This design comes from an exercise in tuning for small area and a short achievable clock period on the open sky130 flow, not from production work. RTL that was checked went through simulation tests only; none was proved equivalent to the original. The series may have gaps, and a smaller design here may also do less where the tests do not look. Only the layout flow was run in runs 8 and 9; the RTL was not checked for function there. No activity file was given, so power comes from the tool's default toggle rates.

Figure 1. Placed standard cells (run 1).
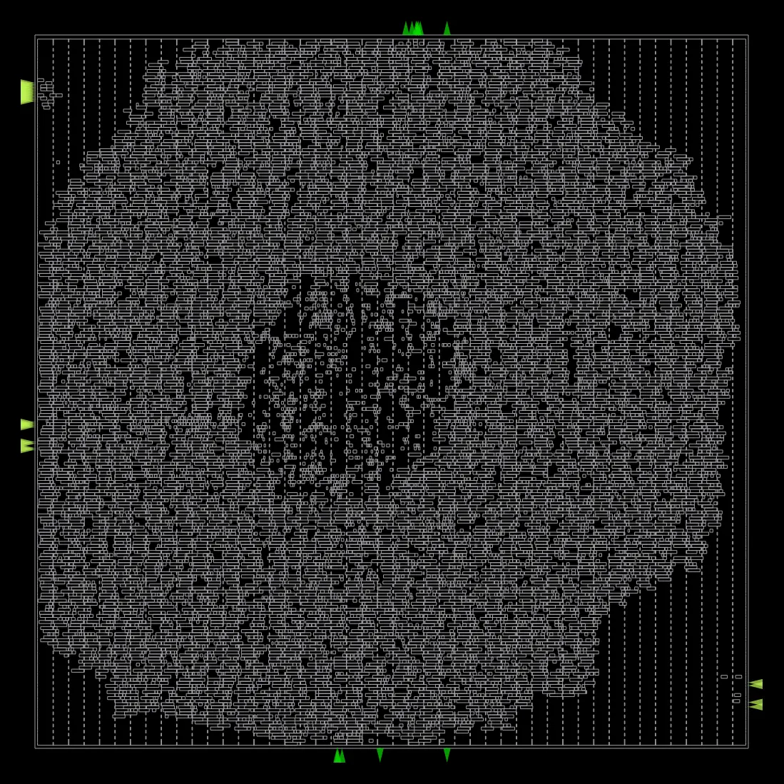
Figure 2. M3 wires (run 1).
Drawn at 1 px/um.
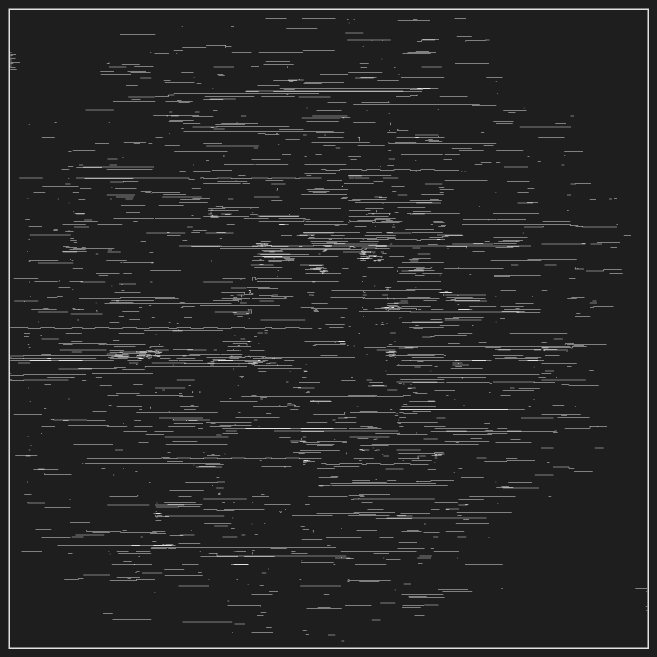
Figure 3. Placement by cell class (run 1).
Drawn at 1 px/um. Fill, decap, tap and diode cells in gray.
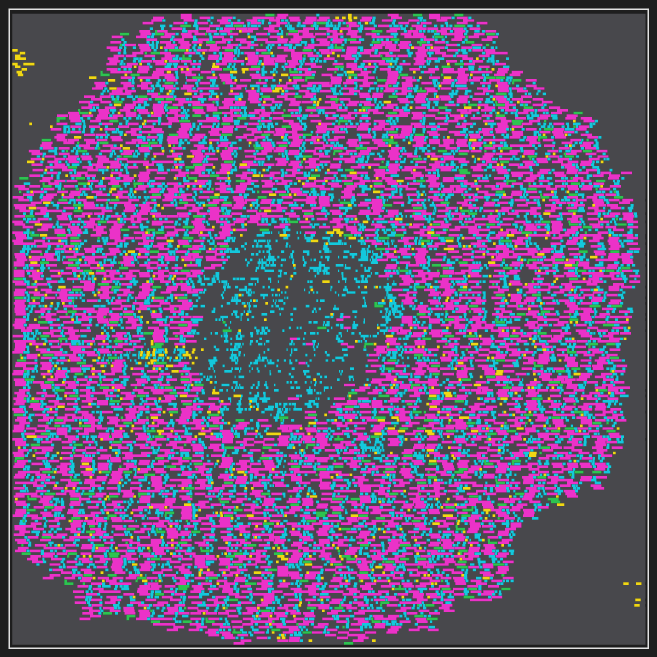
Figure 4. Close-up of the layout (run 1).
Region (294, 421) to (344, 471) um. Cells in gray, sequential cells in the stronger gray; small squares are vias.
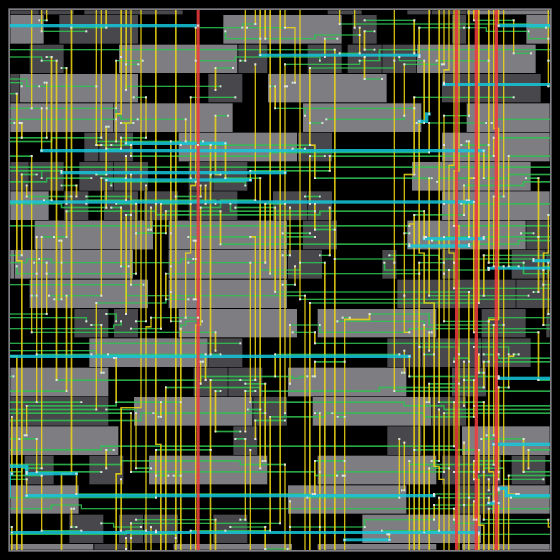
==> flow/design.v <==
module cam(clk, enable, 
	       data_in, 
	       MatchEn, WriteEn,
	       WriteAddr,
	       MatchAddr, Match
	       );
input clk, enable;
input [15:0] data_in;
input MatchEn, WriteEn;
input [7:0] WriteAddr;
output [7:0] MatchAddr;
output Match;
reg [15:0] mem[255:0];
reg Equal, Hit, Match;
reg [7:0] HitAddr, MatchAddr;
integer i;
always @(posedge clk) begin
	if ((enable==1'b1) && (WriteEn==1'b1))
		mem[WriteAddr] <= data_in;
end
always @* begin
	Hit = 1'b0;
	HitAddr = 8'd0;
	if (MatchEn==1'b1) begin
		for(i=0;i<256;i=i+1) begin
			Equal = (mem[i]==data_in) ? 1'b1: 1'b0;
			if ((Equal==1'b1) && (Hit==1'b0)) begin
				Hit = 1'b1;
				HitAddr = i;
			end
			else begin
				Hit = Hit;
				HitAddr = HitAddr;
			end
		end
	end
	else begin
		Hit = Hit;
		HitAddr = HitAddr;
	end
end
always @(posedge clk) begin
	if(enable==1'b0) begin
		Match <= 1'b0;
		MatchAddr <= 8'd0;
	end
	else begin
		Match <= Hit;
		MatchAddr <= HitAddr;
	end
end
endmodule
==> flow/run.sh <==
#!/bin/bash
# synth_recipe.tcl (not shown) runs the flow's synth.tcl, then flattens the netlist and writes it again
# the make line also repeats each setting of config.mk as NAME=value (left out here)
make -C /OpenROAD-flow-scripts/flow DESIGN_CONFIG=/design/flow/config.mk WORK_HOME=/design/flow/orfs CLKGATE_MAP_FILE= SYNTH_SCRIPT=/design/flow/synth_recipe.tcl finish
==> flow/config.mk <==
export PLATFORM = sky130hd
export DESIGN_NAME = cam
export DESIGN_NICKNAME = cam
export VERILOG_FILES = /design/flow/design.v
export SDC_FILE = /design/flow/constraint.sdc
export NUM_CORES = 4
export LEC_CHECK = 0
export CAP_MARGIN = 20
export CORE_MARGIN = 2
export CORE_UTILIZATION = 45
export SLEW_MARGIN = 20
==> flow/constraint.sdc <==
create_clock -name core_clock -period 10.0 [get_ports {clk}]
set_input_delay 2.0000 -clock core_clock [delete_from_list [all_inputs] [get_ports {clk}]]
set_output_delay 2.0000 -clock core_clock [all_outputs]
set_load 0.01 [all_outputs]
==> flow_summary.json, run 1 <==
{
  "status": "timing/DRC/antenna clean",
  "postPlaceCellArea_mm2": 0.190,
  "crit_path_start_kind": "input port",
  "tritoncts.num_buffers": 430,
  "synth_top_cells_by_area": "sky130_fd_sc_hd__edfxtp_1, sky130_fd_sc_hd__xnor2_1, sky130_fd_sc_hd__xor2_1",
  "dp_hpwl_um": 324000,
  "clock_power_mw": 15.3,
  "worst_slack_ns": 2.15,
  "timing.slew.headroom_pct": 20.9,
  "cts_tree": "built",
  "globalRouteMet2Util_pct": 39.4,
  "ys_ff_latch": 4105,
  "synth_top_family_by_area": "XOR/XNOR gates",
  "synth_compound_gate_area_share_pct": 0.746,
  "crit_path_cell_trace": "buf_8 > buf_4 > xor2_1 > nor4_1 > and4_1 > nor4_2 > nand2_2 > nor2_1 > nand4_4 > buf_4 > nor4_2 > a31oi_1 > nand3_1 > nor3_1 > a41oi_1",
  "top_layer_used": "met5",
  "tightestPinTransition_ns": 1.18,
  "clock_sink_count": 4105,
  "endpoint_kind": "flip-flop",
  "power.density_mw_per_mm2": 178,
  "core_area_mm2": 0.399,
  "worstSetupEndpoint": "MatchAddr[6]",
  "cell_with_the_largest_stage_delay_on_the_worst_path": "sky130_fd_sc_hd__nor4_2",
  "grt_first_pass_wirelength_um": 730000,
  "cell_internal_pwr_mw": 28.2,
  "power_leakage_nw": 63.8,
  "drtPass1Iterations": 6,
  "maxCapViolCount": 0,
  "drive_above_1_share_pct": 12.8,
  "syn_nets": 11390,
  "endpoints_failing_setup": 0,
  "critical_path_required_ns": 10.89,
  "clk_path_buf_depth": 4,
  "critical_path_arrival_ns": 8.74,
  "yosys-mux-area-fraction_pct": 0,
  "floorplan.initialDensity_pct": 45.2,
  "gr-total-overflow": 0,
  "clkLatencyLatePin_ns": 1.00,
  "min_from": "mem[114][10]",
  "number_of_global_route_vias_before_repair": 97399,
  "clk_pin_slew_worst_paths_ns": 0.07,
  "port_buffers": 36,
  "sequential_power_share_pct": 52.3,
  "most_used_routing_layer_in_global_routing": "met2",
  "fin_worst_hold_slack_ns": 1.20,
  "finalWeightedCongestion": 0.960,
  "yosysWarningCount": 1,
  "hold_depth": 7,
  "netSwitchingPower_mw": 8.03,
  "die_w_um": 637,
  "post_synth_adder_cell_area_pct": 0,
  "power_switching_share_pct": 22.2,
  "synth_xor_area_share_pct": 19.9,
  "syn_area_per_cell_um2": 15.9,
  "worst-r2r-setup-slack_ns": 3.91,
  "synth_largest_type_area_fraction_pct": 68.1,
  "first_iter_violations": 9448,
  "seq_power_mw": 18.9,
  "max_clock_freq_mhz": 127
}
## Picture notes: Figure 1
sequential cell count of the final layout: 4,105
standard-cell row count: 232

## Picture notes: Figure 2
main direction: horizontal
wire length on this layer: 28.3 mm
share of all routed wire: 5.6%
post-detailed-routing wire length: 508,000 um
number of vias after detailed routing: 97,948
met3 Use GR: 3.80%

## Picture notes: Figure 3
legend:
  other buffers and delay cells:
    color: yellow
    cells: 765
    share_of_their_area: 3.7%
  all other logic:
    color: cyan
    cells: 6,727
    share_of_their_area: 27%
  flip-flops:
    color: magenta
    cells: 4,105
    share_of_their_area: 63%
  clock drivers and dummy loads:
    color: green
    cells: 786
    share_of_their_area: 6.8%
Core Util, Final: 50.8%
final instance area: 0.203 mm2
sequential portion of the cell area: 60.7%

## Picture notes: Figure 4
legend:
  met2:
    color: yellow
  met1:
    color: green
  met3:
    color: cyan
  met4:
    color: red
most frequent: xnor2_1 (36), edfxtp_1 (34), nand4_1 (9)
cells with their middle in the window: 93
netlist names of flops here include: `mem` (34)
sequential cells in the window: 34

[run 1: worst reg2reg max path: cells and delay by family, from the launching register on]
kind / cells / cell delay (ns)
xor gates and xnor gates: 1 / 0.27
AOI/OAI and AO/OA: 2 / 0.45
and+or+nand+nor: 9 / 4.36
DFF: 1 / 0.43
buffers and inverters: 1 / 0.47
[run 1: area by class of cell]
type | count | area, um2
Antenna cell | 10 | 25.0
Inverter | 41 | 154
Clock buffer | 542 | 11200
Clock inverter | 244 | 2100
Multi-Input combinational cell | 6686 | 52400
Tap cell | 5265 | 6590
Sequential cell | 4105 | 123000
Fill cell | 32972 | 196000
Timing Repair Buffer | 765 | 7350
[run 1: sequential cells by signal, summed over array words and instances (netlist names)]
register,cells
MatchAddr,8
mem,4096
Match,1
[run 1: synthesized netlist by cell type, types with 12 or more instances]
cell                       count
sky130_fd_sc_hd__a31oi_1      19
sky130_fd_sc_hd__buf_8        62
sky130_fd_sc_hd__nor2b_1      31
sky130_fd_sc_hd__nor3_1       83
sky130_fd_sc_hd__a21oi_1      20
sky130_fd_sc_hd__nor4_2       21
sky130_fd_sc_hd__edfxtp_1   4096
sky130_fd_sc_hd__nand2_1     129
sky130_fd_sc_hd__and2_1       12
sky130_fd_sc_hd__xnor2_1    2544
sky130_fd_sc_hd__xor2_1     1552
sky130_fd_sc_hd__buf_6       285
sky130_fd_sc_hd__or3_1        12
sky130_fd_sc_hd__nor4_4       12
sky130_fd_sc_hd__nand3_1      80
sky130_fd_sc_hd__nand4_1     800
sky130_fd_sc_hd__buf_2        13
sky130_fd_sc_hd__buf_12       25
sky130_fd_sc_hd__buf_4        94
sky130_fd_sc_hd__nand3b_1     14
sky130_fd_sc_hd__o21ai_0      23
sky130_fd_sc_hd__nand2b_1     28
sky130_fd_sc_hd__inv_1        41
sky130_fd_sc_hd__nor4b_1      16
sky130_fd_sc_hd__nor4_1      604
sky130_fd_sc_hd__clkbuf_1     44
sky130_fd_sc_hd__o22ai_1      14
sky130_fd_sc_hd__nor2_1      401
sky130_fd_sc_hd__nor3b_1      18
sky130_fd_sc_hd__and4_1       31
sky130_fd_sc_hd__and3_1       16
==> run 2: changes to the inputs <==
==> flow/design.v (replaced) <==
module cam(clk, enable,
	       data_in,
	       MatchEn, WriteEn,
	       WriteAddr,
	       MatchAddr, Match
	       );
input clk, enable;
input [15:0] data_in;
input MatchEn, WriteEn;
input [7:0] WriteAddr;
output [7:0] MatchAddr;
output Match;
reg Match;
reg [7:0] MatchAddr;
reg  [15:0] mem [0:255];
wire [255:0] m;    
genvar g;
generate
	for (g = 0; g < 256; g = g + 1) begin : row
		always @(posedge clk)
			if (enable && WriteEn && (WriteAddr == g))
				mem[g] <= data_in;
		assign m[g] = (mem[g] == data_in);
	end
endgenerate
wire [255:0] v0 = m;
wire [127:0] v1; wire [127:0]     a1;
wire [63:0]  v2; wire [64*2-1:0]  a2;
wire [31:0]  v3; wire [32*3-1:0]  a3;
wire [15:0]  v4; wire [16*4-1:0]  a4;
wire [7:0]   v5; wire [8*5-1:0]   a5;
wire [3:0]   v6; wire [4*6-1:0]   a6;
wire [1:0]   v7; wire [2*7-1:0]   a7;
wire         v8; wire [7:0]       a8;
generate
	for (g = 0; g < 128; g = g + 1) begin : l1
		assign v1[g] = v0[2*g] | v0[2*g+1];
		assign a1[g] = ~v0[2*g] & v0[2*g+1];
	end
	for (g = 0; g < 64; g = g + 1) begin : l2
		assign v2[g] = v1[2*g] | v1[2*g+1];
		assign a2[g*2 +: 2] = {~v1[2*g] & v1[2*g+1],
		                       a1[2*g] | (~v1[2*g] & a1[2*g+1])};
	end
	for (g = 0; g < 32; g = g + 1) begin : l3
		assign v3[g] = v2[2*g] | v2[2*g+1];
		assign a3[g*3 +: 3] = {~v2[2*g] & v2[2*g+1],
		                       a2[2*g*2 +: 2] | ({2{~v2[2*g]}} & a2[(2*g+1)*2 +: 2])};
	end
	for (g = 0; g < 16; g = g + 1) begin : l4
		assign v4[g] = v3[2*g] | v3[2*g+1];
		assign a4[g*4 +: 4] = {~v3[2*g] & v3[2*g+1],
		                       a3[2*g*3 +: 3] | ({3{~v3[2*g]}} & a3[(2*g+1)*3 +: 3])};
	end
	for (g = 0; g < 8; g = g + 1) begin : l5
		assign v5[g] = v4[2*g] | v4[2*g+1];
		assign a5[g*5 +: 5] = {~v4[2*g] & v4[2*g+1],
		                       a4[2*g*4 +: 4] | ({4{~v4[2*g]}} & a4[(2*g+1)*4 +: 4])};
	end
	for (g = 0; g < 4; g = g + 1) begin : l6
		assign v6[g] = v5[2*g] | v5[2*g+1];
		assign a6[g*6 +: 6] = {~v5[2*g] & v5[2*g+1],
		                       a5[2*g*5 +: 5] | ({5{~v5[2*g]}} & a5[(2*g+1)*5 +: 5])};
	end
	for (g = 0; g < 2; g = g + 1) begin : l7
		assign v7[g] = v6[2*g] | v6[2*g+1];
		assign a7[g*7 +: 7] = {~v6[2*g] & v6[2*g+1],
		                       a6[2*g*6 +: 6] | ({6{~v6[2*g]}} & a6[(2*g+1)*6 +: 6])};
	end
endgenerate
assign v8 = v7[0] | v7[1];
assign a8 = {~v7[0] & v7[1], a7[6:0] | ({7{~v7[0]}} & a7[13:7])};
wire search = enable & MatchEn;
always @(posedge clk) begin
	Match     <= search & v8;
	MatchAddr <= {8{search}} & a8;
end
endmodule
--- a/flow/config.mk
+++ b/flow/config.mk
@@ -8,4 +8,5 @@
 export CAP_MARGIN = 20
 export CORE_MARGIN = 2
 export CORE_UTILIZATION = 45
+export SETUP_SLACK_MARGIN = 5
 export SLEW_MARGIN = 20
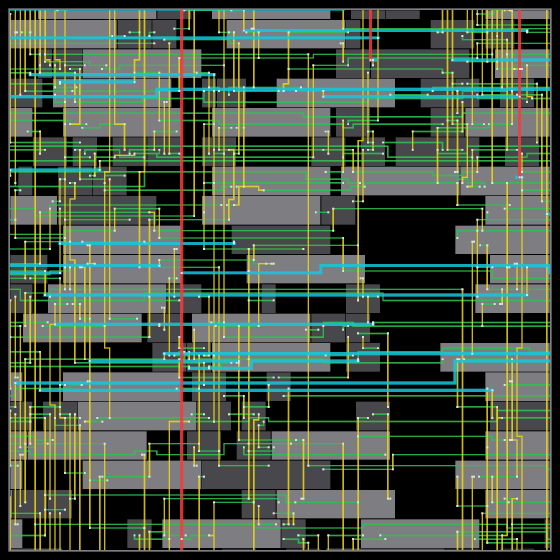
Figure 5: run 2, close-up of the layout.
Region (290, 416) to (340, 466) um. Cells in gray, sequential cells in the stronger gray; small squares are vias.
legend:
  met1:
    color: green
  met2:
    color: yellow
  met3:
    color: cyan
  met4:
    color: red
sequential cells in the window: 36
cells with their middle in the window: 94
most frequent: edfxtp_1 (36), xor2_1 (23), xnor2_1 (8)
netlist names of flops here include: `mem` (36)

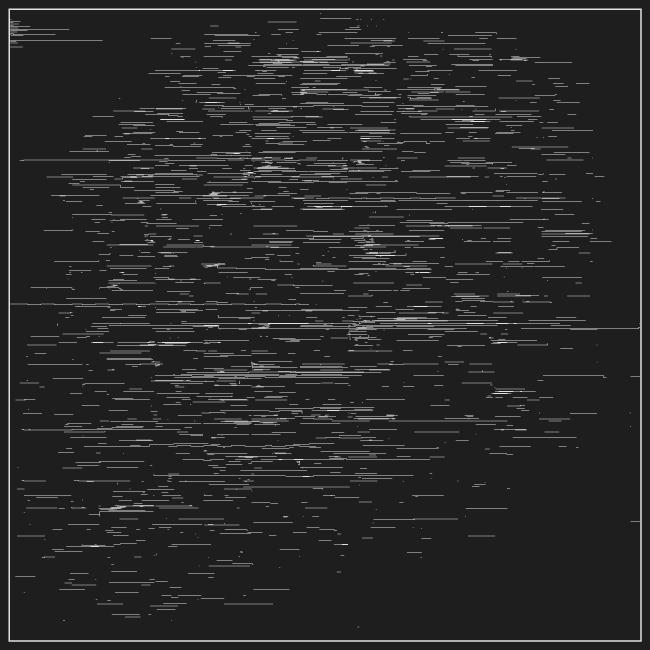
Figure 6: run 2, M3 wires.
Drawn at 1 px/um.
main direction: horizontal
nets with wire on the layer: 723
wire length on this layer: 34.6 mm
longest straight run: 248 um

==> run 2 against run 1 <==
Compared with the run above:
- first-iteration DRC count increased by 3.9%
- register-to-register slack better by 2.4 ns
- combinational power increased by 11%
- via count is 3.2% lower
- critical path type unchanged
- critical endpoint is now MatchAddr[4]
==> flow_summary.json, run 2 <==
{
  "postPlaceCellArea_mm2": 0.183,
  "maxCapViolCount": 0,
  "synth_largest_type_area_fraction_pct": 69.7,
  "syn_nets": 10890,
  "clk_path_buf_depth": 4,
  "timing.slew.headroom_pct": 27.8,
  "endpoint_kind": "flip-flop",
  "number_of_global_route_vias_before_repair": 93758,
  "clkLatencyLatePin_ns": 0.98,
  "postRouteWirelength_um": 491000,
  "status": "timing/DRC/antenna clean",
  "grt_first_pass_wirelength_um": 646000,
  "min_from": "mem[64][10]",
  "finalInstanceArea_mm2": 0.202,
  "ys_top_cells_by_count": "sky130_fd_sc_hd__edfxtp_1, sky130_fd_sc_hd__xor2_1, sky130_fd_sc_hd__xnor2_1, sky130_fd_sc_hd__nor4_1, sky130_fd_sc_hd__nand4_1",
  "cell_internal_pwr_mw": 28.7,
  "die_w_um": 630,
  "tritoncts.num_buffers": 430,
  "clk_pin_slew_worst_paths_ns": 0.06,
  "power_leakage_nw": 65.6,
  "most_instantiated_library_cell_after_synthesis": "sky130_fd_sc_hd__edfxtp_1",
  "synth_xor_area_share_pct": 20.3,
  "crit_path_cell_trace": "buf_16 > buf_16 > buf_12 > xnor2_1 > nand4_1 > nor4_4 > or2_2 > or4bb_1 > or2_2 > and2_1 > o31ai_4 > nand2_2 > a211oi_4 > o32ai_1",
  "netSwitchingPower_mw": 8.17,
  "drive_above_1_share_pct": 12.6,
  "critical_path_required_ns": 10.81,
  "endpoints_failing_setup": 0,
  "hold_depth": 6,
  "clock_sink_count": 4105,
  "period_minus_ws_final_ns": 5.08,
  "first_iter_violations": 9821,
  "yosys-mux-area-fraction_pct": 0,
  "ys_ff_latch": 4105,
  "post_synth_adder_cell_area_pct": 0,
  "largest_register_ffs": 4096,
  "synth_compound_gate_area_share_pct": 0.862,
  "worst-r2r-setup-slack_ns": 6.29,
  "cts_tree": "built",
  "yosysWarningCount": 2,
  "worstSetupEndpoint": "MatchAddr[4]",
  "port_buffers": 36,
  "regMostFlops": "mem",
  "tightestPinTransition_ns": 1.08,
  "cts.htree.levels": 5,
  "fin_crit_sh_pct": 50.8,
  "worst_vdd_ir_mv": 0.158,
  "floorplan.initialDensity_pct": 45.1,
  "sequential_power_share_pct": 51.4,
  "gr-total-overflow": 0,
  "number_of_vias_after_detailed_routing": 94771,
  "cell_with_the_largest_stage_delay_on_the_worst_path": "sky130_fd_sc_hd__or4bb_1",
  "seq_power_mw": 18.9,
  "finalWeightedCongestion": 0.823,
  "synth_top_cells_by_area": "sky130_fd_sc_hd__edfxtp_1, sky130_fd_sc_hd__xor2_1, sky130_fd_sc_hd__xnor2_1",
  "power.density_mw_per_mm2": 183,
  "clock_power_mw": 15.7
}
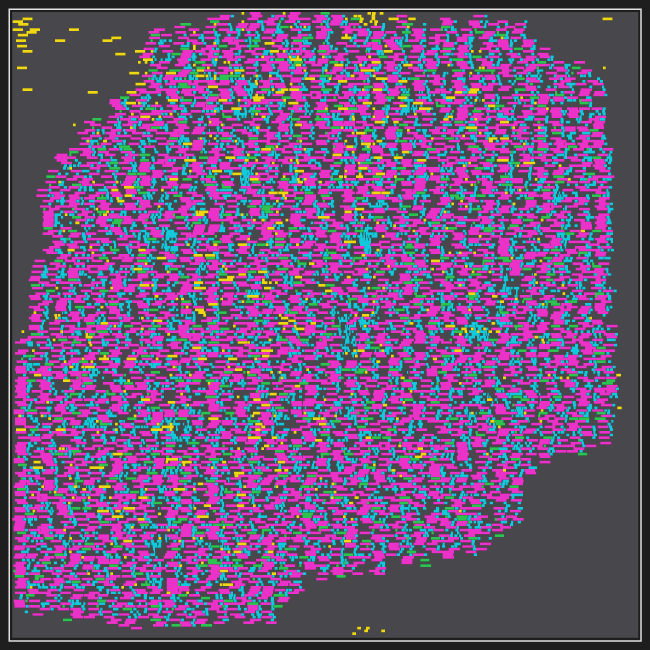
Figure 7: run 2, placement by cell class.
Drawn at 1 px/um. Fill, decap, tap and diode cells in gray.
legend:
  clock drivers and dummy loads:
    color: green
    cells: 786
    share_of_their_area: 7.0%
  all other logic:
    color: cyan
    cells: 6,259
    share_of_their_area: 25%
  flip-flops:
    color: magenta
    cells: 4,105
    share_of_their_area: 63%
  other buffers and delay cells:
    color: yellow
    cells: 673
    share_of_their_area: 4.6%

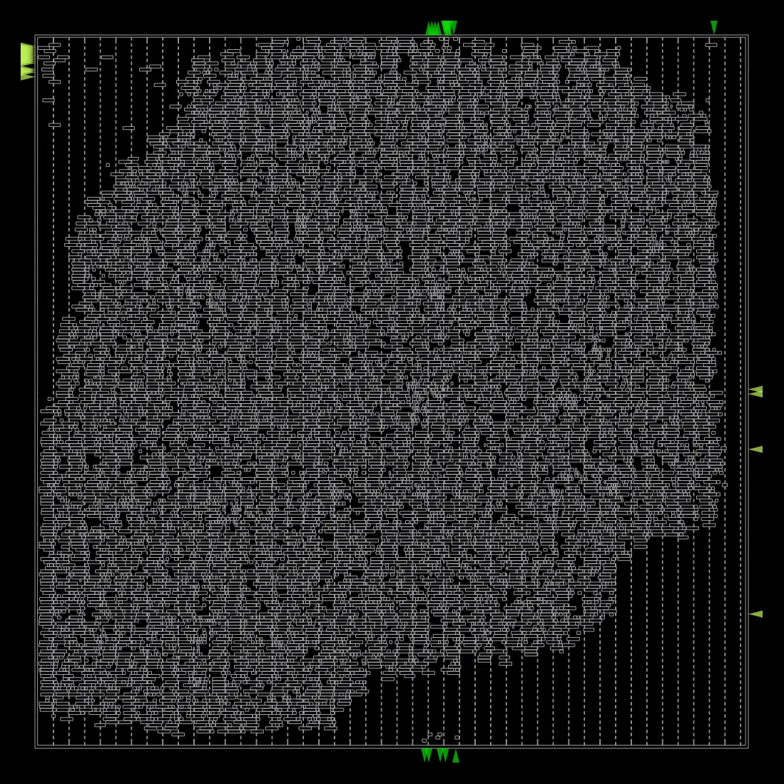
Figure 8: run 2, placed standard cells.
area of the placeable core: 0.391 mm2
standard-cell row count: 230
final instance count without filler cells: 17,050
sequential portion of the cell area: 61.0%
number of inserted filler cells in the final layout: 31,895

## run 2: changes by cell type after synthesis, moves of 19 or more
| cell | change |
|---|---|
| sky130_fd_sc_hd__a21oi_1 | +44 |
| sky130_fd_sc_hd__and4_1 | -27 |
| sky130_fd_sc_hd__buf_4 | +58 |
| sky130_fd_sc_hd__buf_6 | -30 |
| sky130_fd_sc_hd__buf_8 | -33 |
| sky130_fd_sc_hd__nand3_1 | -58 |
| sky130_fd_sc_hd__nand4_1 | -251 |
| sky130_fd_sc_hd__nor2_1 | -71 |
| sky130_fd_sc_hd__nor3_1 | -67 |
| sky130_fd_sc_hd__nor4_1 | +133 |
| sky130_fd_sc_hd__o21ai_0 | +19 |
| sky130_fd_sc_hd__xnor2_1 | -1024 |
| sky130_fd_sc_hd__xor2_1 | +1024 |
## run 2: kinds of logic after synthesis
logic type / after synthesis
AO/OA/AOI/OAI: 231
XOR/XNOR: 4096
buffers and inverters: 524
flip-flops: 4105
AND/OR/NAND/NOR: 1906
## run 2: routing by layer
layer,vias up,global-route usage [%],part of all wire [%]
li1,41112,-,-
met1,49579,30.7,43
met2,3435,36.0,47
met3,643,2.85,7.0
met4,2,5.74,2.8
met5,-,0,0.0026
## run 2: worst min-delay path, cell delays in order, from the launching register on
cell	delay, ns
sky130_fd_sc_hd__edfxtp_1	0.34
sky130_fd_sc_hd__xnor2_1	0.06
sky130_fd_sc_hd__nand4_1	0.09
sky130_fd_sc_hd__nor4_2	0.07
sky130_fd_sc_hd__o32a_1	0.19
sky130_fd_sc_hd__o21ai_0	0.12
sky130_fd_sc_hd__a221o_1	0.15
## run 2: area by class of cell
class / instances / area, um2 / area share [%]
Multi-Input combinational cell: 6233 / 49400 / 24.5
Tap cell: 5220 / 6530 / 3.24
Clock inverter: 253 / 2490 / 1.23
Antenna cell: 7 / 17.5 / 0.00868
Inverter: 26 / 97.6 / 0.0483
Timing Repair Buffer: 673 / 8950 / 4.43
Sequential cell: 4105 / 123000 / 61.0
Clock buffer: 533 / 11300 / 5.57
## run 2: per-stage QoR
stage / setup WS, ns / util, % / hold WS [ns]
final: 4.92 / 51.6 / 1.06
after global routing: 4.92 / 51.6 / 1.14
after CTS: 4.72 / 50.8 / 1.10
after detailed placement: 2.50 / 46.8 / 1.08
after global placement: 2.17 / 46.7 / 1.11
after floorplan: 5.14 / - / 0.782
==> run 3: changes to the inputs <==
--- a/flow/config.mk
+++ b/flow/config.mk
@@ -8,5 +8,4 @@
 export CAP_MARGIN = 20
 export CORE_MARGIN = 2
 export CORE_UTILIZATION = 45
-export SETUP_SLACK_MARGIN = 5
 export SLEW_MARGIN = 20
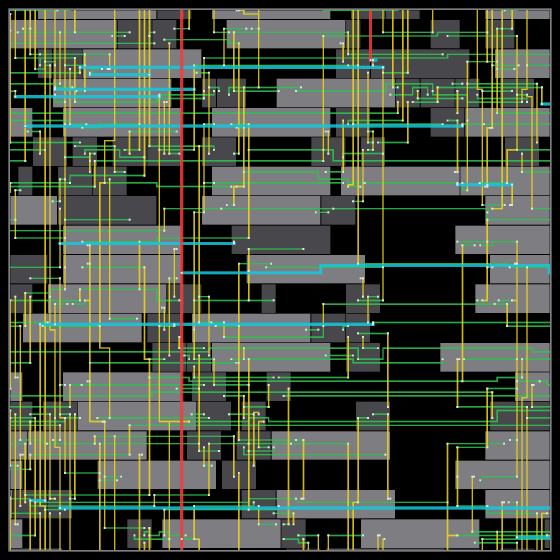
Figure 9: run 3, close-up of the layout.
Region (290, 416) to (340, 466) um. Cells in gray, sequential cells in the stronger gray; small squares are vias.
legend:
  met4:
    color: red
  met1:
    color: green
  met2:
    color: yellow
  met3:
    color: cyan
sequential cells in the window: 35
netlist names of flops here include: `mem` (35)
most frequent: edfxtp_1 (35), xor2_1 (24)
cells with their middle in the window: 92

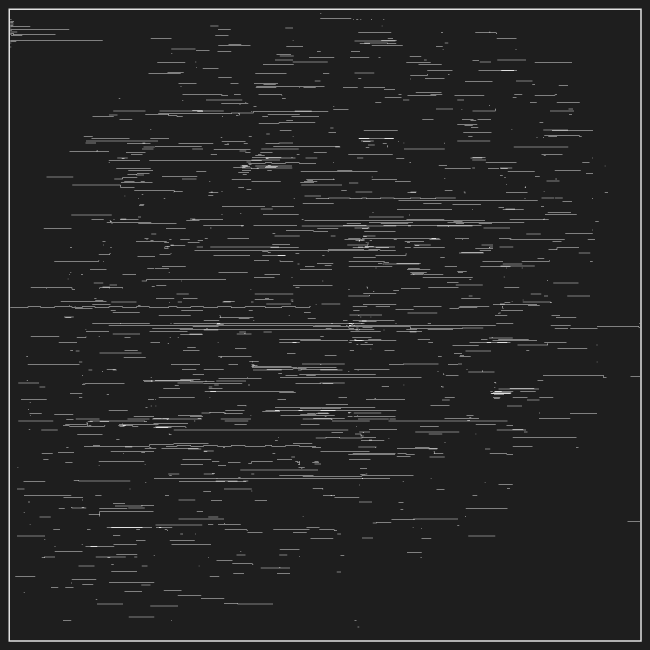
Figure 10: run 3, M3 wires.
Drawn at 1 px/um.
longest straight run: 205 um
wire length on this layer: 20.9 mm
main direction: horizontal
nets with wire on the layer: 502
share of all routed wire: 4.9%
number of vias after detailed routing: 90,250
post-detailed-routing wire length: 423,000 um
met3 Use GR: 2.81%

==> run 3 against run 2 <==
Compared with the run above:
- still clean on timing, DRC and antenna
- critical path depth stayed put
- combinational power is 17% lower
- synthesized cell count stayed put
- hold slack better by 0.017 ns
- fmax is 22% lower
- clock skew is 0.010 ns lower
- final cell count is 1.2% lower
- clock power hardly changed
- routed wire length is 14% lower
- core utilization is 1.3 points lower
- total power is 1.2% lower
- register-to-register slack worse by 0.61 ns
- critical path type unchanged
==> flow_summary.json, run 3 <==
{
  "status": "timing/DRC/antenna clean",
  "clkLatencyLatePin_ns": 0.96,
  "multi_input_area_mm2": 0.0488,
  "synth_largest_type_area_fraction_pct": 69.7,
  "clk_pin_slew_worst_paths_ns": 0.06,
  "tightestPinTransition_ns": 1.16,
  "post_drt_via_cell_ratio": 5.36,
  "cts.htree.levels": 5,
  "yosys-mux-area-fraction_pct": 0,
  "floorplan.initialDensity_pct": 45.1,
  "place_ws_ns": 2.50,
  "fin_crit_sh_pct": 64.9,
  "power_leakage_nw": 63.2,
  "post_synth_adder_cell_area_pct": 0,
  "biggestRegsByFlops": "mem: 4096 flops, MatchAddr: 8 flops, Match: 1 flops",
  "max_clock_freq_mhz": 154,
  "clock_sink_count": 4105,
  "yosysWarningCount": 2,
  "cts_tree": "built",
  "number_of_global_route_vias_before_repair": 93177,
  "drtPass1Iterations": 5,
  "critical_path_arrival_ns": 7.29,
  "filler_cell_count": 32339,
  "most_used_routing_layer_in_global_routing": "met2",
  "core_area_mm2": 0.391,
  "period_minus_ws_final_ns": 6.49,
  "standard_cell_row_count": 230,
  "die_w_um": 630,
  "grt_start_max_net_pins": 104,
  "port_buffers": 36,
  "regMostFlops": "mem",
  "critical_path_required_ns": 10.80,
  "dp_hpwl_um": 244000,
  "synth_top_cells_by_area": "sky130_fd_sc_hd__edfxtp_1, sky130_fd_sc_hd__xor2_1, sky130_fd_sc_hd__xnor2_1",
  "power.density_mw_per_mm2": 185,
  "worst_slack_ns": 3.51,
  "endpoints_failing_setup": 0,
  "synth_compound_gate_area_share_pct": 0.862,
  "hold_depth": 6,
  "seqCellArea_mm2": 0.123,
  "ys_top_cells_by_count": "sky130_fd_sc_hd__edfxtp_1, sky130_fd_sc_hd__xor2_1, sky130_fd_sc_hd__xnor2_1, sky130_fd_sc_hd__nor4_1, sky130_fd_sc_hd__nand4_1",
  "syn_nets": 10890,
  "finalWeightedCongestion": 0.823,
  "cell_with_the_largest_stage_delay_on_the_worst_path": "sky130_fd_sc_hd__o31ai_1",
  "first_iter_violations": 7090,
  "drive_above_1_share_pct": 10.4,
  "synthesized_netlist_cell_count": 10862,
  "globalRouteMet2Util_pct": 34.6,
  "synth_top_family_by_area": "XOR/XNOR gates",
  "crit_path_start_kind": "input port",
  "most_instantiated_library_cell_after_synthesis": "sky130_fd_sc_hd__edfxtp_1",
  "worstSetupEndpoint": "MatchAddr[4]",
  "clk_path_buf_depth": 4,
  "grt_first_pass_wirelength_um": 626000,
  "worst_vdd_ir_mv": 0.158,
  "syn_area_per_cell_um2": 16.3,
  "gr-total-overflow": 0,
  "synth_xor_area_share_pct": 20.3,
  "worst-r2r-setup-slack_ns": 5.68,
  "maxCapViolCount": 0
}
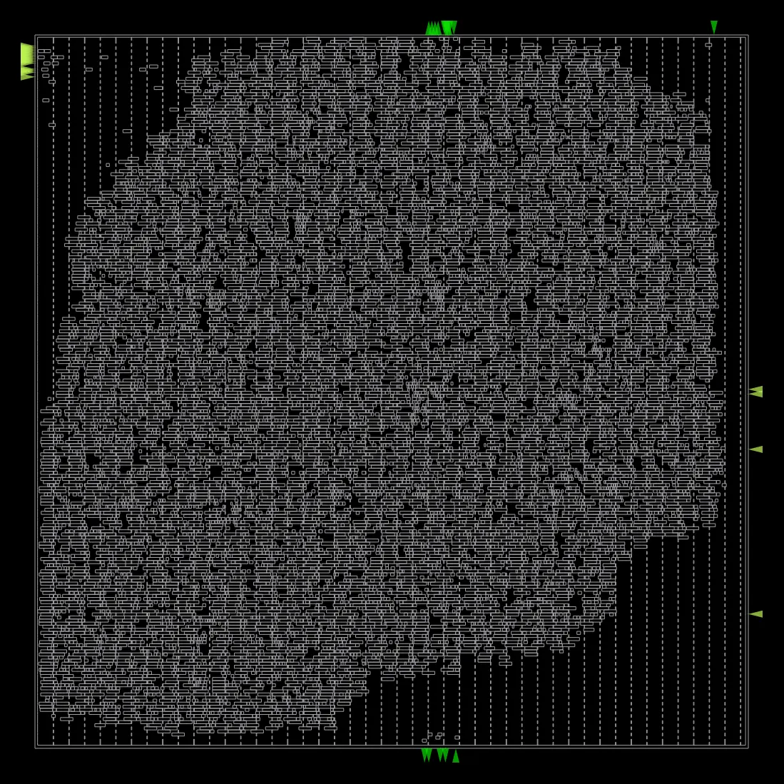
Figure 11: run 3, placed standard cells.
sequential portion of the cell area: 62.5%
tap cell count: 5,220
Core Util, Final: 50.3%
final instance count without filler cells: 16,841

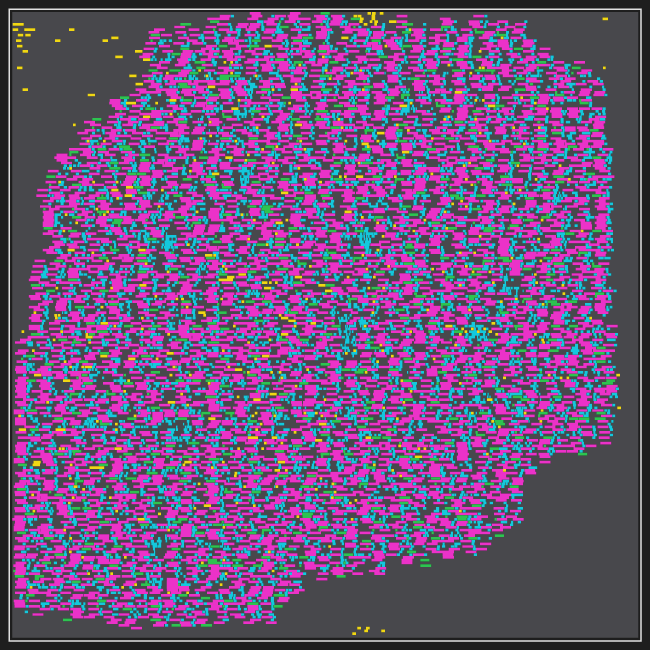
Figure 12: run 3, placement by cell class.
Drawn at 1 px/um. Fill, decap, tap and diode cells in gray.
legend:
  all other logic:
    color: cyan
    cells: 6,259
    share_of_their_area: 26%
  flip-flops:
    color: magenta
    cells: 4,105
    share_of_their_area: 65%
  other buffers and delay cells:
    color: yellow
    cells: 468
    share_of_their_area: 2.5%
  clock drivers and dummy loads:
    color: green
    cells: 786
    share_of_their_area: 7.2%
final instance area: 0.197 mm2

[run 3: cell counts after synthesis]
Identical to the previous run, type by type.
[run 3: cell families (layout without fill, tap and decap cells)]
family                 after synthesis  in the layout
other                                0              3
buffers and inverters              524           1280
XOR/XNOR                          4096           4096
AND/OR/NAND/NOR                   1906           1906
flip-flops                        4105           4105
AO/OA/AOI/OAI                      231            231
[run 3: worst min path at each step]
stage,from,to
finish,mem[64][15],MatchAddr[0]
global route,mem[64][15],MatchAddr[0]
CTS,mem[64][15],MatchAddr[0]
detailed placement,mem[64][15],MatchAddr[0]
global placement,mem[64][10],MatchAddr[0]
floorplan,mem[0][2],MatchAddr[0]
[run 3: final cells by class]
cell class	instances	share of cell area (%)
Sequential cell	4105	62.5
Multi-Input combinational cell	6233	24.7
Clock buffer	533	5.71
Tap cell	5220	3.32
Timing Repair Buffer	468	2.38
Clock inverter	253	1.27
Inverter	26	0.0495
Antenna cell	3	0.00381
[run 3: worst max-delay path, delay by kind of cell]
kind | cells | cell delay, ns
XOR/XNOR | 1 | 0.12
AO/OA/AOI/OAI | 3 | 1.72
AND/OR/NAND/NOR | 7 | 1.87
buffers and inverters | 3 | 1.35
[run 3: through the flow]
stage / instances / hold WS, ns / utilization, % / power, mW / area (um2)
2_1_floorplan: 10862 / 0.782 / - / 20.5 / 177000
3_3_place_gp: 16046 / 1.11 / 46.7 / 21.1 / 183000
3_5_place_dp: 16052 / 1.08 / 46.8 / 21.2 / 183000
4_1_cts: 16838 / 1.10 / 50.3 / 36.7 / 197000
5_1_grt: 16839 / 1.16 / 50.3 / 37.5 / 197000
6_report: 16841 / 1.07 / 50.3 / 36.4 / 197000
[run 3: where the power goes]
| group | switching [mW] | leakage, nW | internal (mW) |
|---|---|---|---|
| clock | 6.62 | 6.68 | 9.00 |
| combinational | 1.26 | 19.7 | 0.582 |
| sequential | 0.00768 | 36.9 | 18.9 |
| total | 7.89 | 63.2 | 28.5 |
[run 3: metal layers]
layer  wire length (um)  vias up
li1                   -    40624
met1             189000    46882
met2             202000     2172
met3              20900      570
met4              11500        2
met5                 17        -
==> run 4: changes to the inputs <==
==> flow/design.v (replaced) <==
module cam(clk, enable,
	       data_in,
	       MatchEn, WriteEn,
	       WriteAddr,
	       MatchAddr, Match
	       );
input clk, enable;
input [15:0] data_in;
input MatchEn, WriteEn;
input [7:0] WriteAddr;
output [7:0] MatchAddr;
output Match;
reg Match;
reg [7:0] MatchAddr;
wire        wr = enable & WriteEn;
wire [15:0] grp_any;
wire [63:0] grp_idx;
genvar g;
generate
	for (g = 0; g < 16; g = g + 1) begin : grp
		wire gsel = wr & (WriteAddr[7:4] == g);
		cam_group u (
			.clk(clk), .wsel(gsel), .waddr(WriteAddr[3:0]), .d(data_in),
			.any(grp_any[g]), .idx(grp_idx[4*g +: 4])
		);
	end
endgenerate
wire [7:0] addr;
cam_sel16 top_sel (.any(grp_any), .idx(grp_idx), .hit(), .addr(addr));
wire search = enable & MatchEn;
always @(posedge clk) begin
	Match     <= search & (|grp_any);
	MatchAddr <= {8{search}} & addr;
end
endmodule
module cam_sel16(any, idx, hit, addr);
input  [15:0] any;
input  [63:0] idx;
output        hit;
output [7:0]  addr;
reg [3:0] grp;
reg [3:0] low;
integer i;
always @* begin
	grp = 4'd0;
	low = 4'd0;
	for (i = 15; i >= 0; i = i - 1)
		if (any[i]) grp = i;
	for (i = 0; i < 16; i = i + 1)
		if ((any & ((16'd1 << i) - 16'd1)) == 16'd0)
			low = low | idx[4*i +: 4];
end
assign hit  = |any;
assign addr = {grp, low};
endmodule
module cam_group(clk, wsel, waddr, d, any, idx);
input        clk, wsel;
input  [3:0] waddr;
input  [15:0] d;
output       any;
output [3:0] idx;
wire [15:0] m;
genvar e;
generate
	for (e = 0; e < 16; e = e + 1) begin : ent
		wire we = wsel & (waddr == e);
		cam_row u (.clk(clk), .we(we), .we_n(~we), .d(d), .match(m[e]));
	end
endgenerate
reg [3:0] i4;
integer i;
always @* begin
	i4 = 4'd0;
	for (i = 15; i >= 0; i = i - 1)
		if (m[i]) i4 = i;
end
assign any = |m;
assign idx = i4;
endmodule
module cam_row(clk, we, we_n, d, match);
input clk, we, we_n;
input [15:0] d;
output match;
reg [15:0] q;
always @(posedge clk)
	q <= (q & {16{we_n}}) | (d & {16{we}});
assign match = (q == d);
endmodule
==> flow/flow/run.sh (new file) <==
#!/bin/bash
set -euo pipefail
bash standard.sh SETUP_SLACK_MARGIN=6.5 finish > standard_flow.log 2>&1
==> flow/standard.sh (new file) <==
#!/bin/bash
# synth_recipe.tcl (not shown) runs the flow's synth.tcl, then flattens the netlist and writes it again
# the make line also repeats each setting of config.mk as NAME=value (left out here)
make -C /OpenROAD-flow-scripts/flow DESIGN_CONFIG=/design/flow/config.mk WORK_HOME=/design/flow/orfs CLKGATE_MAP_FILE= SYNTH_SCRIPT=/design/flow/synth_recipe.tcl "${@:-finish}"
--- a/flow/config.mk
+++ b/flow/config.mk
@@ -7,5 +7,8 @@
 export LEC_CHECK = 0
 export CAP_MARGIN = 20
 export CORE_MARGIN = 2
-export CORE_UTILIZATION = 45
+export CORE_UTILIZATION = 55
+export SETUP_SLACK_MARGIN = 5
 export SLEW_MARGIN = 20
+export SYNTH_HIERARCHICAL = 1
+export TNS_END_PERCENT = 5
removed: flow/run.sh
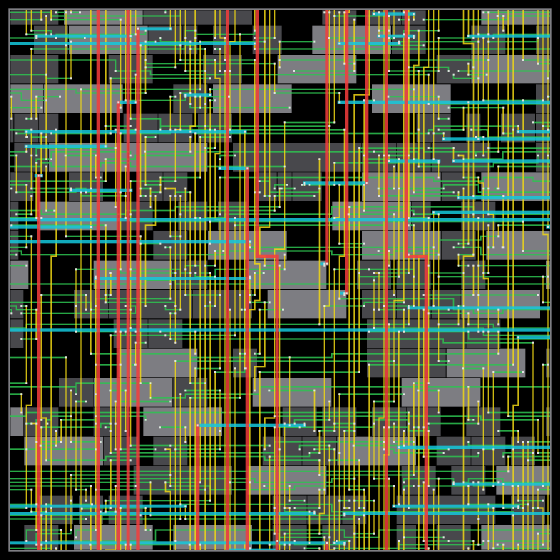
Figure 13: run 4, close-up of the layout.
Region (260, 373) to (310, 423) um. Cells in gray, sequential cells in the stronger gray; small squares are vias.
legend:
  met2:
    color: yellow
  met3:
    color: cyan
  met4:
    color: red
  met1:
    color: green
netlist names of flops here include: `grp.u.ent.u.q` (32), `MatchAddr` (3)
cells with their middle in the window: 129
sequential cells in the window: 35
most frequent: dfxtp_1 (35), a22o_1 (30), xnor2_1 (28)

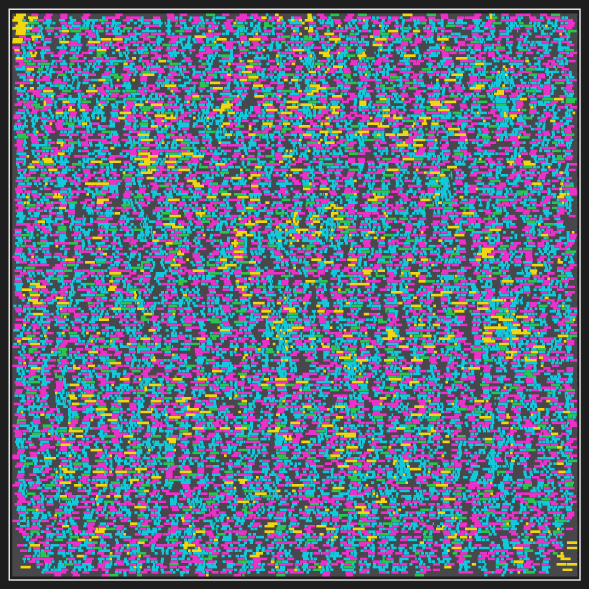
Figure 14: run 4, placement by cell class.
Drawn at 1 px/um. Fill, decap, tap and diode cells in gray.
legend:
  other buffers and delay cells:
    color: yellow
    cells: 1,030
    share_of_their_area: 8.5%
  flip-flops:
    color: magenta
    cells: 4,105
    share_of_their_area: 40%
  clock drivers and dummy loads:
    color: green
    cells: 797
    share_of_their_area: 7.2%
  all other logic:
    color: cyan
    cells: 10,784
    share_of_their_area: 44%

==> run 4 against run 3 <==
Compared with the run above:
- register-to-register slack better by 1.2 ns
- fmax rose by 46%
- total power up 4.3%
- die area shrank 18%
- cell area is 7.5% higher
- global-route usage is 16 points higher
- clock-buffer cell count increased by 127
- largest power group unchanged
- sequential cell count stayed put
- largest cell class is now multi-input gates
- highest routed layer unchanged
- routed wire length up 50%
- combinational power up 120%
- core utilization up 16 points
==> flow_summary.json, run 4 <==
{
  "crit_path_start_kind": "input port",
  "globalRouteMet2Util_pct": 58.5,
  "timing.slew.headroom_pct": 32.7,
  "wl_met1_um": 271000,
  "biggestRegsByFlops": "grp.u.ent.u.q: 4096 flops, MatchAddr: 8 flops, Match: 1 flops",
  "cts_tree": "built",
  "power_mw": 38.0,
  "power_leakage_nw": 77.0,
  "die_w_um": 569,
  "filler_cell_count": 23857,
  "number_of_vias_after_detailed_routing": 136385,
  "endpoints_failing_setup": 0,
  "clock_sink_count": 4105,
  "post_drt_via_cell_ratio": 6.52,
  "fin_worst_hold_slack_ns": 0.490,
  "numPlacedInstances": 19372,
  "max_clock_freq_mhz": 224,
  "critical_path_arrival_ns": 5.32,
  "syn_nets": 15934,
  "worst_vdd_ir_mv": 0.219,
  "clkLatencyLatePin_ns": 1.00,
  "dp_hpwl_um": 290000,
  "top_layer_used": "met5",
  "hold_depth": 1,
  "met2_wirelength_um": 284000,
  "cts.htree.levels": 5,
  "grt_first_pass_wirelength_um": 909000,
  "number_of_global_route_vias_before_repair": 131428,
  "regMostFlops": "grp.u.ent.u.q",
  "tritoncts.num_buffers": 431,
  "status": "timing/DRC/antenna clean",
  "first_iter_violations": 13276,
  "endpoint_kind": "flip-flop",
  "period_minus_ws_final_ns": 4.46,
  "critical_path_required_ns": 10.86,
  "drive_above_1_share_pct": 15.8,
  "yosysWarningCount": 10,
  "clk_path_buf_depth": 4
}
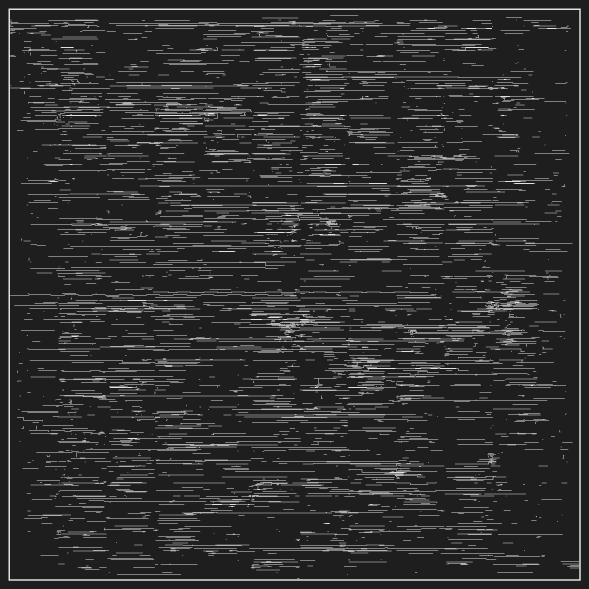
Figure 15: run 4, M3 wires.
Drawn at 1 px/um.
share of all routed wire: 8.2%
longest straight run: 345 um
nets with wire on the layer: 1,299
main direction: horizontal
post-detailed-routing wire length: 636,000 um
met3 Use GR: 5.28%

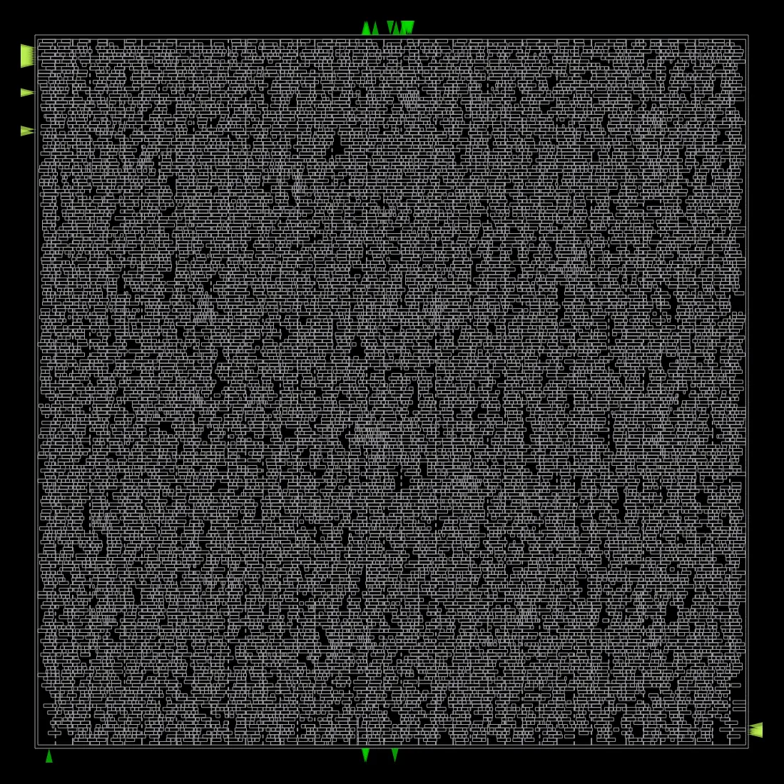
Figure 16: run 4, placed standard cells.
standard-cell row count: 207
area of the placeable core: 0.318 mm2
final instance count without filler cells: 20,914
tap cell count: 4,180
Core Util, Final: 66.6%

==> run 4: critical path, cell delays in order <==
cell and delay, ns:
sky130_fd_sc_hd__buf_16 0.20, sky130_fd_sc_hd__buf_16 0.26, sky130_fd_sc_hd__buf_6 0.26, sky130_fd_sc_hd__xnor2_1 0.14, sky130_fd_sc_hd__nand4_1 0.16, sky130_fd_sc_hd__nor4_4 0.43, sky130_fd_sc_hd__nor4_2 0.09, sky130_fd_sc_hd__and3_1 0.21
sky130_fd_sc_hd__nand4_1 0.16, sky130_fd_sc_hd__buf_4 0.16, sky130_fd_sc_hd__inv_1 0.09, sky130_fd_sc_hd__a21oi_1 0.21, sky130_fd_sc_hd__o21ai_1 0.09, sky130_fd_sc_hd__a21o_1 0.21, sky130_fd_sc_hd__a221o_1 0.36, sky130_fd_sc_hd__and3_1 0.15
==> run 4: final cells by class <==
cell class	instances	area [um2]	share of cell area, %
flip-flops and latches	4105	82200	38.8
diodes	18	45.0	0.0213
repair inverters	11	62.6	0.0295
inverters	319	1680	0.794
repair buffers	1030	17600	8.33
clock inverters	137	1710	0.807
well taps	4180	5230	2.47
clock buffers	660	13200	6.21
multi-input cells	10454	90100	42.5
==> run 4: through the flow <==
step	cell area (um2)	util [%]	worst slack (ns)
2_1_floorplan	176000	-	5.77
3_3_place_gp	179000	56.4	2.86
3_5_place_dp	180000	56.4	2.83
4_1_cts	209000	65.7	5.77
5_1_grt	212000	66.6	5.53
6_report	212000	66.6	5.54
==> run 4: repair_timing <==
action | 4_1_cts | 5_1_grt
pin swaps | 149 | 72
setup endpoints to repair | 4114 | 4093
buffers inserted | 364 | 138
cloned | 193 | 32
gates resized for setup | 842 | 193
hold buffers | 0 | 0
==> run 4: report_power, final <==
part / total [mW] / leakage [nW] / internal, mW / switching [mW]
Clock: 16.9 / 7.39 / 9.98 / 6.88
Sequential: 17.2 / 33.2 / 16.8 / 0.332
Combinational: 3.96 / 36.5 / 1.86 / 2.09
Total: 38.0 / 77.0 / 28.7 / 9.30
==> run 4: worst paths after layout <==
check | from | end | slack, ns
worst max-delay path | data_in[15] | MatchAddr[2] | 5.54
worst min register to register | grp[3].u.ent[3].u.q[14] | grp[3].u.ent[3].u.q[14] | 0.49
worst min-delay path | grp[3].u.ent[3].u.q[14] | grp[3].u.ent[3].u.q[14] | 0.49
worst max register to register | grp[2].u.ent[8].u.q[9] | MatchAddr[2] | 6.91
==> run 5: changes to the inputs <==
--- a/flow/config.mk
+++ b/flow/config.mk
@@ -7,7 +7,8 @@
 export LEC_CHECK = 0
 export CAP_MARGIN = 20
 export CORE_MARGIN = 2
-export CORE_UTILIZATION = 55
+export CORE_UTILIZATION = 60
+export CTS_BUF_LIST = sky130_fd_sc_hd__clkbuf_8
 export SETUP_SLACK_MARGIN = 5
 export SLEW_MARGIN = 20
 export SYNTH_HIERARCHICAL = 1
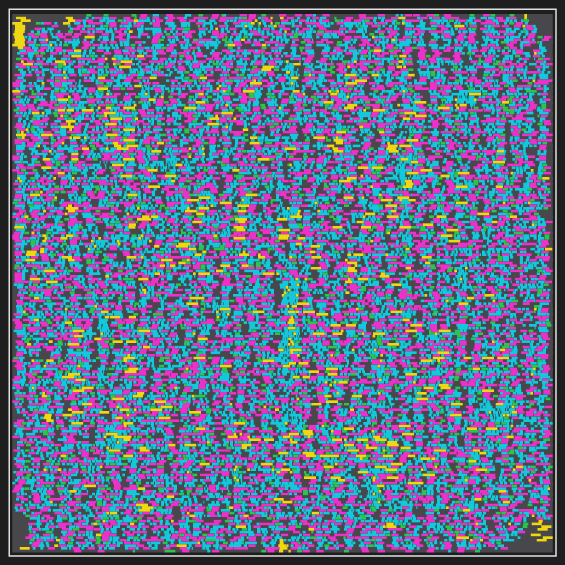
Figure 17: run 5, placement by cell class.
Drawn at 1 px/um. Fill, decap, tap and diode cells in gray.
legend:
  all other logic:
    color: cyan
    cells: 10,782
    share_of_their_area: 46%
  flip-flops:
    color: magenta
    cells: 4,105
    share_of_their_area: 41%
  other buffers and delay cells:
    color: yellow
    cells: 775
    share_of_their_area: 7.1%
  clock drivers and dummy loads:
    color: green
    cells: 1,173
    share_of_their_area: 6.6%
standard-cell row count: 198
sequential portion of the cell area: 39.8%
Core Util, Final: 71.0%
area of the placeable core: 0.291 mm2

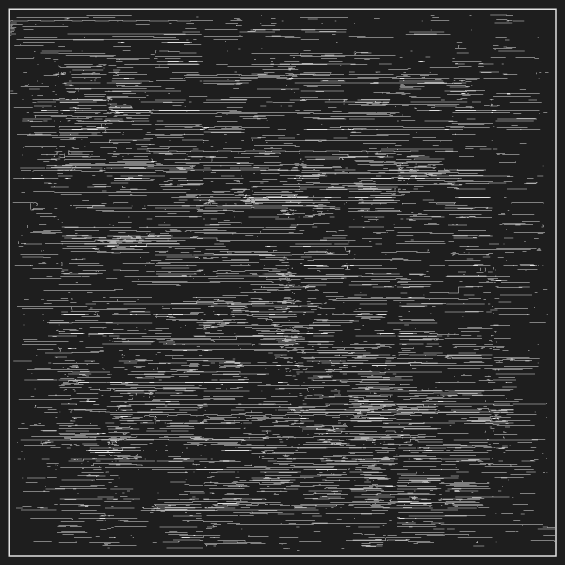
Figure 18: run 5, M3 wires.
Drawn at 1 px/um.
main direction: horizontal
share of all routed wire: 9.7%
met3 Use GR: 8.43%
post-detailed-routing wire length: 618,000 um
number of vias after detailed routing: 137,630

==> run 5 against run 4 <==
Compared with the run above:
- critical endpoint is now MatchAddr[1]
- synthesized cell count unchanged
- clock power decreased by 13%
- sequential power about the same
- non-clock buffer count decreased by 255
- total power decreased by 6.1%
==> flow_summary.json, run 5 <==
{
  "worst-path-buf-inv": 4,
  "period_minus_ws_final_ns": 4.25,
  "hold_depth": 1,
  "drtPass1Iterations": 7,
  "top_family_by_delay_on_critical_path": "simple AND/OR/NAND/NOR gates",
  "floorplan.initialDensity_pct": 60.4,
  "critical_path.max_stage_delay_ns": 0.47,
  "endpoint_kind": "flip-flop",
  "fin_crit_sh_pct": 42.5,
  "grt_start_max_net_pins": 87,
  "syn_area_per_cell_um2": 11.0,
  "clkLatencyLatePin_ns": 1.24,
  "cts_tree": "built",
  "power.density_mw_per_mm2": 173,
  "crit_path_start_kind": "input port",
  "finalWeightedCongestion": 0.879,
  "die_w_um": 545,
  "min_delay_worst_endpoint": "grp[3].u.ent[1].u.q[14]",
  "first_iter_violations": 13879,
  "tritoncts.num_buffers": 667,
  "status": "timing/DRC/antenna clean",
  "critical_path_arrival_ns": 5.41,
  "max_clock_freq_mhz": 235,
  "endpoints_failing_setup": 0,
  "timing.slew.headroom_pct": 28.3,
  "dp_hpwl_um": 278000,
  "critical_path.reg2reg.endpoint": "MatchAddr[1]",
  "tightestPinTransition_ns": 1.08,
  "syn_nets": 15934,
  "cp.depth": 16,
  "worst-r2r-setup-slack_ns": 6.86,
  "power_leakage_nw": 74.7,
  "clk_path_buf_depth": 4,
  "power_mw": 35.7,
  "worst_vdd_ir_mv": 0.144,
  "grt_first_pass_wirelength_um": 899000,
  "number_of_global_route_vias_before_repair": 135071,
  "gr-total-overflow": 0,
  "synthesized_netlist_cell_count": 15906,
  "min_from": "grp[3].u.ent[1].u.q[14]",
  "critical_path_required_ns": 11.17,
  "regMostFlops": "grp.u.ent.u.q",
  "cell_with_the_largest_stage_delay_on_the_worst_path": "sky130_fd_sc_hd__nor4_4",
  "drive_above_1_share_pct": 15.9
}
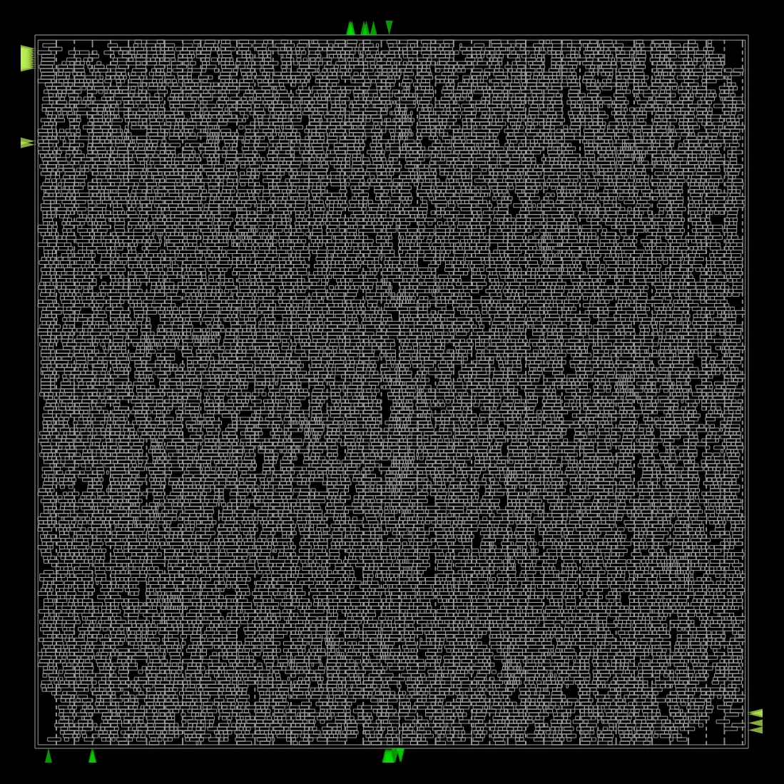
Figure 19: run 5, placed standard cells.
tap cell count: 3,900
number of inserted filler cells in the final layout: 20,819
final instance count without filler cells: 20,751

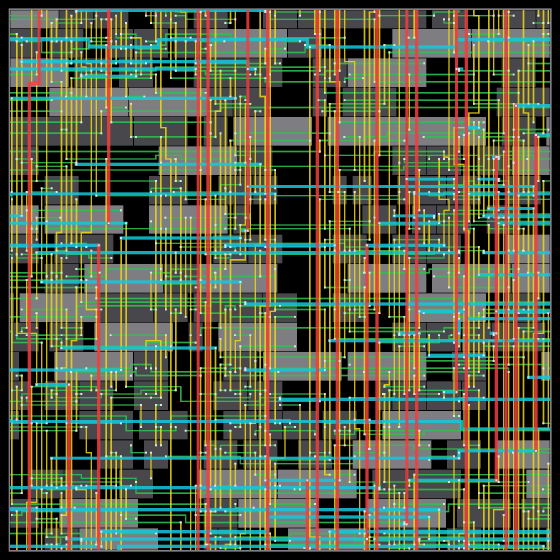
Figure 20: run 5, close-up of the layout.
Region (248, 357) to (298, 407) um. Cells in gray, sequential cells in the stronger gray; small squares are vias.
legend:
  met3:
    color: cyan
  met1:
    color: green
  met2:
    color: yellow
  met4:
    color: red
sequential cells in the window: 36
cells with their middle in the window: 148
most frequent: a22o_1 (40), dfxtp_1 (36), xnor2_1 (36)
netlist names of flops here include: `grp.u.ent.u.q` (35), `MatchAddr` (1)

==> run 5: cell types whose count changed in the layout (fill, tap and decap cells not counted), sizes merged, moves of 3 or more <==
cell and change:
buf -224, inv +198, clkbuf +167, clkinvlp +61, clkinv -39, bufinv -30
bufbuf -7, clkdlybuf4s50 -7, dlymetal6s2s -3
==> run 5: through the flow <==
stage / setup WS, ns / utilization, % / area (um2) / std cells
global placement: 3.12 / 61.3 / 179000 / 19038
CTS: 6.07 / 70.7 / 206000 / 20696
finish: 5.75 / 71.0 / 207000 / 20751
floorplan: 5.77 / - / 176000 / 15906
detailed placement: 3.13 / 61.4 / 179000 / 19039
global route: 5.78 / 70.9 / 207000 / 20744
==> run 5: worst max-delay path by stage <==
| stage | startpoint | end | slack, ns |
|---|---|---|---|
| floorplan | data_in[4] | MatchAddr[2] | 5.77 |
| detailed placement | data_in[1] | MatchAddr[1] | 3.13 |
| CTS | data_in[11] | MatchAddr[2] | 6.07 |
| finish | data_in[5] | MatchAddr[1] | 5.75 |
| global placement | data_in[1] | MatchAddr[1] | 3.12 |
| global route | data_in[3] | MatchAddr[1] | 5.78 |
==> run 5: routing by layer <==
layer,wire [um],vias up,track usage [%],part of all wire [%]
li1,-,59734,-,-
met2,270000,6694,60.9,44
met4,39200,14,22.2,6.3
met3,60100,1761,8.43,9.7
met1,249000,69427,51.8,40
met5,92,-,0,0.015
==> run 5: layout make-up <==
cell class	instances	area (um2)	area share [%]
well taps	3900	4880	2.36
clock buffers	844	11600	5.62
repair inverters	9	50.0	0.0242
clock inverters	329	1750	0.846
repair buffers	775	14300	6.91
diodes	16	40.0	0.0194
multi-input cells	10454	89900	43.5
inverters	319	1860	0.901
flip-flops and latches	4105	82200	39.8
==> run 5: report_power, final <==
group	switching (mW)	total [mW]	internal, mW
registers	0.335	17.2	16.8
clock network	6.93	14.7	7.76
logic	2.05	3.80	1.76
total	9.31	35.7	26.3
==> run 5: what timing repair did <==
action                      CTS  global route
gates resized for setup     966            79
setup buffers               303            25
setup endpoints to repair  4114          4062
hold endpoints to repair      0             0
cloned                      181            14
pin swaps                   115            19
==> run 6: changes to the inputs <==
--- a/flow/config.mk
+++ b/flow/config.mk
@@ -8,7 +8,8 @@
 export CAP_MARGIN = 20
 export CORE_MARGIN = 2
 export CORE_UTILIZATION = 60
-export CTS_BUF_LIST = sky130_fd_sc_hd__clkbuf_8
+export CTS_CLUSTER_DIAMETER = 80
+export CTS_CLUSTER_SIZE = 30
 export SETUP_SLACK_MARGIN = 5
 export SLEW_MARGIN = 20
 export SYNTH_HIERARCHICAL = 1
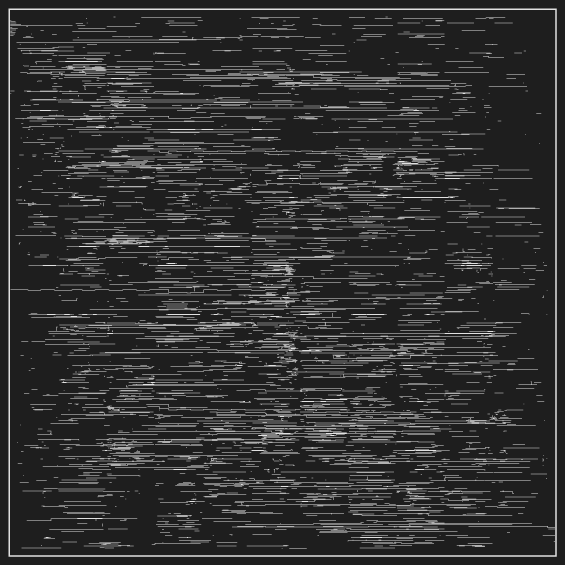
Figure 21: run 6, M3 wires.
Drawn at 1 px/um.
longest straight run: 283 um
share of all routed wire: 8.9%
wire length on this layer: 52.7 mm

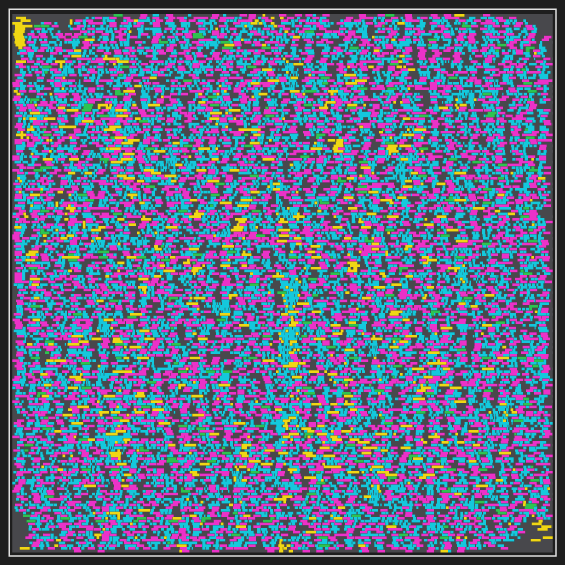
Figure 22: run 6, placement by cell class.
Drawn at 1 px/um. Fill, decap, tap and diode cells in gray.
legend:
  other buffers and delay cells:
    color: yellow
    cells: 781
    share_of_their_area: 7.1%
  clock drivers and dummy loads:
    color: green
    cells: 300
    share_of_their_area: 3.1%
  flip-flops:
    color: magenta
    cells: 4,105
    share_of_their_area: 42%
  all other logic:
    color: cyan
    cells: 10,780
    share_of_their_area: 47%

==> run 6 against run 5 <==
Compared with the run above:
- total power fell by 15%
- clock power shrank 35%
- synthesized cell count did not move
- area after synthesis stayed put
- combinational power is 2% lower
- core utilization shrank 2.7 points
- critical endpoint is now MatchAddr[0]
- largest power group unchanged
- highest routed layer unchanged
==> flow_summary.json, run 6 <==
{
  "comb_power_share_pct": 12.2,
  "dp_hpwl_um": 278000,
  "worst-r2r-setup-slack_ns": 6.93,
  "sequential_power_share_pct": 56.3,
  "status": "timing/DRC/antenna clean",
  "seq_power_mw": 17.1,
  "power_switching_share_pct": 26.4,
  "most_used_routing_layer_in_global_routing": "met2",
  "port_buffers": 36,
  "cts_tree": "built",
  "fin_worst_hold_slack_ns": 0.502,
  "critical_path_required_ns": 10.91,
  "worst_vdd_ir_mv": 0.173,
  "clk_pin_slew_worst_paths_ns": 0.11,
  "post_drt_via_cell_ratio": 6.69,
  "min_delay_worst_endpoint": "grp[3].u.ent[1].u.q[14]",
  "netSwitchingPower_mw": 8.04,
  "biggestRegsByFlops": "grp.u.ent.u.q: 4096 flops, MatchAddr: 8 flops, Match: 1 flops",
  "postRouteWirelength_um": 594000,
  "drtPass1Iterations": 6,
  "finalWeightedCongestion": 0.879,
  "yosysWarningCount": 10,
  "global_route.usage.met1_pct": 50.5,
  "max_clock_freq_mhz": 227,
  "largest_register_ffs": 4096,
  "worst_slack_ns": 5.59,
  "power.density_mw_per_mm2": 153,
  "power_leakage_nw": 69.8,
  "clk_path_buf_depth": 4,
  "clock_power_mw": 9.58,
  "worstReg2RegStart": "grp[14].u.ent[14].u.q[10]",
  "maxCapViolCount": 0,
  "postPlaceCellArea_mm2": 0.179,
  "cts.htree.levels": 4,
  "gr-total-overflow": 0,
  "hold_depth": 1,
  "top_layer_used": "met5",
  "tritoncts.num_buffers": 183,
  "gr-usage-met3_pct": 6.31
}
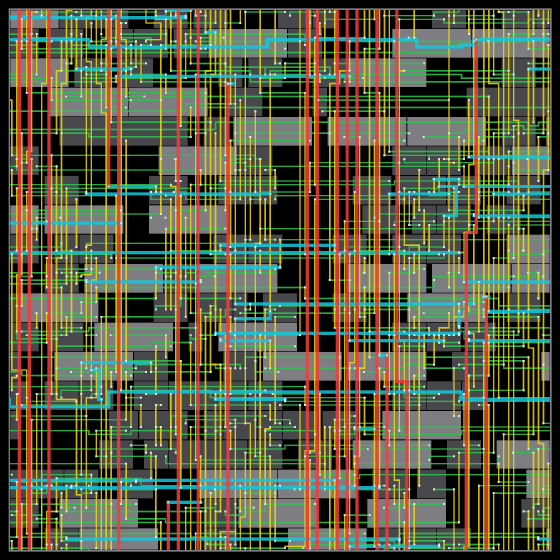
Figure 23: run 6, close-up of the layout.
Region (248, 357) to (298, 407) um. Cells in gray, sequential cells in the stronger gray; small squares are vias.
legend:
  met1:
    color: green
  met4:
    color: red
  met2:
    color: yellow
  met3:
    color: cyan
most frequent: a22o_1 (39), dfxtp_1 (36), xnor2_1 (36)
netlist names of flops here include: `grp.u.ent.u.q` (35), `MatchAddr` (1)
sequential cells in the window: 36
cells with their middle in the window: 141

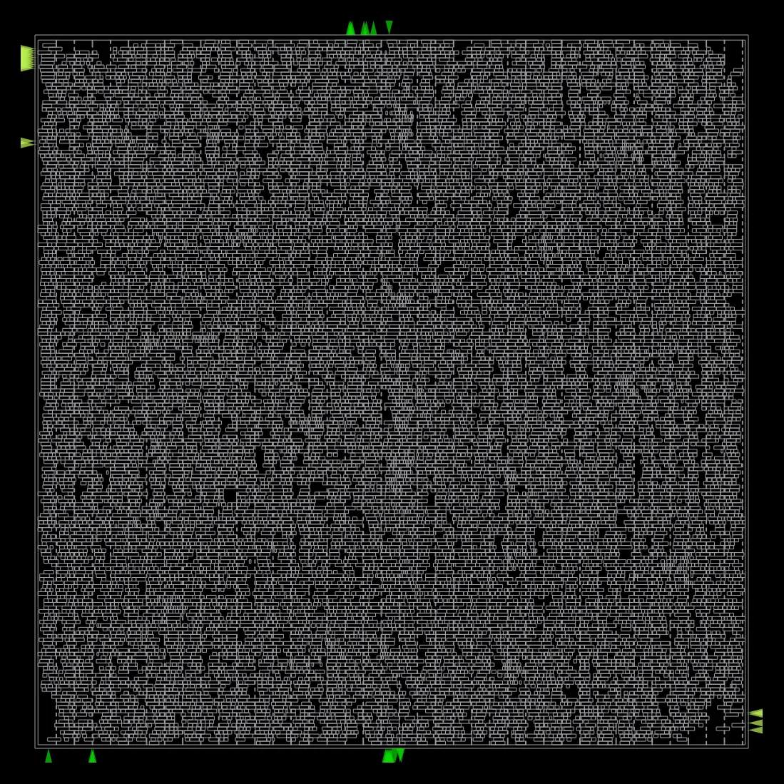
Figure 24: run 6, placed standard cells.
number of inserted filler cells in the final layout: 21,493
sequential portion of the cell area: 41.4%
final instance count without filler cells: 19,886
Core Util, Final: 68.2%

==> run 6: cell count changes in the layout (fill, tap and decap cells not counted), sizes merged, moves of 10 or more <==
| cell | previous run | this run |
|---|---|---|
| buf | 614 | 630 |
| bufbuf | 147 | 111 |
| clkbuf | 849 | 227 |
| clkinv | 43 | 33 |
| clkinvlp | 206 | 175 |
| inv | 401 | 210 |
==> run 6: repair_timing <==
action / 4_1_cts / 5_1_grt
gates resized for setup: 811 / 183
pin swaps: 83 / 79
setup buffers: 243 / 107
endpoints found under the hold margin: 0 / 0
cloned: 144 / 33
endpoints found under the setup margin: 4114 / 4029
==> run 6: area by class of cell <==
cell class	instances	area, um2	share of cell area (%)
antenna	20	50.0	0.0252
tap	3900	4880	2.46
multi-input combinational	10454	89900	45.2
timing repair inverter	7	47.5	0.0239
clock buffer	199	4770	2.40
inverter	319	1800	0.905
clock inverter	101	1170	0.587
timing repair buffer	781	13800	6.97
sequential	4105	82200	41.4
==> run 6: how the worst max path moves through the flow <==
stage / start / endpoint / slack (ns) / cells past startpoint
4_1_cts: data_in[7] / MatchAddr[2] / 5.73 / 15
3_3_place_gp: data_in[1] / MatchAddr[1] / 3.12 / 15
5_1_grt: data_in[15] / MatchAddr[2] / 5.58 / 17
6_report: data_in[0] / MatchAddr[0] / 5.59 / 16
2_1_floorplan: data_in[4] / MatchAddr[2] / 5.77 / 13
3_5_place_dp: data_in[1] / MatchAddr[1] / 3.13 / 15
==> run 6: worst max-delay path, stage by stage <==
cell,delay [ns]
sky130_fd_sc_hd__buf_16,0.21
sky130_fd_sc_hd__buf_12,0.14
sky130_fd_sc_hd__buf_12,0.16
sky130_fd_sc_hd__buf_16,0.18
sky130_fd_sc_hd__xnor2_1,0.13
sky130_fd_sc_hd__nand4_1,0.18
sky130_fd_sc_hd__nor4_4,0.43
sky130_fd_sc_hd__buf_4,0.19
sky130_fd_sc_hd__or2b_1,0.22
sky130_fd_sc_hd__o311a_1,0.14
sky130_fd_sc_hd__o22ai_1,0.32
sky130_fd_sc_hd__nor2_1,0.14
sky130_fd_sc_hd__a221oi_4,0.41
sky130_fd_sc_hd__o31ai_2,0.15
sky130_fd_sc_hd__nand3_1,0.12
sky130_fd_sc_hd__and3_1,0.14
==> run 7: changes to the inputs <==
==> flow/run.sh (new file) <==
#!/bin/bash
# synth_recipe.tcl (not shown) runs the flow's synth.tcl, then flattens the netlist and writes it again
# the make line also repeats each setting of config.mk as NAME=value (left out here)
make -C /OpenROAD-flow-scripts/flow DESIGN_CONFIG=/design/flow/config.mk WORK_HOME=/design/flow/orfs CLKGATE_MAP_FILE= SYNTH_SCRIPT=/design/flow/synth_recipe.tcl finish
--- a/flow/config.mk
+++ b/flow/config.mk
@@ -7,10 +7,7 @@
 export LEC_CHECK = 0
 export CAP_MARGIN = 20
 export CORE_MARGIN = 2
-export CORE_UTILIZATION = 60
-export CTS_CLUSTER_DIAMETER = 80
-export CTS_CLUSTER_SIZE = 30
+export CORE_UTILIZATION = 45
 export SETUP_SLACK_MARGIN = 5
 export SLEW_MARGIN = 20
 export SYNTH_HIERARCHICAL = 1
-export TNS_END_PERCENT = 5
removed: flow/flow/run.sh
removed: flow/standard.sh
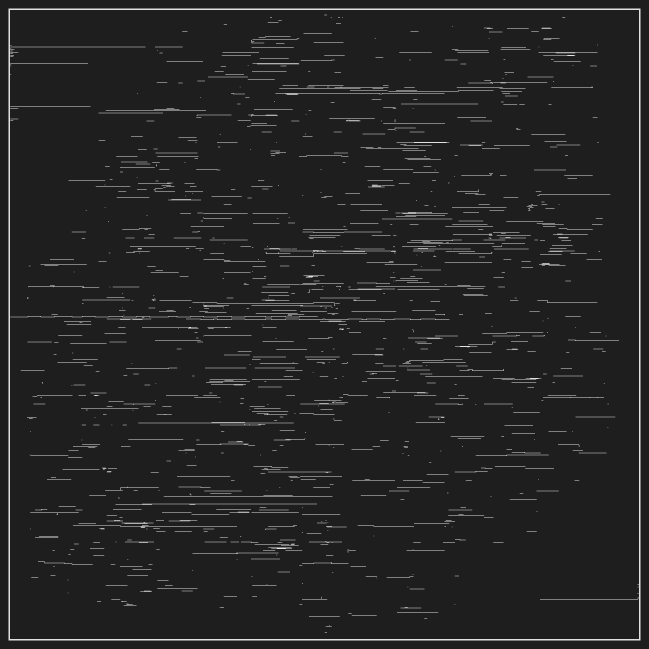
Figure 25: run 7, M3 wires.
Drawn at 1 px/um.
share of all routed wire: 3.8%
main direction: horizontal
longest straight run: 175 um
nets with wire on the layer: 517
wire length on this layer: 18,300 um
met3 Use GR: 2.16%
post-detailed-routing wire length: 481,000 um
number of vias after detailed routing: 121,355

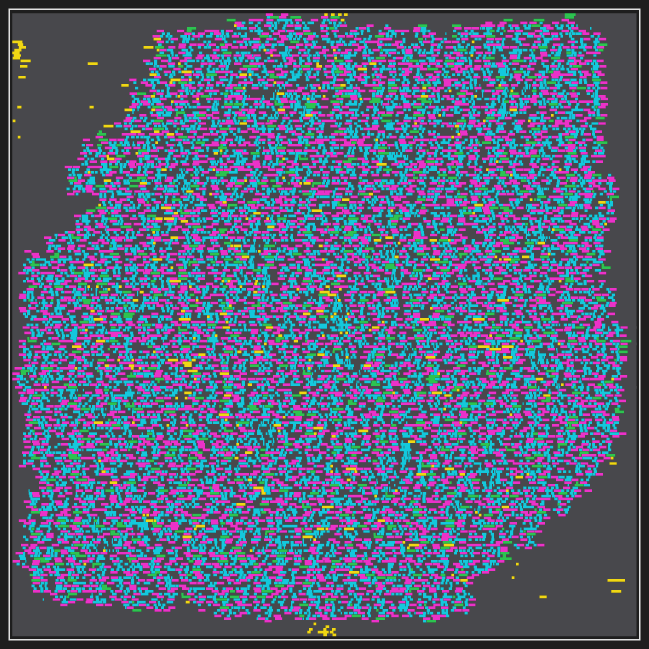
Figure 26: run 7, placement by cell class.
Drawn at 1 px/um. Fill, decap, tap and diode cells in gray.
legend:
  clock drivers and dummy loads:
    color: green
    cells: 788
    share_of_their_area: 7.8%
  all other logic:
    color: cyan
    cells: 10,773
    share_of_their_area: 47%
  other buffers and delay cells:
    color: yellow
    cells: 349
    share_of_their_area: 2.6%
  flip-flops:
    color: magenta
    cells: 4,105
    share_of_their_area: 43%

==> run 7 against run 6 <==
Compared with the run above:
- non-clock buffer count shrank 432
- first-iteration DRC count shrank 39%
- die area rose by 33%
- hold slack lost 0.013 ns
- register-to-register slack lost 0.29 ns
- global-route usage is 15 points lower
- sequential share of layout area is 0.19 points higher
- highest routed layer is now met4
==> flow_summary.json, run 7 <==
{
  "status": "timing/DRC/antenna clean",
  "syn_area_per_cell_um2": 11.0,
  "timing.slew.headroom_pct": 30.4,
  "sequential_power_share_pct": 46.4,
  "syn_nets": 15934,
  "cts.htree.levels": 5,
  "clk_path_buf_depth": 4,
  "min_delay_worst_endpoint": "grp[13].u.ent[7].u.q[14]",
  "fin_crit_sh_pct": 51.4,
  "synthesized_netlist_cell_count": 15906,
  "grt_start_max_net_pins": 91,
  "first_iter_violations": 8110,
  "endpoints_failing_setup": 0,
  "postLayoutCoreUtil_pct": 50.8,
  "drive_above_1_share_pct": 10.3,
  "clk_pin_slew_worst_paths_ns": 0.06,
  "hold_depth": 1,
  "maxCapViolCount": 0,
  "drtPass1Iterations": 5,
  "yosysWarningCount": 10,
  "critical_path_arrival_ns": 6.00,
  "biggestRegsByFlops": "grp.u.ent.u.q: 4096 flops, MatchAddr: 8 flops, Match: 1 flops",
  "regMostFlops": "grp.u.ent.u.q",
  "min_from": "grp[13].u.ent[7].u.q[14]",
  "power.density_mw_per_mm2": 187,
  "netSwitchingPower_mw": 8.78,
  "number_of_global_route_vias_before_repair": 115929
}
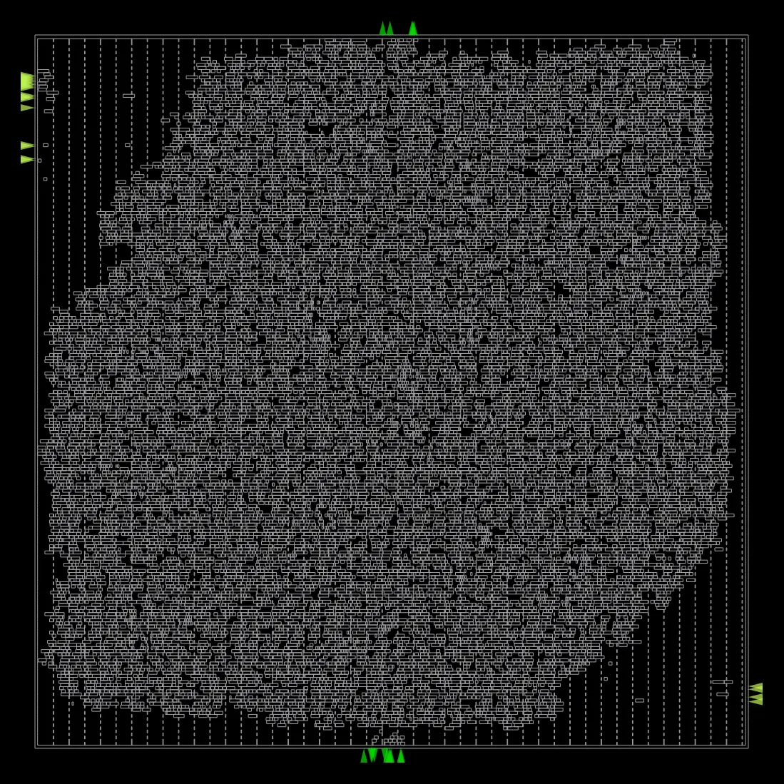
Figure 27: run 7, placed standard cells.
number of inserted filler cells in the final layout: 34,899
tap cell count: 5,197
final instance count without filler cells: 21,220
area of the placeable core: 0.389 mm2

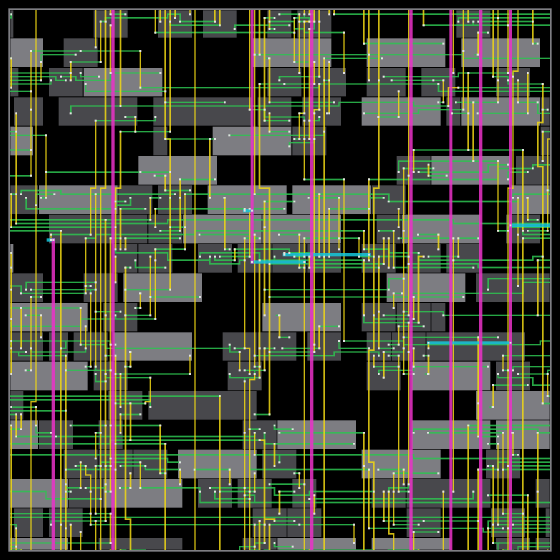
Figure 28: run 7, close-up of the layout.
Region (289, 415) to (339, 465) um. Cells in gray, sequential cells in the stronger gray; small squares are vias.
legend:
  met4:
    color: magenta
  met1:
    color: green
  met3:
    color: cyan
  met2:
    color: yellow
netlist names of flops here include: `grp.u.ent.u.q` (29), `MatchAddr` (1)
most frequent: dfxtp_1 (30), a22o_1 (30), xnor2_1 (30)
cells with their middle in the window: 112
sequential cells in the window: 30

## run 7: how the worst max path moves through the flow
stage / startpoint / to / slack [ns] / cells past startpoint
finish: WriteAddr[7] / grp[14].u.ent[9].u.q[8] / 4.86 / 8
global route: data_in[1] / MatchAddr[3] / 4.79 / 16
CTS: data_in[9] / MatchAddr[3] / 4.85 / 14
detailed placement: data_in[3] / MatchAddr[3] / 3.27 / 16
global placement: data_in[15] / MatchAddr[1] / 3.26 / 14
floorplan: data_in[4] / MatchAddr[2] / 5.68 / 12
## run 7: cell type report
type | count | area, um2
flip-flops and latches | 4105 | 82200
repair buffers | 349 | 4880
clock inverters | 146 | 2030
well taps | 5197 | 6500
multi-input cells | 10454 | 87800
clock buffers | 642 | 13000
fillers | 34899 | 191000
inverters | 319 | 1250
diodes | 8 | 20.0
## run 7: power groups by stage
stage | logic [mW] | clock network [mW] | registers (mW)
3_5_place_dp | 2.82 | 0 | 17.5
3_3_place_gp | 2.81 | 0 | 17.5
4_1_cts | 2.89 | 17.2 | 17.1
5_1_grt | 3.17 | 17.8 | 17.2
2_1_floorplan | 1.64 | 0 | 17.4
6_report | 2.94 | 16.8 | 17.1
## run 7: what timing repair did
action / 4_1_cts / 5_1_grt
setup buffers: 19 / 7
hold buffers: 0 / 0
gates cloned: 8 / 16
endpoints found under the hold margin: 0 / 0
endpoints found under the setup margin: 880 / 368
resized for setup: 105 / 103
pin swaps: 2 / 4
## run 7: routing by layer
| layer | part of all wire, % | up-vias |
|---|---|---|
| met1 | 49 | 60675 |
| met3 | 3.8 | 604 |
| li1 | - | 58062 |
| met5 | 0 | - |
| met4 | 2.5 | 0 |
| met2 | 45 | 2014 |
## run 7: metrics by stage
step	total power [mW]	instance area, um2
after floorplan	19.1	176000
after global placement	20.3	180000
after detailed placement	20.3	180000
after CTS	37.2	197000
after global routing	38.2	198000
final	36.9	198000
==> run 8: changes to the inputs <==
==> flow/design.v (replaced) <==
module cam(clk, enable,
	       data_in,
	       MatchEn, WriteEn,
	       WriteAddr,
	       MatchAddr, Match
	       );
input clk, enable;
input [15:0] data_in;
input MatchEn, WriteEn;
input [7:0] WriteAddr;
output [7:0] MatchAddr;
output Match;
reg Match;
reg [7:0] MatchAddr;
wire        wr = enable & WriteEn;
wire [15:0] grp_none;    
wire [63:0] grp_idx;     
genvar g;
generate
	for (g = 0; g < 16; g = g + 1) begin : grp
		wire gsel = wr & (WriteAddr[7:4] == g);
		cam_group u (
			.clk(clk), .wsel(gsel), .waddr(WriteAddr[3:0]), .d(data_in),
			.none(grp_none[g]), .idx(grp_idx[4*g +: 4])
		);
	end
endgenerate
wire search = enable & MatchEn;
reg [3:0] hi;
reg [3:0] low;
integer i;
always @* begin
	hi = 4'd0;
	low = 4'd0;
	for (i = 15; i >= 0; i = i - 1)
		if (!grp_none[i]) hi = i;
	for (i = 0; i < 16; i = i + 1)
		if ((~grp_none & ((16'd1 << i) - 16'd1)) == 16'd0)
			low = low | grp_idx[4*i +: 4];
end
always @(posedge clk) begin
	Match     <= search & ~(&grp_none);
	MatchAddr <= {8{search}} & {hi, low};
end
endmodule
module cam_group(clk, wsel, waddr, d, none, idx);
input        clk, wsel;
input  [3:0] waddr;
input  [15:0] d;
output       none;
output [3:0] idx;
wire [15:0] mm;    
genvar e;
generate
	for (e = 0; e < 16; e = e + 1) begin : ent
		wire we = wsel & (waddr == e);
		cam_row u (.clk(clk), .we(we), .we_n(~we), .d(d), .mismatch(mm[e]));
	end
endgenerate
reg [3:0] i4;
integer i;
always @* begin
	i4 = 4'd0;
	for (i = 15; i >= 0; i = i - 1)
		if (!mm[i]) i4 = i;
end
assign none = &mm;
assign idx  = i4;
endmodule
module cam_row(clk, we, we_n, d, mismatch);
input clk, we, we_n;
input [15:0] d;
output mismatch;
reg [15:0] q;
always @(posedge clk)
	q <= (q & {16{we_n}}) | (d & {16{we}});
assign mismatch = |(q ^ d);
endmodule
==> flow/flow/run.sh (new file) <==
#!/bin/bash
set -euo pipefail
bash standard.sh SETUP_SLACK_MARGIN=6.5 finish > standard_flow.log 2>&1
==> flow/standard.sh (new file) <==
#!/bin/bash
# synth_recipe.tcl (not shown) runs the flow's synth.tcl, then flattens the netlist and writes it again
# the make line also repeats each setting of config.mk as NAME=value (left out here)
make -C /OpenROAD-flow-scripts/flow DESIGN_CONFIG=/design/flow/config.mk WORK_HOME=/design/flow/orfs CLKGATE_MAP_FILE= SYNTH_SCRIPT=/design/flow/synth_recipe.tcl "${@:-finish}"
--- a/flow/config.mk
+++ b/flow/config.mk
@@ -7,7 +7,9 @@
 export LEC_CHECK = 0
 export CAP_MARGIN = 20
 export CORE_MARGIN = 2
-export CORE_UTILIZATION = 45
+export CORE_UTILIZATION = 60
+export CTS_BUF_LIST = sky130_fd_sc_hd__clkbuf_8
 export SETUP_SLACK_MARGIN = 5
 export SLEW_MARGIN = 20
 export SYNTH_HIERARCHICAL = 1
+export TNS_END_PERCENT = 5
removed: flow/run.sh
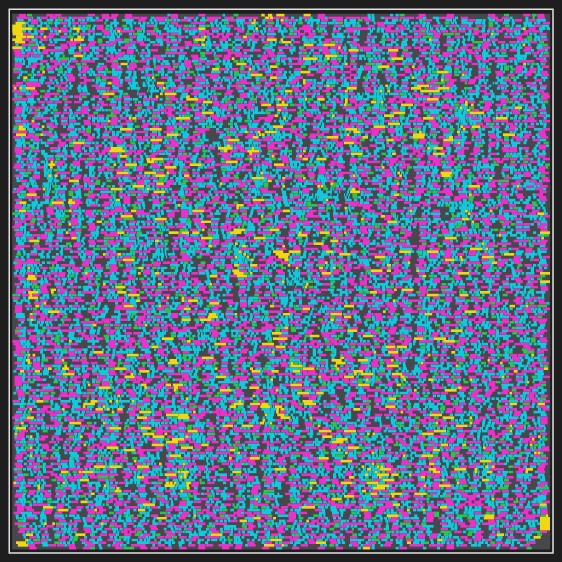
Figure 29: run 8, placement by cell class.
Drawn at 1 px/um. Fill, decap, tap and diode cells in gray.
legend:
  all other logic:
    color: cyan
    cells: 10,768
    share_of_their_area: 45%
  flip-flops:
    color: magenta
    cells: 4,105
    share_of_their_area: 41%
  other buffers and delay cells:
    color: yellow
    cells: 783
    share_of_their_area: 6.9%
  clock drivers and dummy loads:
    color: green
    cells: 1,194
    share_of_their_area: 6.8%
area of the placeable core: 0.288 mm2
Core Util, Final: 70.5%
standard-cell row count: 197
sequential portion of the cell area: 40.5%

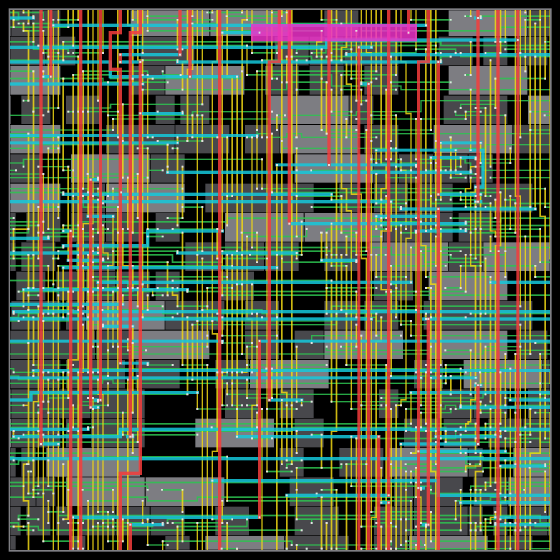
Figure 30: run 8, close-up of the layout.
Region (246, 355) to (296, 405) um. Cells in gray, sequential cells in the stronger gray; small squares are vias.
legend:
  met4:
    color: red
  met3:
    color: cyan
  met5:
    color: magenta
  met2:
    color: yellow
  met1:
    color: green
cells with their middle in the window: 152
netlist names of flops here include: `grp.u.ent.u.q` (29), `MatchAddr` (2)
most frequent: xor2_1 (29), dfxtp_1 (29), a22o_1 (26)
sequential cells in the window: 31

==> run 8 against run 7 <==
Compared with the run above:
- die area is 26% lower
- largest cell class unchanged
- global-route usage is 16 points higher
- fmax is 22% higher
- critical endpoint is now MatchAddr[1]
- combinational power is 16% higher
- total power is 4.4% lower
- area after synthesis is 1.1% lower
==> flow_summary.json, run 8 <==
{
  "status": "timing/DRC/antenna clean",
  "clk_pin_slew_worst_paths_ns": 0.06,
  "cp.depth": 14,
  "tritoncts.num_buffers": 666,
  "finalWeightedCongestion": 0.838,
  "critical_path.reg2reg.endpoint": "MatchAddr[1]",
  "maxCapViolCount": 0,
  "critical_path_required_ns": 11.13,
  "grt_start_max_net_pins": 64,
  "globalRouteMet2Util_pct": 60.0,
  "global_route.usage.met1_pct": 53.3,
  "worstSetupStartpoint": "data_in[3]",
  "syn_area_per_cell_um2": 10.9,
  "worst-r2r-setup-slack_ns": 6.86,
  "power.density_mw_per_mm2": 174,
  "most_common_cell_type_on_the_critical_path": "sky130_fd_sc_hd__buf_16",
  "fin_worst_hold_slack_ns": 0.490,
  "grt_first_pass_wirelength_um": 873000,
  "floorplan.initialDensity_pct": 60.3,
  "endpoints_failing_setup": 0,
  "period_minus_ws_final_ns": 4.20,
  "yosysWarningCount": 9,
  "regMostFlops": "grp.u.ent.u.q",
  "max_clock_freq_mhz": 238,
  "worstSetupEndpoint": "MatchAddr[1]",
  "drtPass1Iterations": 6,
  "worst-path-buf-inv": 4,
  "most_instantiated_library_cell_after_synthesis": "sky130_fd_sc_hd__dfxtp_1",
  "critical_path.max_stage_delay_ns": 0.38,
  "worstReg2RegStart": "grp[2].u.ent[13].u.q[1]",
  "top_family_by_delay_on_critical_path": "compound AO/OA/AOI/OAI gates",
  "power_mw": 35.3,
  "clkLatencyLatePin_ns": 1.25,
  "drive_above_1_share_pct": 15.3,
  "tightestPinTransition_ns": 0.934,
  "met3WireLength_um": 54000,
  "met2_wirelength_um": 265000,
  "place_ws_ns": 3.40,
  "critical_path_arrival_ns": 5.33,
  "cts_tree": "built",
  "worst_vdd_ir_mv": 0.129,
  "largest_register_ffs": 4096,
  "endpoint_kind": "flip-flop"
}
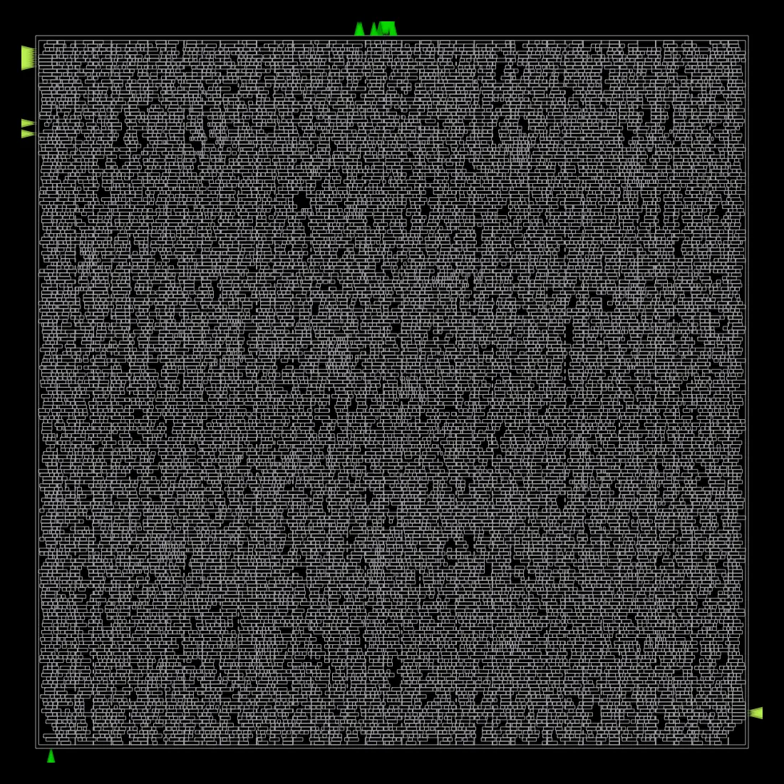
Figure 31: run 8, placed standard cells.
tap cell count: 3,781
final instance count without filler cells: 20,648
number of inserted filler cells in the final layout: 20,948

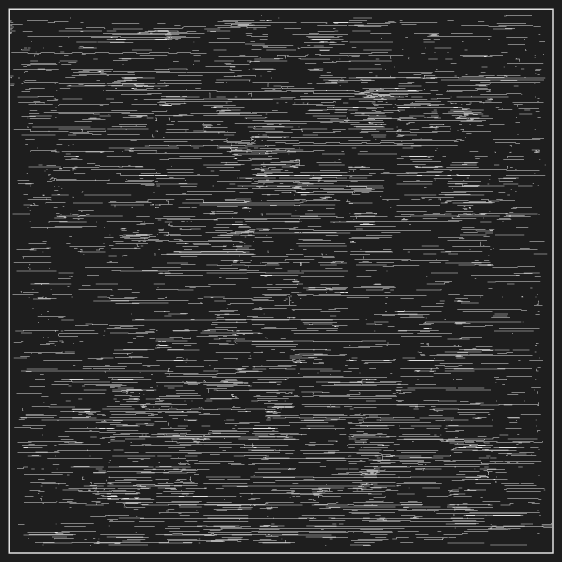
Figure 32: run 8, M3 wires.
Drawn at 1 px/um.
share of all routed wire: 9.0%
main direction: horizontal
longest straight run: 229 um
met3 Use GR: 7.41%
post-detailed-routing wire length: 602,000 um
number of vias after detailed routing: 135,723

## run 8: cells by family (layout without fill, tap and decap cells)
group	count (synthesis)	after routing	synth area share [%]
AO/OA/AOI/OAI	4326	4326	21.7
flip-flops	4105	4105	47.3
XOR/XNOR	4096	4096	20.6
AND/OR/NAND/NOR	1994	1994	6.71
buffers and inverters	1370	2329	3.71
other	0	17	0
## run 8: report_power, final
part / leakage, nW / switching [mW] / total [mW] / internal, mW
logic: 52.2 / 1.98 / 3.41 / 1.43
registers: 33.2 / 0.327 / 17.2 / 16.8
clock network: 7.84 / 6.94 / 14.8 / 7.82
## run 8: Yosys stat by module (local to each module, per instance)
module	cells inside	copies in the design	cell area, um2	flops+latches
cam	147	1	957	9
cam_group	72	16	354	0
cam_row	57	256	653	16
## run 8: repair_timing
item,4_1_cts,5_1_grt
gates resized for setup,845,140
buffers inserted,275,48
hold endpoints to repair,0,0
cloned,168,23
setup endpoints to repair,4114,3976
pin swaps,138,76
## run 8: worst min-delay path by stage
stage                        startpoint                  endpoint  slack (ns)  cells after the start
2_1_floorplan   grp[0].u.ent[0].u.q[14]   grp[0].u.ent[0].u.q[14]        0.46                      1
3_3_place_gp   grp[6].u.ent[14].u.q[14]  grp[6].u.ent[14].u.q[14]        0.47                      1
3_5_place_dp   grp[6].u.ent[12].u.q[14]  grp[6].u.ent[12].u.q[14]        0.47                      1
4_1_cts         grp[7].u.ent[4].u.q[14]   grp[7].u.ent[4].u.q[14]        0.49                      1
5_1_grt         grp[8].u.ent[8].u.q[14]   grp[8].u.ent[8].u.q[14]        0.50                      1
6_report       grp[8].u.ent[10].u.q[14]  grp[8].u.ent[10].u.q[14]        0.49                      1
## run 8: cell type report
| class | instances | area [um2] |
|---|---|---|
| Clock buffer | 834 | 11500 |
| Timing Repair inverter | 12 | 67.6 |
| Tap cell | 3781 | 4730 |
| Clock inverter | 360 | 1970 |
| Antenna cell | 17 | 42.5 |
| Multi-Input combinational cell | 10416 | 86900 |
| Sequential cell | 4105 | 82200 |
| Inverter | 340 | 2030 |
| Fill cell | 20948 | 84900 |
| Timing Repair Buffer | 783 | 13700 |
## run 8: through the flow
stage,instances,utilization (%),cell area (um2)
finish,20648,70.5,203000
global route,20637,70.5,203000
CTS,20560,70.0,202000
detailed placement,18923,61.3,177000
global placement,18922,61.3,177000
floorplan,15891,-,174000
==> run 9: changes to the inputs <==
==> flow/design.v (replaced) <==
module cam(clk, enable,
	       data_in,
	       MatchEn, WriteEn,
	       WriteAddr,
	       MatchAddr, Match
	       );
input clk, enable;
input [15:0] data_in;
input MatchEn, WriteEn;
input [7:0] WriteAddr;
output [7:0] MatchAddr;
output Match;
reg Match;
reg [7:0] MatchAddr;
wire        wr  = enable & WriteEn;
wire [15:0] wlo = 16'd1 << WriteAddr[3:0];
wire [15:0] whi = {15'd0, wr} << WriteAddr[7:4];
wire [255:0] mm;       
wire [63:0]  a_any;    
wire [127:0] a_idx;
wire [15:0]  b_none;   
wire [63:0]  b_idx;
wire [3:0]   c_any;    
wire [23:0]  c_idx;
wire         d_none;   
wire [7:0]   d_idx;
genvar g;
generate
	for (g = 0; g < 256; g = g + 1) begin : ent
		wire we = whi[g / 16] & wlo[g % 16];
		cam_row u (.clk(clk), .we(we), .we_n(~we), .d(data_in), .mismatch(mm[g]));
	end
	for (g = 0; g < 64; g = g + 1) begin : la
		cam_pe4_leaf u (.none(mm[4*g +: 4]), .any(a_any[g]), .idx(a_idx[2*g +: 2]));
	end
	for (g = 0; g < 16; g = g + 1) begin : lb
		cam_pe4_any #(.W(2)) u (.any(a_any[4*g +: 4]), .idx(a_idx[8*g +: 8]),
		                        .none(b_none[g]), .oidx(b_idx[4*g +: 4]));
	end
	for (g = 0; g < 4; g = g + 1) begin : lc
		cam_pe4_none #(.W(4)) u (.none(b_none[4*g +: 4]), .idx(b_idx[16*g +: 16]),
		                         .any(c_any[g]), .oidx(c_idx[6*g +: 6]));
	end
endgenerate
cam_pe4_any #(.W(6)) ld (.any(c_any), .idx(c_idx), .none(d_none), .oidx(d_idx));
wire search = enable & MatchEn;
always @(posedge clk) begin
	Match     <= search & ~d_none;
	MatchAddr <= {8{search}} & d_idx;
end
endmodule
module cam_pe4_leaf(none, any, idx);
input  [3:0] none;
output       any;
output [1:0] idx;
assign any    = ~&none;
assign idx[1] = none[0] & none[1] & ~(none[2] & none[3]);
assign idx[0] = none[0] & (~none[1] | (none[2] & ~none[3]));
endmodule
module cam_pe4_any(any, idx, none, oidx);
parameter W = 2;
input  [3:0]     any;
input  [4*W-1:0] idx;
output           none;
output [W+1:0]   oidx;
assign none = ~|any;
assign oidx[W+1] = ~any[0] & ~any[1] & (any[2] | any[3]);
assign oidx[W]   = ~any[0] & (any[1] | (~any[2] & any[3]));
assign oidx[W-1:0] = idx[0 +: W]
                   | ({W{~any[0]}} & idx[W +: W])
                   | ({W{~any[0] & ~any[1]}} & idx[2*W +: W])
                   | ({W{~any[0] & ~any[1] & ~any[2]}} & idx[3*W +: W]);
endmodule
module cam_pe4_none(none, idx, any, oidx);
parameter W = 2;
input  [3:0]     none;
input  [4*W-1:0] idx;
output           any;
output [W+1:0]   oidx;
assign any = ~&none;
assign oidx[W+1] = none[0] & none[1] & ~(none[2] & none[3]);
assign oidx[W]   = none[0] & (~none[1] | (none[2] & ~none[3]));
assign oidx[W-1:0] = idx[0 +: W]
                   | ({W{none[0]}} & idx[W +: W])
                   | ({W{none[0] & none[1]}} & idx[2*W +: W])
                   | ({W{none[0] & none[1] & none[2]}} & idx[3*W +: W]);
endmodule
module cam_row(clk, we, we_n, d, mismatch);
input clk, we, we_n;
input [15:0] d;
output mismatch;
reg [15:0] q;
always @(posedge clk)
	q <= (q & {16{we_n}}) | (d & {16{we}});
assign mismatch = |(q ^ d);
endmodule
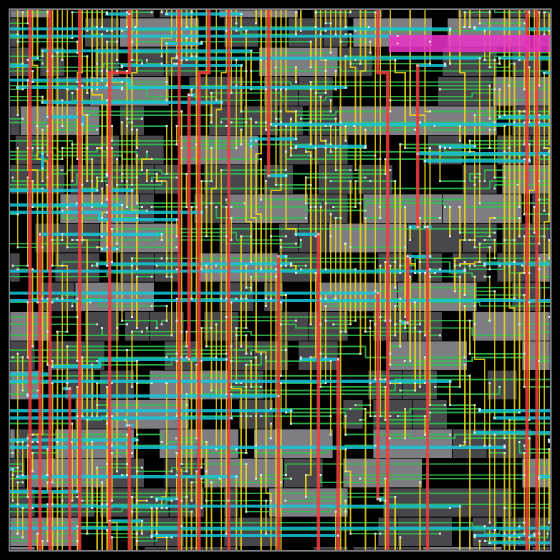
Figure 33: run 9, close-up of the layout.
Region (247, 356) to (297, 406) um. Cells in gray, sequential cells in the stronger gray; small squares are vias.
legend:
  met5:
    color: magenta
  met2:
    color: yellow
  met4:
    color: red
  met3:
    color: cyan
  met1:
    color: green
netlist names of flops here include: `ent.u.q` (35)
cells with their middle in the window: 147
most frequent: dfxtp_1 (35), xor2_1 (33), a22o_1 (25)
sequential cells in the window: 35

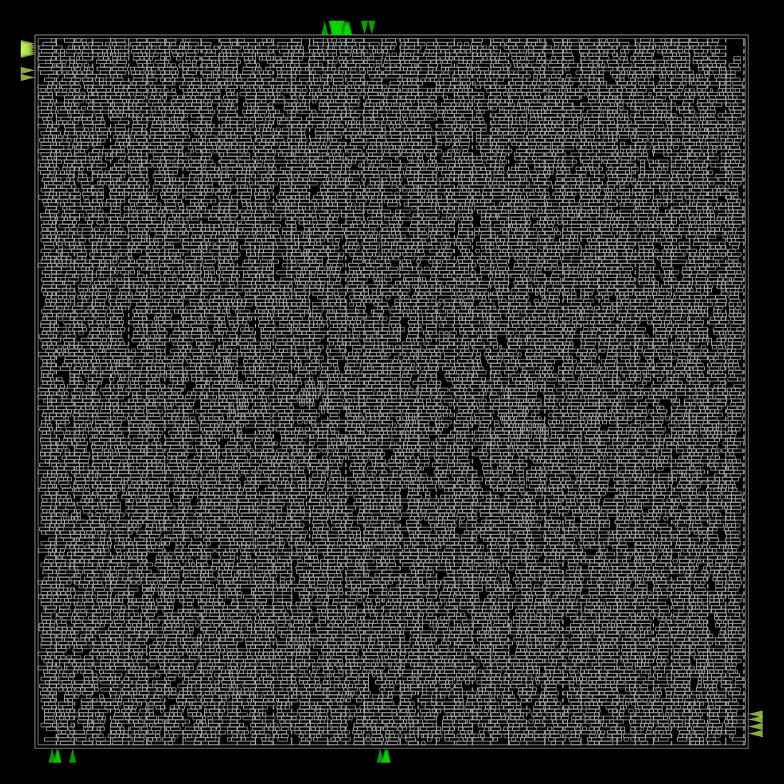
Figure 34: run 9, placed standard cells.
Core Util, Final: 71.6%
final instance count without filler cells: 20,969
standard-cell row count: 198
number of inserted filler cells in the final layout: 20,871
sequential portion of the cell area: 39.5%

==> run 9 against run 8 <==
Compared with the run above:
- core utilization is 1.1 points higher
- sequential cell count stayed put
- total power is 1.7% higher
- clock-buffer cell count is 46 higher
- clock skew hardly changed
- final cell count is 1.6% higher
- global-route usage is 5.0 points higher
- register-to-register slack better by 0.23 ns
- critical path type unchanged
==> flow_summary.json, run 9 <==
{
  "post_drt_via_cell_ratio": 6.83,
  "status": "timing/DRC/antenna clean",
  "cts.htree.levels": 6,
  "regMostFlops": "ent.u.q",
  "finalWeightedCongestion": 0.887,
  "yosysWarningCount": 8,
  "drive_above_1_share_pct": 17.2,
  "crit_path_cell_trace": "buf_16 > buf_12 > buf_12 > bufbuf_16 > xor2_1 > nor4_1 > nand4_1 > a21oi_1 > a21oi_2 > o31ai_2 > a21oi_1 > o21ai_1 > a21oi_2 > o21ai_2 > and3_1",
  "cell_with_the_largest_stage_delay_on_the_worst_path": "sky130_fd_sc_hd__o31ai_2",
  "place_ws_ns": 2.91,
  "crit_path_start_kind": "input port",
  "finalInstanceArea_mm2": 0.208,
  "worst-r2r-setup-slack_ns": 7.09,
  "tightestPinTransition_ns": 1.13,
  "grt_first_pass_wirelength_um": 965000,
  "number_of_vias_after_detailed_routing": 143178,
  "drtPass1Iterations": 8,
  "ys_ff_latch": 4105,
  "gr-total-overflow": 0,
  "syn_nets": 16000,
  "postRouteWirelength_um": 689000,
  "power_mw": 35.9,
  "ys_top_cells_by_count": "sky130_fd_sc_hd__dfxtp_1, sky130_fd_sc_hd__xor2_1, sky130_fd_sc_hd__a22o_1, sky130_fd_sc_hd__nor4_1, sky130_fd_sc_hd__buf_2",
  "critical_path_required_ns": 11.18,
  "worst-path-buf-inv": 4,
  "critical_path.max_stage_delay_ns": 0.48,
  "clk_path_buf_depth": 4,
  "timing.slew.headroom_pct": 24.4,
  "grt_start_max_net_pins": 69,
  "postPlaceCellArea_mm2": 0.180,
  "clk_pin_slew_worst_paths_ns": 0.06,
  "worst_vdd_ir_mv": 0.137,
  "core_area_mm2": 0.291,
  "synth_top_cells_by_area": "sky130_fd_sc_hd__dfxtp_1, sky130_fd_sc_hd__xor2_1, sky130_fd_sc_hd__a22o_1",
  "clock_sink_count": 4105,
  "clkLatencyLatePin_ns": 1.24,
  "period_minus_ws_final_ns": 4.07,
  "maxCapViolCount": 0,
  "floorplan.initialDensity_pct": 60.2,
  "cts_tree": "built",
  "max_clock_freq_mhz": 246,
  "tritoncts.num_buffers": 668,
  "power_leakage_nw": 94.1,
  "syn_area_per_cell_um2": 11.0,
  "most_instantiated_library_cell_after_synthesis": "sky130_fd_sc_hd__dfxtp_1",
  "power.density_mw_per_mm2": 173,
  "post_cts_hold_buffer_count": 0,
  "synth_largest_type_area_fraction_pct": 46.9,
  "biggestRegsByFlops": "ent.u.q: 4096 flops, MatchAddr: 8 flops, Match: 1 flops",
  "first_iter_violations": 16432
}
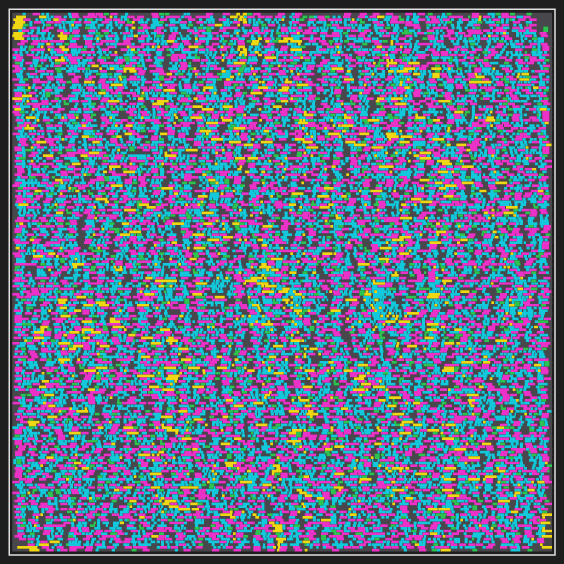
Figure 35: run 9, placement by cell class.
Drawn at 1 px/um. Fill, decap, tap and diode cells in gray.
legend:
  other buffers and delay cells:
    color: yellow
    cells: 1,061
    share_of_their_area: 8.1%
  flip-flops:
    color: magenta
    cells: 4,105
    share_of_their_area: 40%
  clock drivers and dummy loads:
    color: green
    cells: 1,203
    share_of_their_area: 6.8%
  all other logic:
    color: cyan
    cells: 10,669
    share_of_their_area: 45%

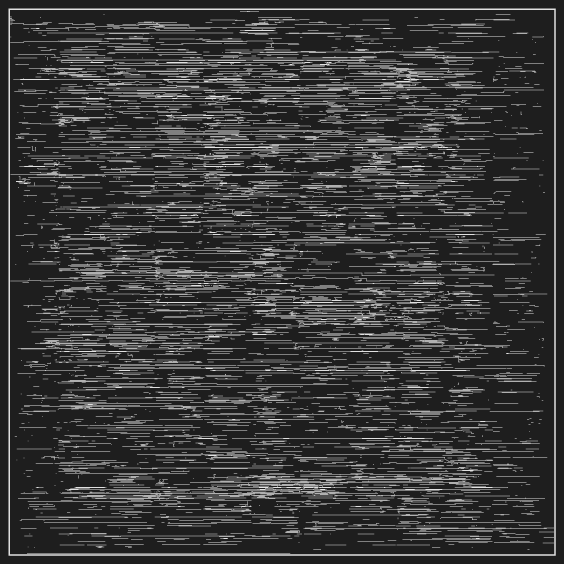
Figure 36: run 9, M3 wires.
Drawn at 1 px/um.
longest straight run: 339 um
main direction: horizontal

==> run 9: cell count changes after synthesis, sizes merged, moves of 56 or more <==
cell,delta
nand2,-247
clkbuf,+90
nand2b,+68
buf,+83
a21boi,+68
a21oi,+143
inv,-306
nor2,-56
nor3,+220
nand3,+167
==> run 9: modules after synthesis, one instance, submodules excluded, excerpt <==
module,times used,area (um2),flops+latches
cam,1,4440,9
cam_row,256,653,16
cam_pe4_leaf,64,28.8,0
==> run 9: cell type report <==
type / instances / area, um2
inverter: 34 / 136
antenna: 31 / 77.6
tap: 3900 / 4880
multi-input combinational: 10635 / 90500
timing repair buffer: 1061 / 16500
fill: 20871 / 82600
clock inverter: 323 / 1640
sequential: 4105 / 82200
clock buffer: 880 / 12100
==> run 9: path summary, 6_finish.rpt <==
path	start	cells after the start	to
worst min register to register	ent[171].u.q[14]	1	ent[171].u.q[14]
worst max-delay path	data_in[7]	15	MatchAddr[1]
worst min-delay path	ent[171].u.q[14]	1	ent[171].u.q[14]
worst max register to register	ent[91].u.q[4]	13	MatchAddr[1]
==> run 9: through the flow <==
stage          instances  hold WS [ns]
2_1_floorplan      15972         0.459
3_3_place_gp       19112         0.472
3_5_place_dp       19112         0.473
4_1_cts            20791         0.492
5_1_grt            20946         0.505
6_report           20969         0.491
==> run 9: layer usage <==
metal	vias to the layer above	part of all wire, %	global-route usage, %	wire length (um)
li1	60792	-	-	-
met1	71922	38	56.6	264000
met2	8380	42	65.2	292000
met3	2066	11	10.5	77900
met4	18	7.8	30.8	53900
met5	-	0.023	0	158
==> run 9: power breakdown <==
part	internal (mW)	switching, mW	total (mW)	leakage (nW)
clock network	8.00	7.05	15.0	7.93
registers	16.8	0.330	17.2	33.2
logic	1.50	2.22	3.71	53.0
==> run 9: repair_timing <==
item / in CTS / in global routing
pin swaps: 163 / 135
endpoints found under the setup margin: 4114 / 3471
endpoints found under the hold margin: 0 / 0
buffers inserted: 306 / 124
gates cloned: 170 / 22
gates resized for setup: 773 / 229
==> run 9: cells by family (layout without fill, tap and decap cells) <==
logic type,after synthesis,after routing,share of synthesized area [%]
XOR/XNOR,4096,4096,20.5
AND/OR/NAND/NOR,2123,2128,7.35
buffers and inverters,1237,2298,3.49
other,0,31,0
AO/OA/AOI/OAI,4411,4411,21.7
flip-flops,4105,4105,46.9
==> run 10: changes to the inputs <==
--- a/flow/design.v
+++ b/flow/design.v
@@ -15,6 +15,7 @@
 wire        wr  = enable & WriteEn;
 wire [15:0] wlo = 16'd1 << WriteAddr[3:0];
 wire [15:0] whi = {15'd0, wr} << WriteAddr[7:4];
+wire [15:0] wdata_n = ~data_in;
 wire [255:0] mm;       
 wire [63:0]  a_any;    
 wire [127:0] a_idx;
@@ -28,7 +29,8 @@
 generate
 	for (g = 0; g < 256; g = g + 1) begin : ent
 		wire we = whi[g / 16] & wlo[g % 16];
-		cam_row u (.clk(clk), .we(we), .we_n(~we), .d(data_in), .mismatch(mm[g]));
+		cam_row u (.clk(clk), .we(we), .we_n(~we), .key(data_in), .wdata_n(wdata_n),
+		           .mismatch(mm[g]));
 	end
 	for (g = 0; g < 64; g = g + 1) begin : la
 		cam_pe4_leaf u (.none(mm[4*g +: 4]), .any(a_any[g]), .idx(a_idx[2*g +: 2]));
@@ -85,12 +87,13 @@
                    | ({W{none[0] & none[1]}} & idx[2*W +: W])
                    | ({W{none[0] & none[1] & none[2]}} & idx[3*W +: W]);
 endmodule
-module cam_row(clk, we, we_n, d, mismatch);
+module cam_row(clk, we, we_n, key, wdata_n, mismatch);
 input clk, we, we_n;
-input [15:0] d;
+input [15:0] key;
+input [15:0] wdata_n;
 output mismatch;
-reg [15:0] q;
+reg [15:0] q_n;
 always @(posedge clk)
-	q <= (q & {16{we_n}}) | (d & {16{we}});
-assign mismatch = |(q ^ d);
+	q_n <= (q_n & {16{we_n}}) | (wdata_n & {16{we}});
+assign mismatch = |(q_n ~^ key);
 endmodule
--- a/flow/config.mk
+++ b/flow/config.mk
@@ -8,7 +8,8 @@
 export CAP_MARGIN = 20
 export CORE_MARGIN = 2
 export CORE_UTILIZATION = 60
-export CTS_BUF_LIST = sky130_fd_sc_hd__clkbuf_8
+export CTS_CLUSTER_DIAMETER = 60
+export CTS_CLUSTER_SIZE = 24
 export SETUP_SLACK_MARGIN = 5
 export SLEW_MARGIN = 20
 export SYNTH_HIERARCHICAL = 1
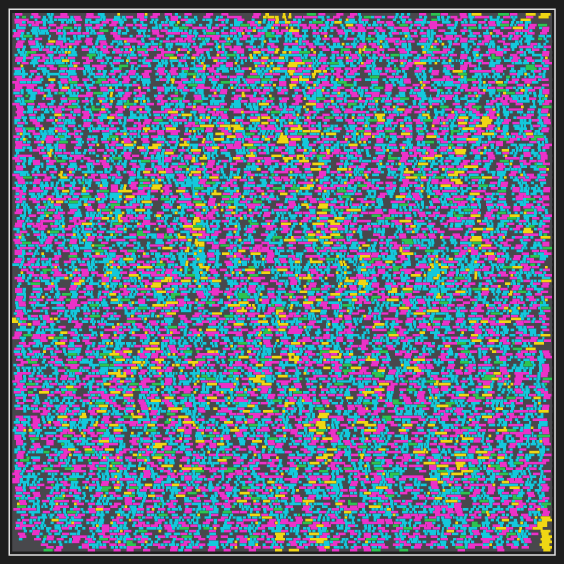
Figure 37: run 10, placement by cell class.
Drawn at 1 px/um. Fill, decap, tap and diode cells in gray.
legend:
  other buffers and delay cells:
    color: yellow
    cells: 1,130
    share_of_their_area: 8.3%
  all other logic:
    color: cyan
    cells: 10,692
    share_of_their_area: 46%
  flip-flops:
    color: magenta
    cells: 4,105
    share_of_their_area: 41%
  clock drivers and dummy loads:
    color: green
    cells: 512
    share_of_their_area: 4.9%

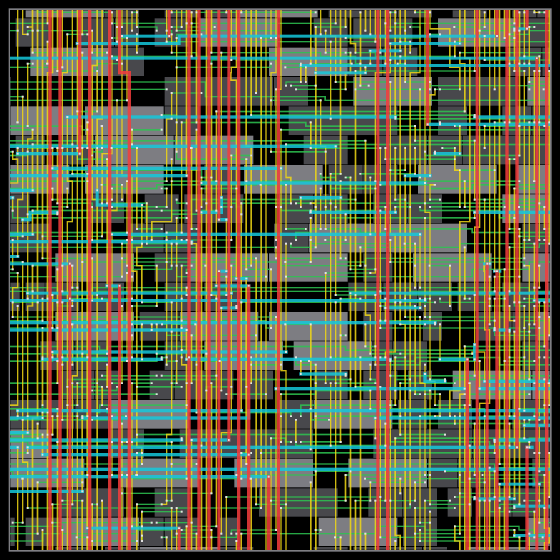
Figure 38: run 10, close-up of the layout.
Region (247, 356) to (297, 406) um. Cells in gray, sequential cells in the stronger gray; small squares are vias.
legend:
  met1:
    color: green
  met2:
    color: yellow
  met3:
    color: cyan
  met4:
    color: red
sequential cells in the window: 35
cells with their middle in the window: 139
netlist names of flops here include: `ent.u.q_n` (35)
most frequent: dfxtp_1 (35), xnor2_1 (34), a22o_1 (33)

==> run 10 against run 9 <==
Compared with the run above:
- now fails the layout checks on slew limit
- non-clock buffer count increased by 69
- area after synthesis about the same
- routed wire length increased by 8.2%
- die area about the same
- register-to-register slack about the same
- synthesized cell count increased by 0.10%
- global-route usage increased by 3.0 points
- combinational power increased by 15%
- cell area decreased by 1.6%
- total power decreased by 4.6%
- critical path type unchanged
- largest cell class unchanged
==> flow_summary.json, run 10 <==
{
  "status": "failed layout checks",
  "failed_layout_checks": "slew limit",
  "worst-r2r-setup-slack_ns": 7.09,
  "power_leakage_nw": 71.3,
  "postPlaceCellArea_mm2": 0.179,
  "tritoncts.num_buffers": 283,
  "comb_power_share_pct": 12.4,
  "fin_worst_hold_slack_ns": 0.508,
  "floorplan.initialDensity_pct": 60.3,
  "finalInstanceArea_mm2": 0.205,
  "clkPwrFrac_pct": 37.6,
  "slew_viol_final": 57,
  "cts_tree": "built",
  "endpoint_kind": "flip-flop",
  "largest_register_ffs": 4096,
  "worst-r2r-cell-count": 13,
  "ys_top_cells_by_count": "sky130_fd_sc_hd__dfxtp_1, sky130_fd_sc_hd__xnor2_1, sky130_fd_sc_hd__a22o_1, sky130_fd_sc_hd__nor4_1, sky130_fd_sc_hd__buf_2",
  "synth_top_cells_by_area": "sky130_fd_sc_hd__dfxtp_1, sky130_fd_sc_hd__xnor2_1, sky130_fd_sc_hd__a22o_1",
  "number_of_vias_after_detailed_routing": 145584,
  "place_ws_ns": 3.13,
  "regMostFlops": "ent.u.q_n",
  "dp_hpwl_um": 331000,
  "sequential_power_share_pct": 50.0,
  "die_w_um": 544,
  "gr-total-overflow": 0,
  "clock_sink_count": 4105,
  "clkLatencyLatePin_ns": 0.95,
  "globalRouteMet2Util_pct": 68.6,
  "cts.htree.levels": 5,
  "synth_largest_type_area_fraction_pct": 46.9,
  "crit_path_start_kind": "input port",
  "multi_input_area_mm2": 0.0909,
  "most_used_routing_layer_in_global_routing": "met2",
  "finish.cell_count_without_fillers": 20360,
  "yosysWarningCount": 8,
  "power_mw": 34.3,
  "numPlacedInstances": 19056,
  "post_drt_via_cell_ratio": 7.15,
  "ys_ff_latch": 4105,
  "filler_cell_count": 20951,
  "cell_internal_pwr_mw": 24.8
}
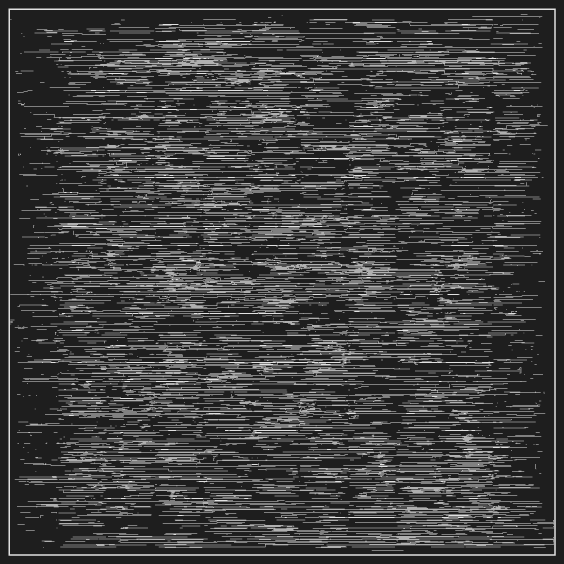
Figure 39: run 10, M3 wires.
Drawn at 1 px/um.
main direction: horizontal
share of all routed wire: 13%
longest straight run: 333 um
nets with wire on the layer: 1,630

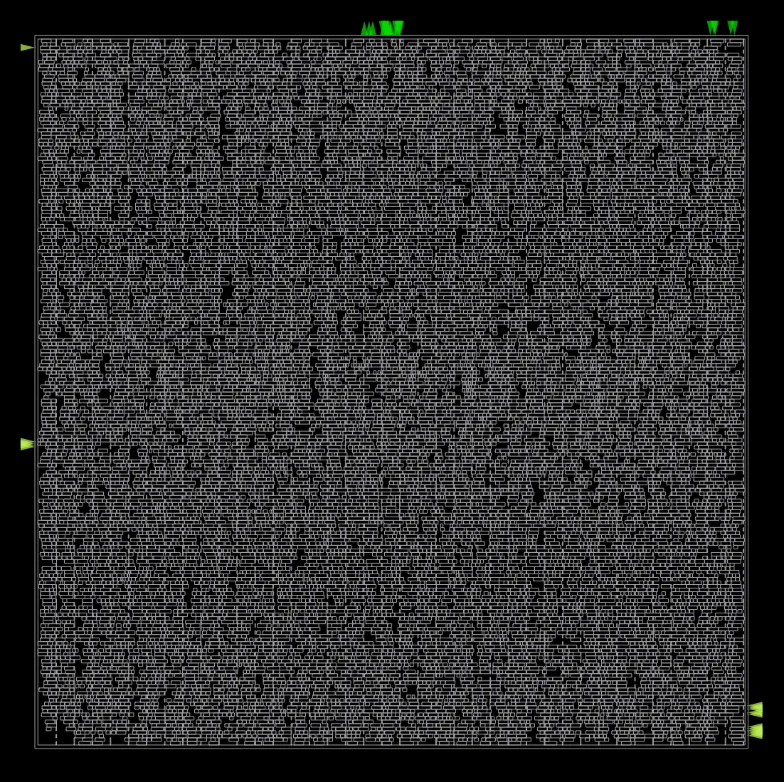
Figure 40: run 10, placed standard cells.
area of the placeable core: 0.291 mm2
sequential portion of the cell area: 40.1%
tap cell count: 3,900
Core Util, Final: 70.5%

[run 10: cell count changes in the layout (fill, tap and decap cells not counted), moves of 38 or more]
| cell | delta |
|---|---|
| sky130_fd_sc_hd__xnor2_1 | +4091 |
| sky130_fd_sc_hd__nor4_2 | +40 |
| sky130_fd_sc_hd__clkbuf_8 | -873 |
| sky130_fd_sc_hd__buf_16 | +48 |
| sky130_fd_sc_hd__buf_4 | +48 |
| sky130_fd_sc_hd__nor4_1 | -38 |
| sky130_fd_sc_hd__xor2_1 | -4092 |
| sky130_fd_sc_hd__clkbuf_16 | +322 |
| sky130_fd_sc_hd__inv_1 | -220 |
| sky130_fd_sc_hd__bufbuf_16 | -85 |
[run 10: kinds of logic (layout without fill, tap and decap cells)]
kind of cell | after synthesis | count (layout) | share of synthesized area, %
other cells | 0 | 21 | 0
simple gates | 2123 | 2126 | 7.34
buf+inv | 1253 | 1701 | 3.52
compound gates | 4411 | 4411 | 21.7
flops | 4105 | 4105 | 46.9
xor+xnor | 4096 | 4096 | 20.5
[run 10: final cells by class]
type                       count  share of cell area, %
tap                         3900                   2.38
sequential                  4105                   40.1
timing repair buffer        1130                   8.10
clock buffer                 325                   3.74
timing repair inverter         9                 0.0244
antenna                       21                 0.0257
inverter                      50                  0.125
multi-input combinational  10633                   44.4
clock inverter               187                   1.05
[run 10: power by group through the flow]
| stage | Sequential [mW] | Clock (mW) | Combinational, mW |
|---|---|---|---|
| after global placement | 17.5 | 0 | 3.20 |
| after floorplan | 17.4 | 0 | 1.88 |
| final | 17.1 | 12.9 | 4.25 |
| after CTS | 17.1 | 12.8 | 3.86 |
| after detailed placement | 17.5 | 0 | 3.25 |
| after global routing | 17.2 | 13.4 | 4.28 |
[run 10: per-layer routing]
| metal | part of all wire, % | vias to the layer above |
|---|---|---|
| met3 | 13 | 2661 |
| met4 | 9.2 | 8 |
| li1 | - | 59985 |
| met5 | 0.0077 | - |
| met1 | 36 | 73011 |
| met2 | 41 | 9919 |
[run 10: worst paths after layout]
kind                   endpoint               start
min reg2reg  ent[230].u.q_n[13]  ent[230].u.q_n[13]
max reg2reg        MatchAddr[0]  ent[163].u.q_n[10]
max                MatchAddr[0]          data_in[1]
min          ent[230].u.q_n[13]  ent[230].u.q_n[13]
[run 10: repair_timing]
action,in CTS,in global routing
gates cloned,150,47
setup endpoints to repair,4114,3994
setup buffers,306,266
gates resized for setup,672,379
pin swaps,142,237
==> run 11: changes to the inputs <==
--- a/flow/config.mk
+++ b/flow/config.mk
@@ -8,8 +8,7 @@
 export CAP_MARGIN = 20
 export CORE_MARGIN = 2
 export CORE_UTILIZATION = 60
-export CTS_CLUSTER_DIAMETER = 60
-export CTS_CLUSTER_SIZE = 24
+export CTS_BUF_LIST = sky130_fd_sc_hd__clkbuf_8
 export SETUP_SLACK_MARGIN = 5
 export SLEW_MARGIN = 20
 export SYNTH_HIERARCHICAL = 1
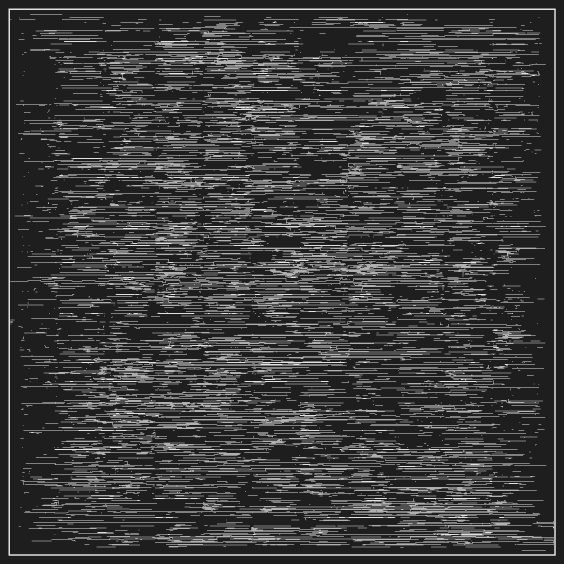
Figure 41: run 11, M3 wires.
Drawn at 1 px/um.
wire length on this layer: 94.1 mm
share of all routed wire: 13%
main direction: horizontal
nets with wire on the layer: 1,569
longest straight run: 227 um

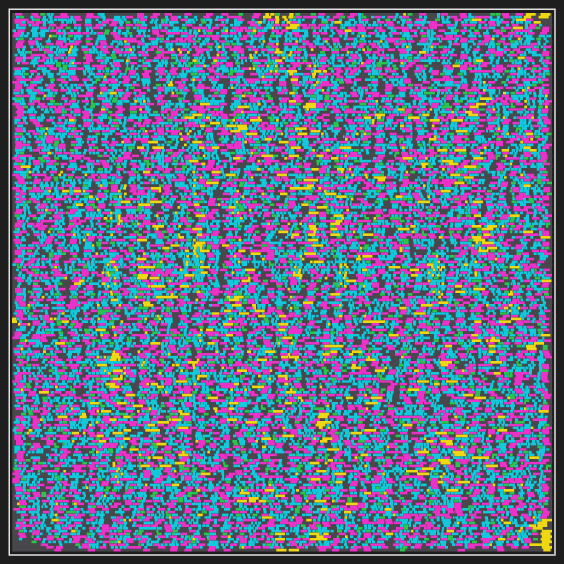
Figure 42: run 11, placement by cell class.
Drawn at 1 px/um. Fill, decap, tap and diode cells in gray.
legend:
  other buffers and delay cells:
    color: yellow
    cells: 952
    share_of_their_area: 7.3%
  clock drivers and dummy loads:
    color: green
    cells: 1,154
    share_of_their_area: 6.6%
  all other logic:
    color: cyan
    cells: 10,688
    share_of_their_area: 45%
  flip-flops:
    color: magenta
    cells: 4,105
    share_of_their_area: 41%

==> run 11 against run 10 <==
Compared with the run above:
- routed wire length fell by 0.68%
- area after synthesis did not move
- non-clock buffer count fell by 178
- the run now finishes clean
- register-to-register slack got worse by 0.06 ns
- sequential share of layout area fell by 0.26 points
- largest cell class unchanged
- global-route usage rose by 0.86 points
- final cell count rose by 2.2%
- worst setup slack improved by 0.24 ns
- critical endpoint is now ent[30].u.q_n[10]
- fmax rose by 6.0%
==> flow_summary.json, run 11 <==
{
  "port_buffers": 36,
  "top_family_by_delay_on_critical_path": "buffers and inverters",
  "top_layer_used": "met5",
  "grt_start_max_net_pins": 128,
  "clk_pin_slew_worst_paths_ns": 0.06,
  "endpoint_kind": "flip-flop",
  "biggestRegsByFlops": "ent.u.q_n: 4096 flops, MatchAddr: 8 flops, Match: 1 flops",
  "global_route.usage.met1_pct": 60.3,
  "power_mw": 36.1,
  "clk_path_buf_depth": 4,
  "period_minus_ws_final_ns": 4.00,
  "die_w_um": 544,
  "most_instantiated_library_cell_after_synthesis": "sky130_fd_sc_hd__dfxtp_1",
  "standard_cell_row_count": 198,
  "status": "timing/DRC/antenna clean",
  "critical_path.max_stage_delay_ns": 0.76,
  "post_cts_hold_buffer_count": 0,
  "worst-path-buf-inv": 7,
  "postLayoutCoreUtil_pct": 70.9,
  "fin_worst_hold_slack_ns": 0.503
}
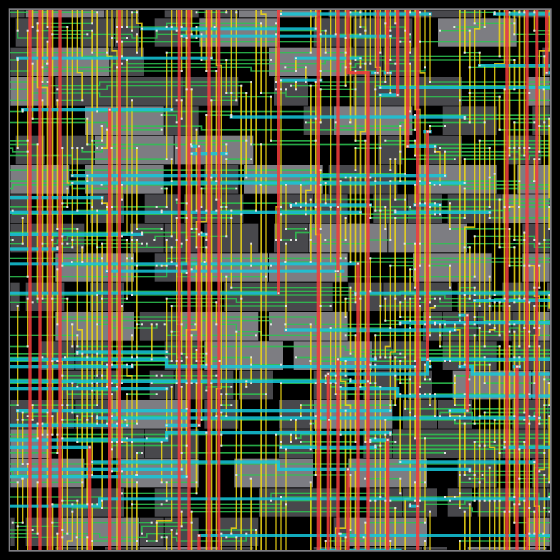
Figure 43: run 11, close-up of the layout.
Region (247, 356) to (297, 406) um. Cells in gray, sequential cells in the stronger gray; small squares are vias.
legend:
  met2:
    color: yellow
  met3:
    color: cyan
  met4:
    color: red
  met1:
    color: green
sequential cells in the window: 35
most frequent: dfxtp_1 (35), xnor2_1 (34), a22o_1 (33)
netlist names of flops here include: `ent.u.q_n` (35)
cells with their middle in the window: 136

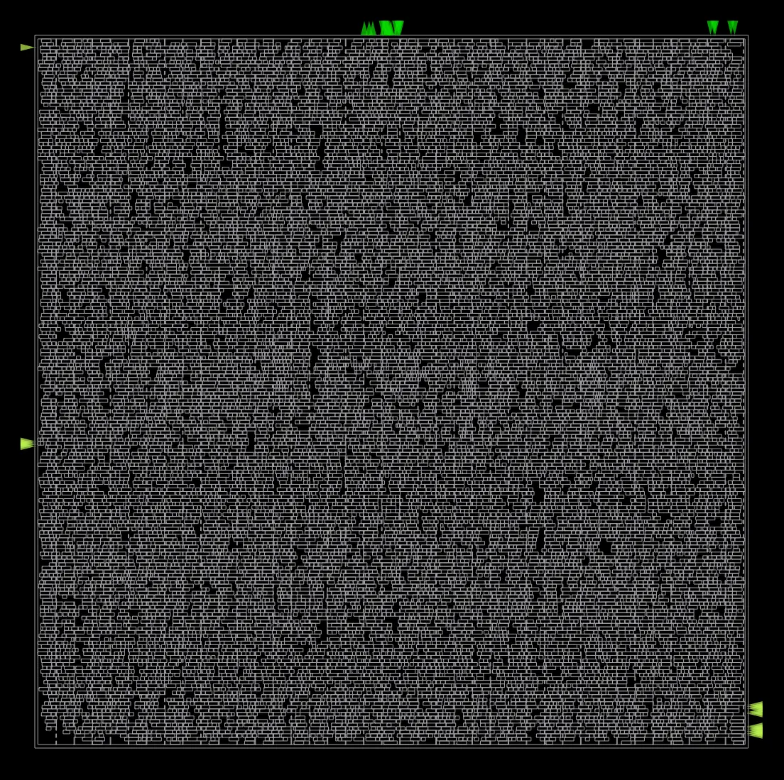
Figure 44: run 11, placed standard cells.
number of inserted filler cells in the final layout: 21,033
final instance count without filler cells: 20,811
sequential portion of the cell area: 39.9%

## run 11: cell counts after synthesis
Identical to the previous run, type by type.
## run 11: worst max path at each step
stage	from	to	cells after the start
2_1_floorplan	data_in[3]	ent[0].u.q_n[3]	2
3_3_place_gp	data_in[6]	MatchAddr[1]	13
3_5_place_dp	data_in[1]	MatchAddr[0]	14
4_1_cts	Match	Match	1
5_1_grt	data_in[14]	MatchAddr[0]	17
6_report	data_in[10]	ent[30].u.q_n[10]	8
## run 11: report_power, final
group	total (mW)	internal (mW)	switching [mW]	leakage, nW
Sequential	17.2	16.8	0.337	33.2
Clock	14.8	7.77	7.00	7.62
Combinational	4.16	1.73	2.43	32.2
Total	36.1	26.3	9.77	73.1
## run 11: cell type report
cell class | instances | share of cell area (%)
clock buffers | 849 | 5.67
diodes | 12 | 0.0146
flip-flops and latches | 4105 | 39.9
repair inverters | 5 | 0.0134
clock inverters | 305 | 0.770
multi-input cells | 10633 | 44.0
repair buffers | 952 | 7.13
well taps | 3900 | 2.37
inverters | 50 | 0.123
## run 11: per-module statistics from Yosys (local to each module, per instance), excerpt
| module | flops+latches | area [um2] | copies in the design | cells inside |
|---|---|---|---|---|
| cam_row | 16 | 653 | 256 | 57 |
| cam_pe4_leaf | 0 | 28.8 | 64 | 5 |
| cam | 9 | 4500 | 1 | 773 |

Setup slack of run 11, layout unchanged: 6.002 ns with ideal ports, 5.572 ns with driving cells assumed (clock clkbuf_16, inputs buf_2), 4.223 ns with port delays also shifted by the 1.349 ns mid clock arrival.
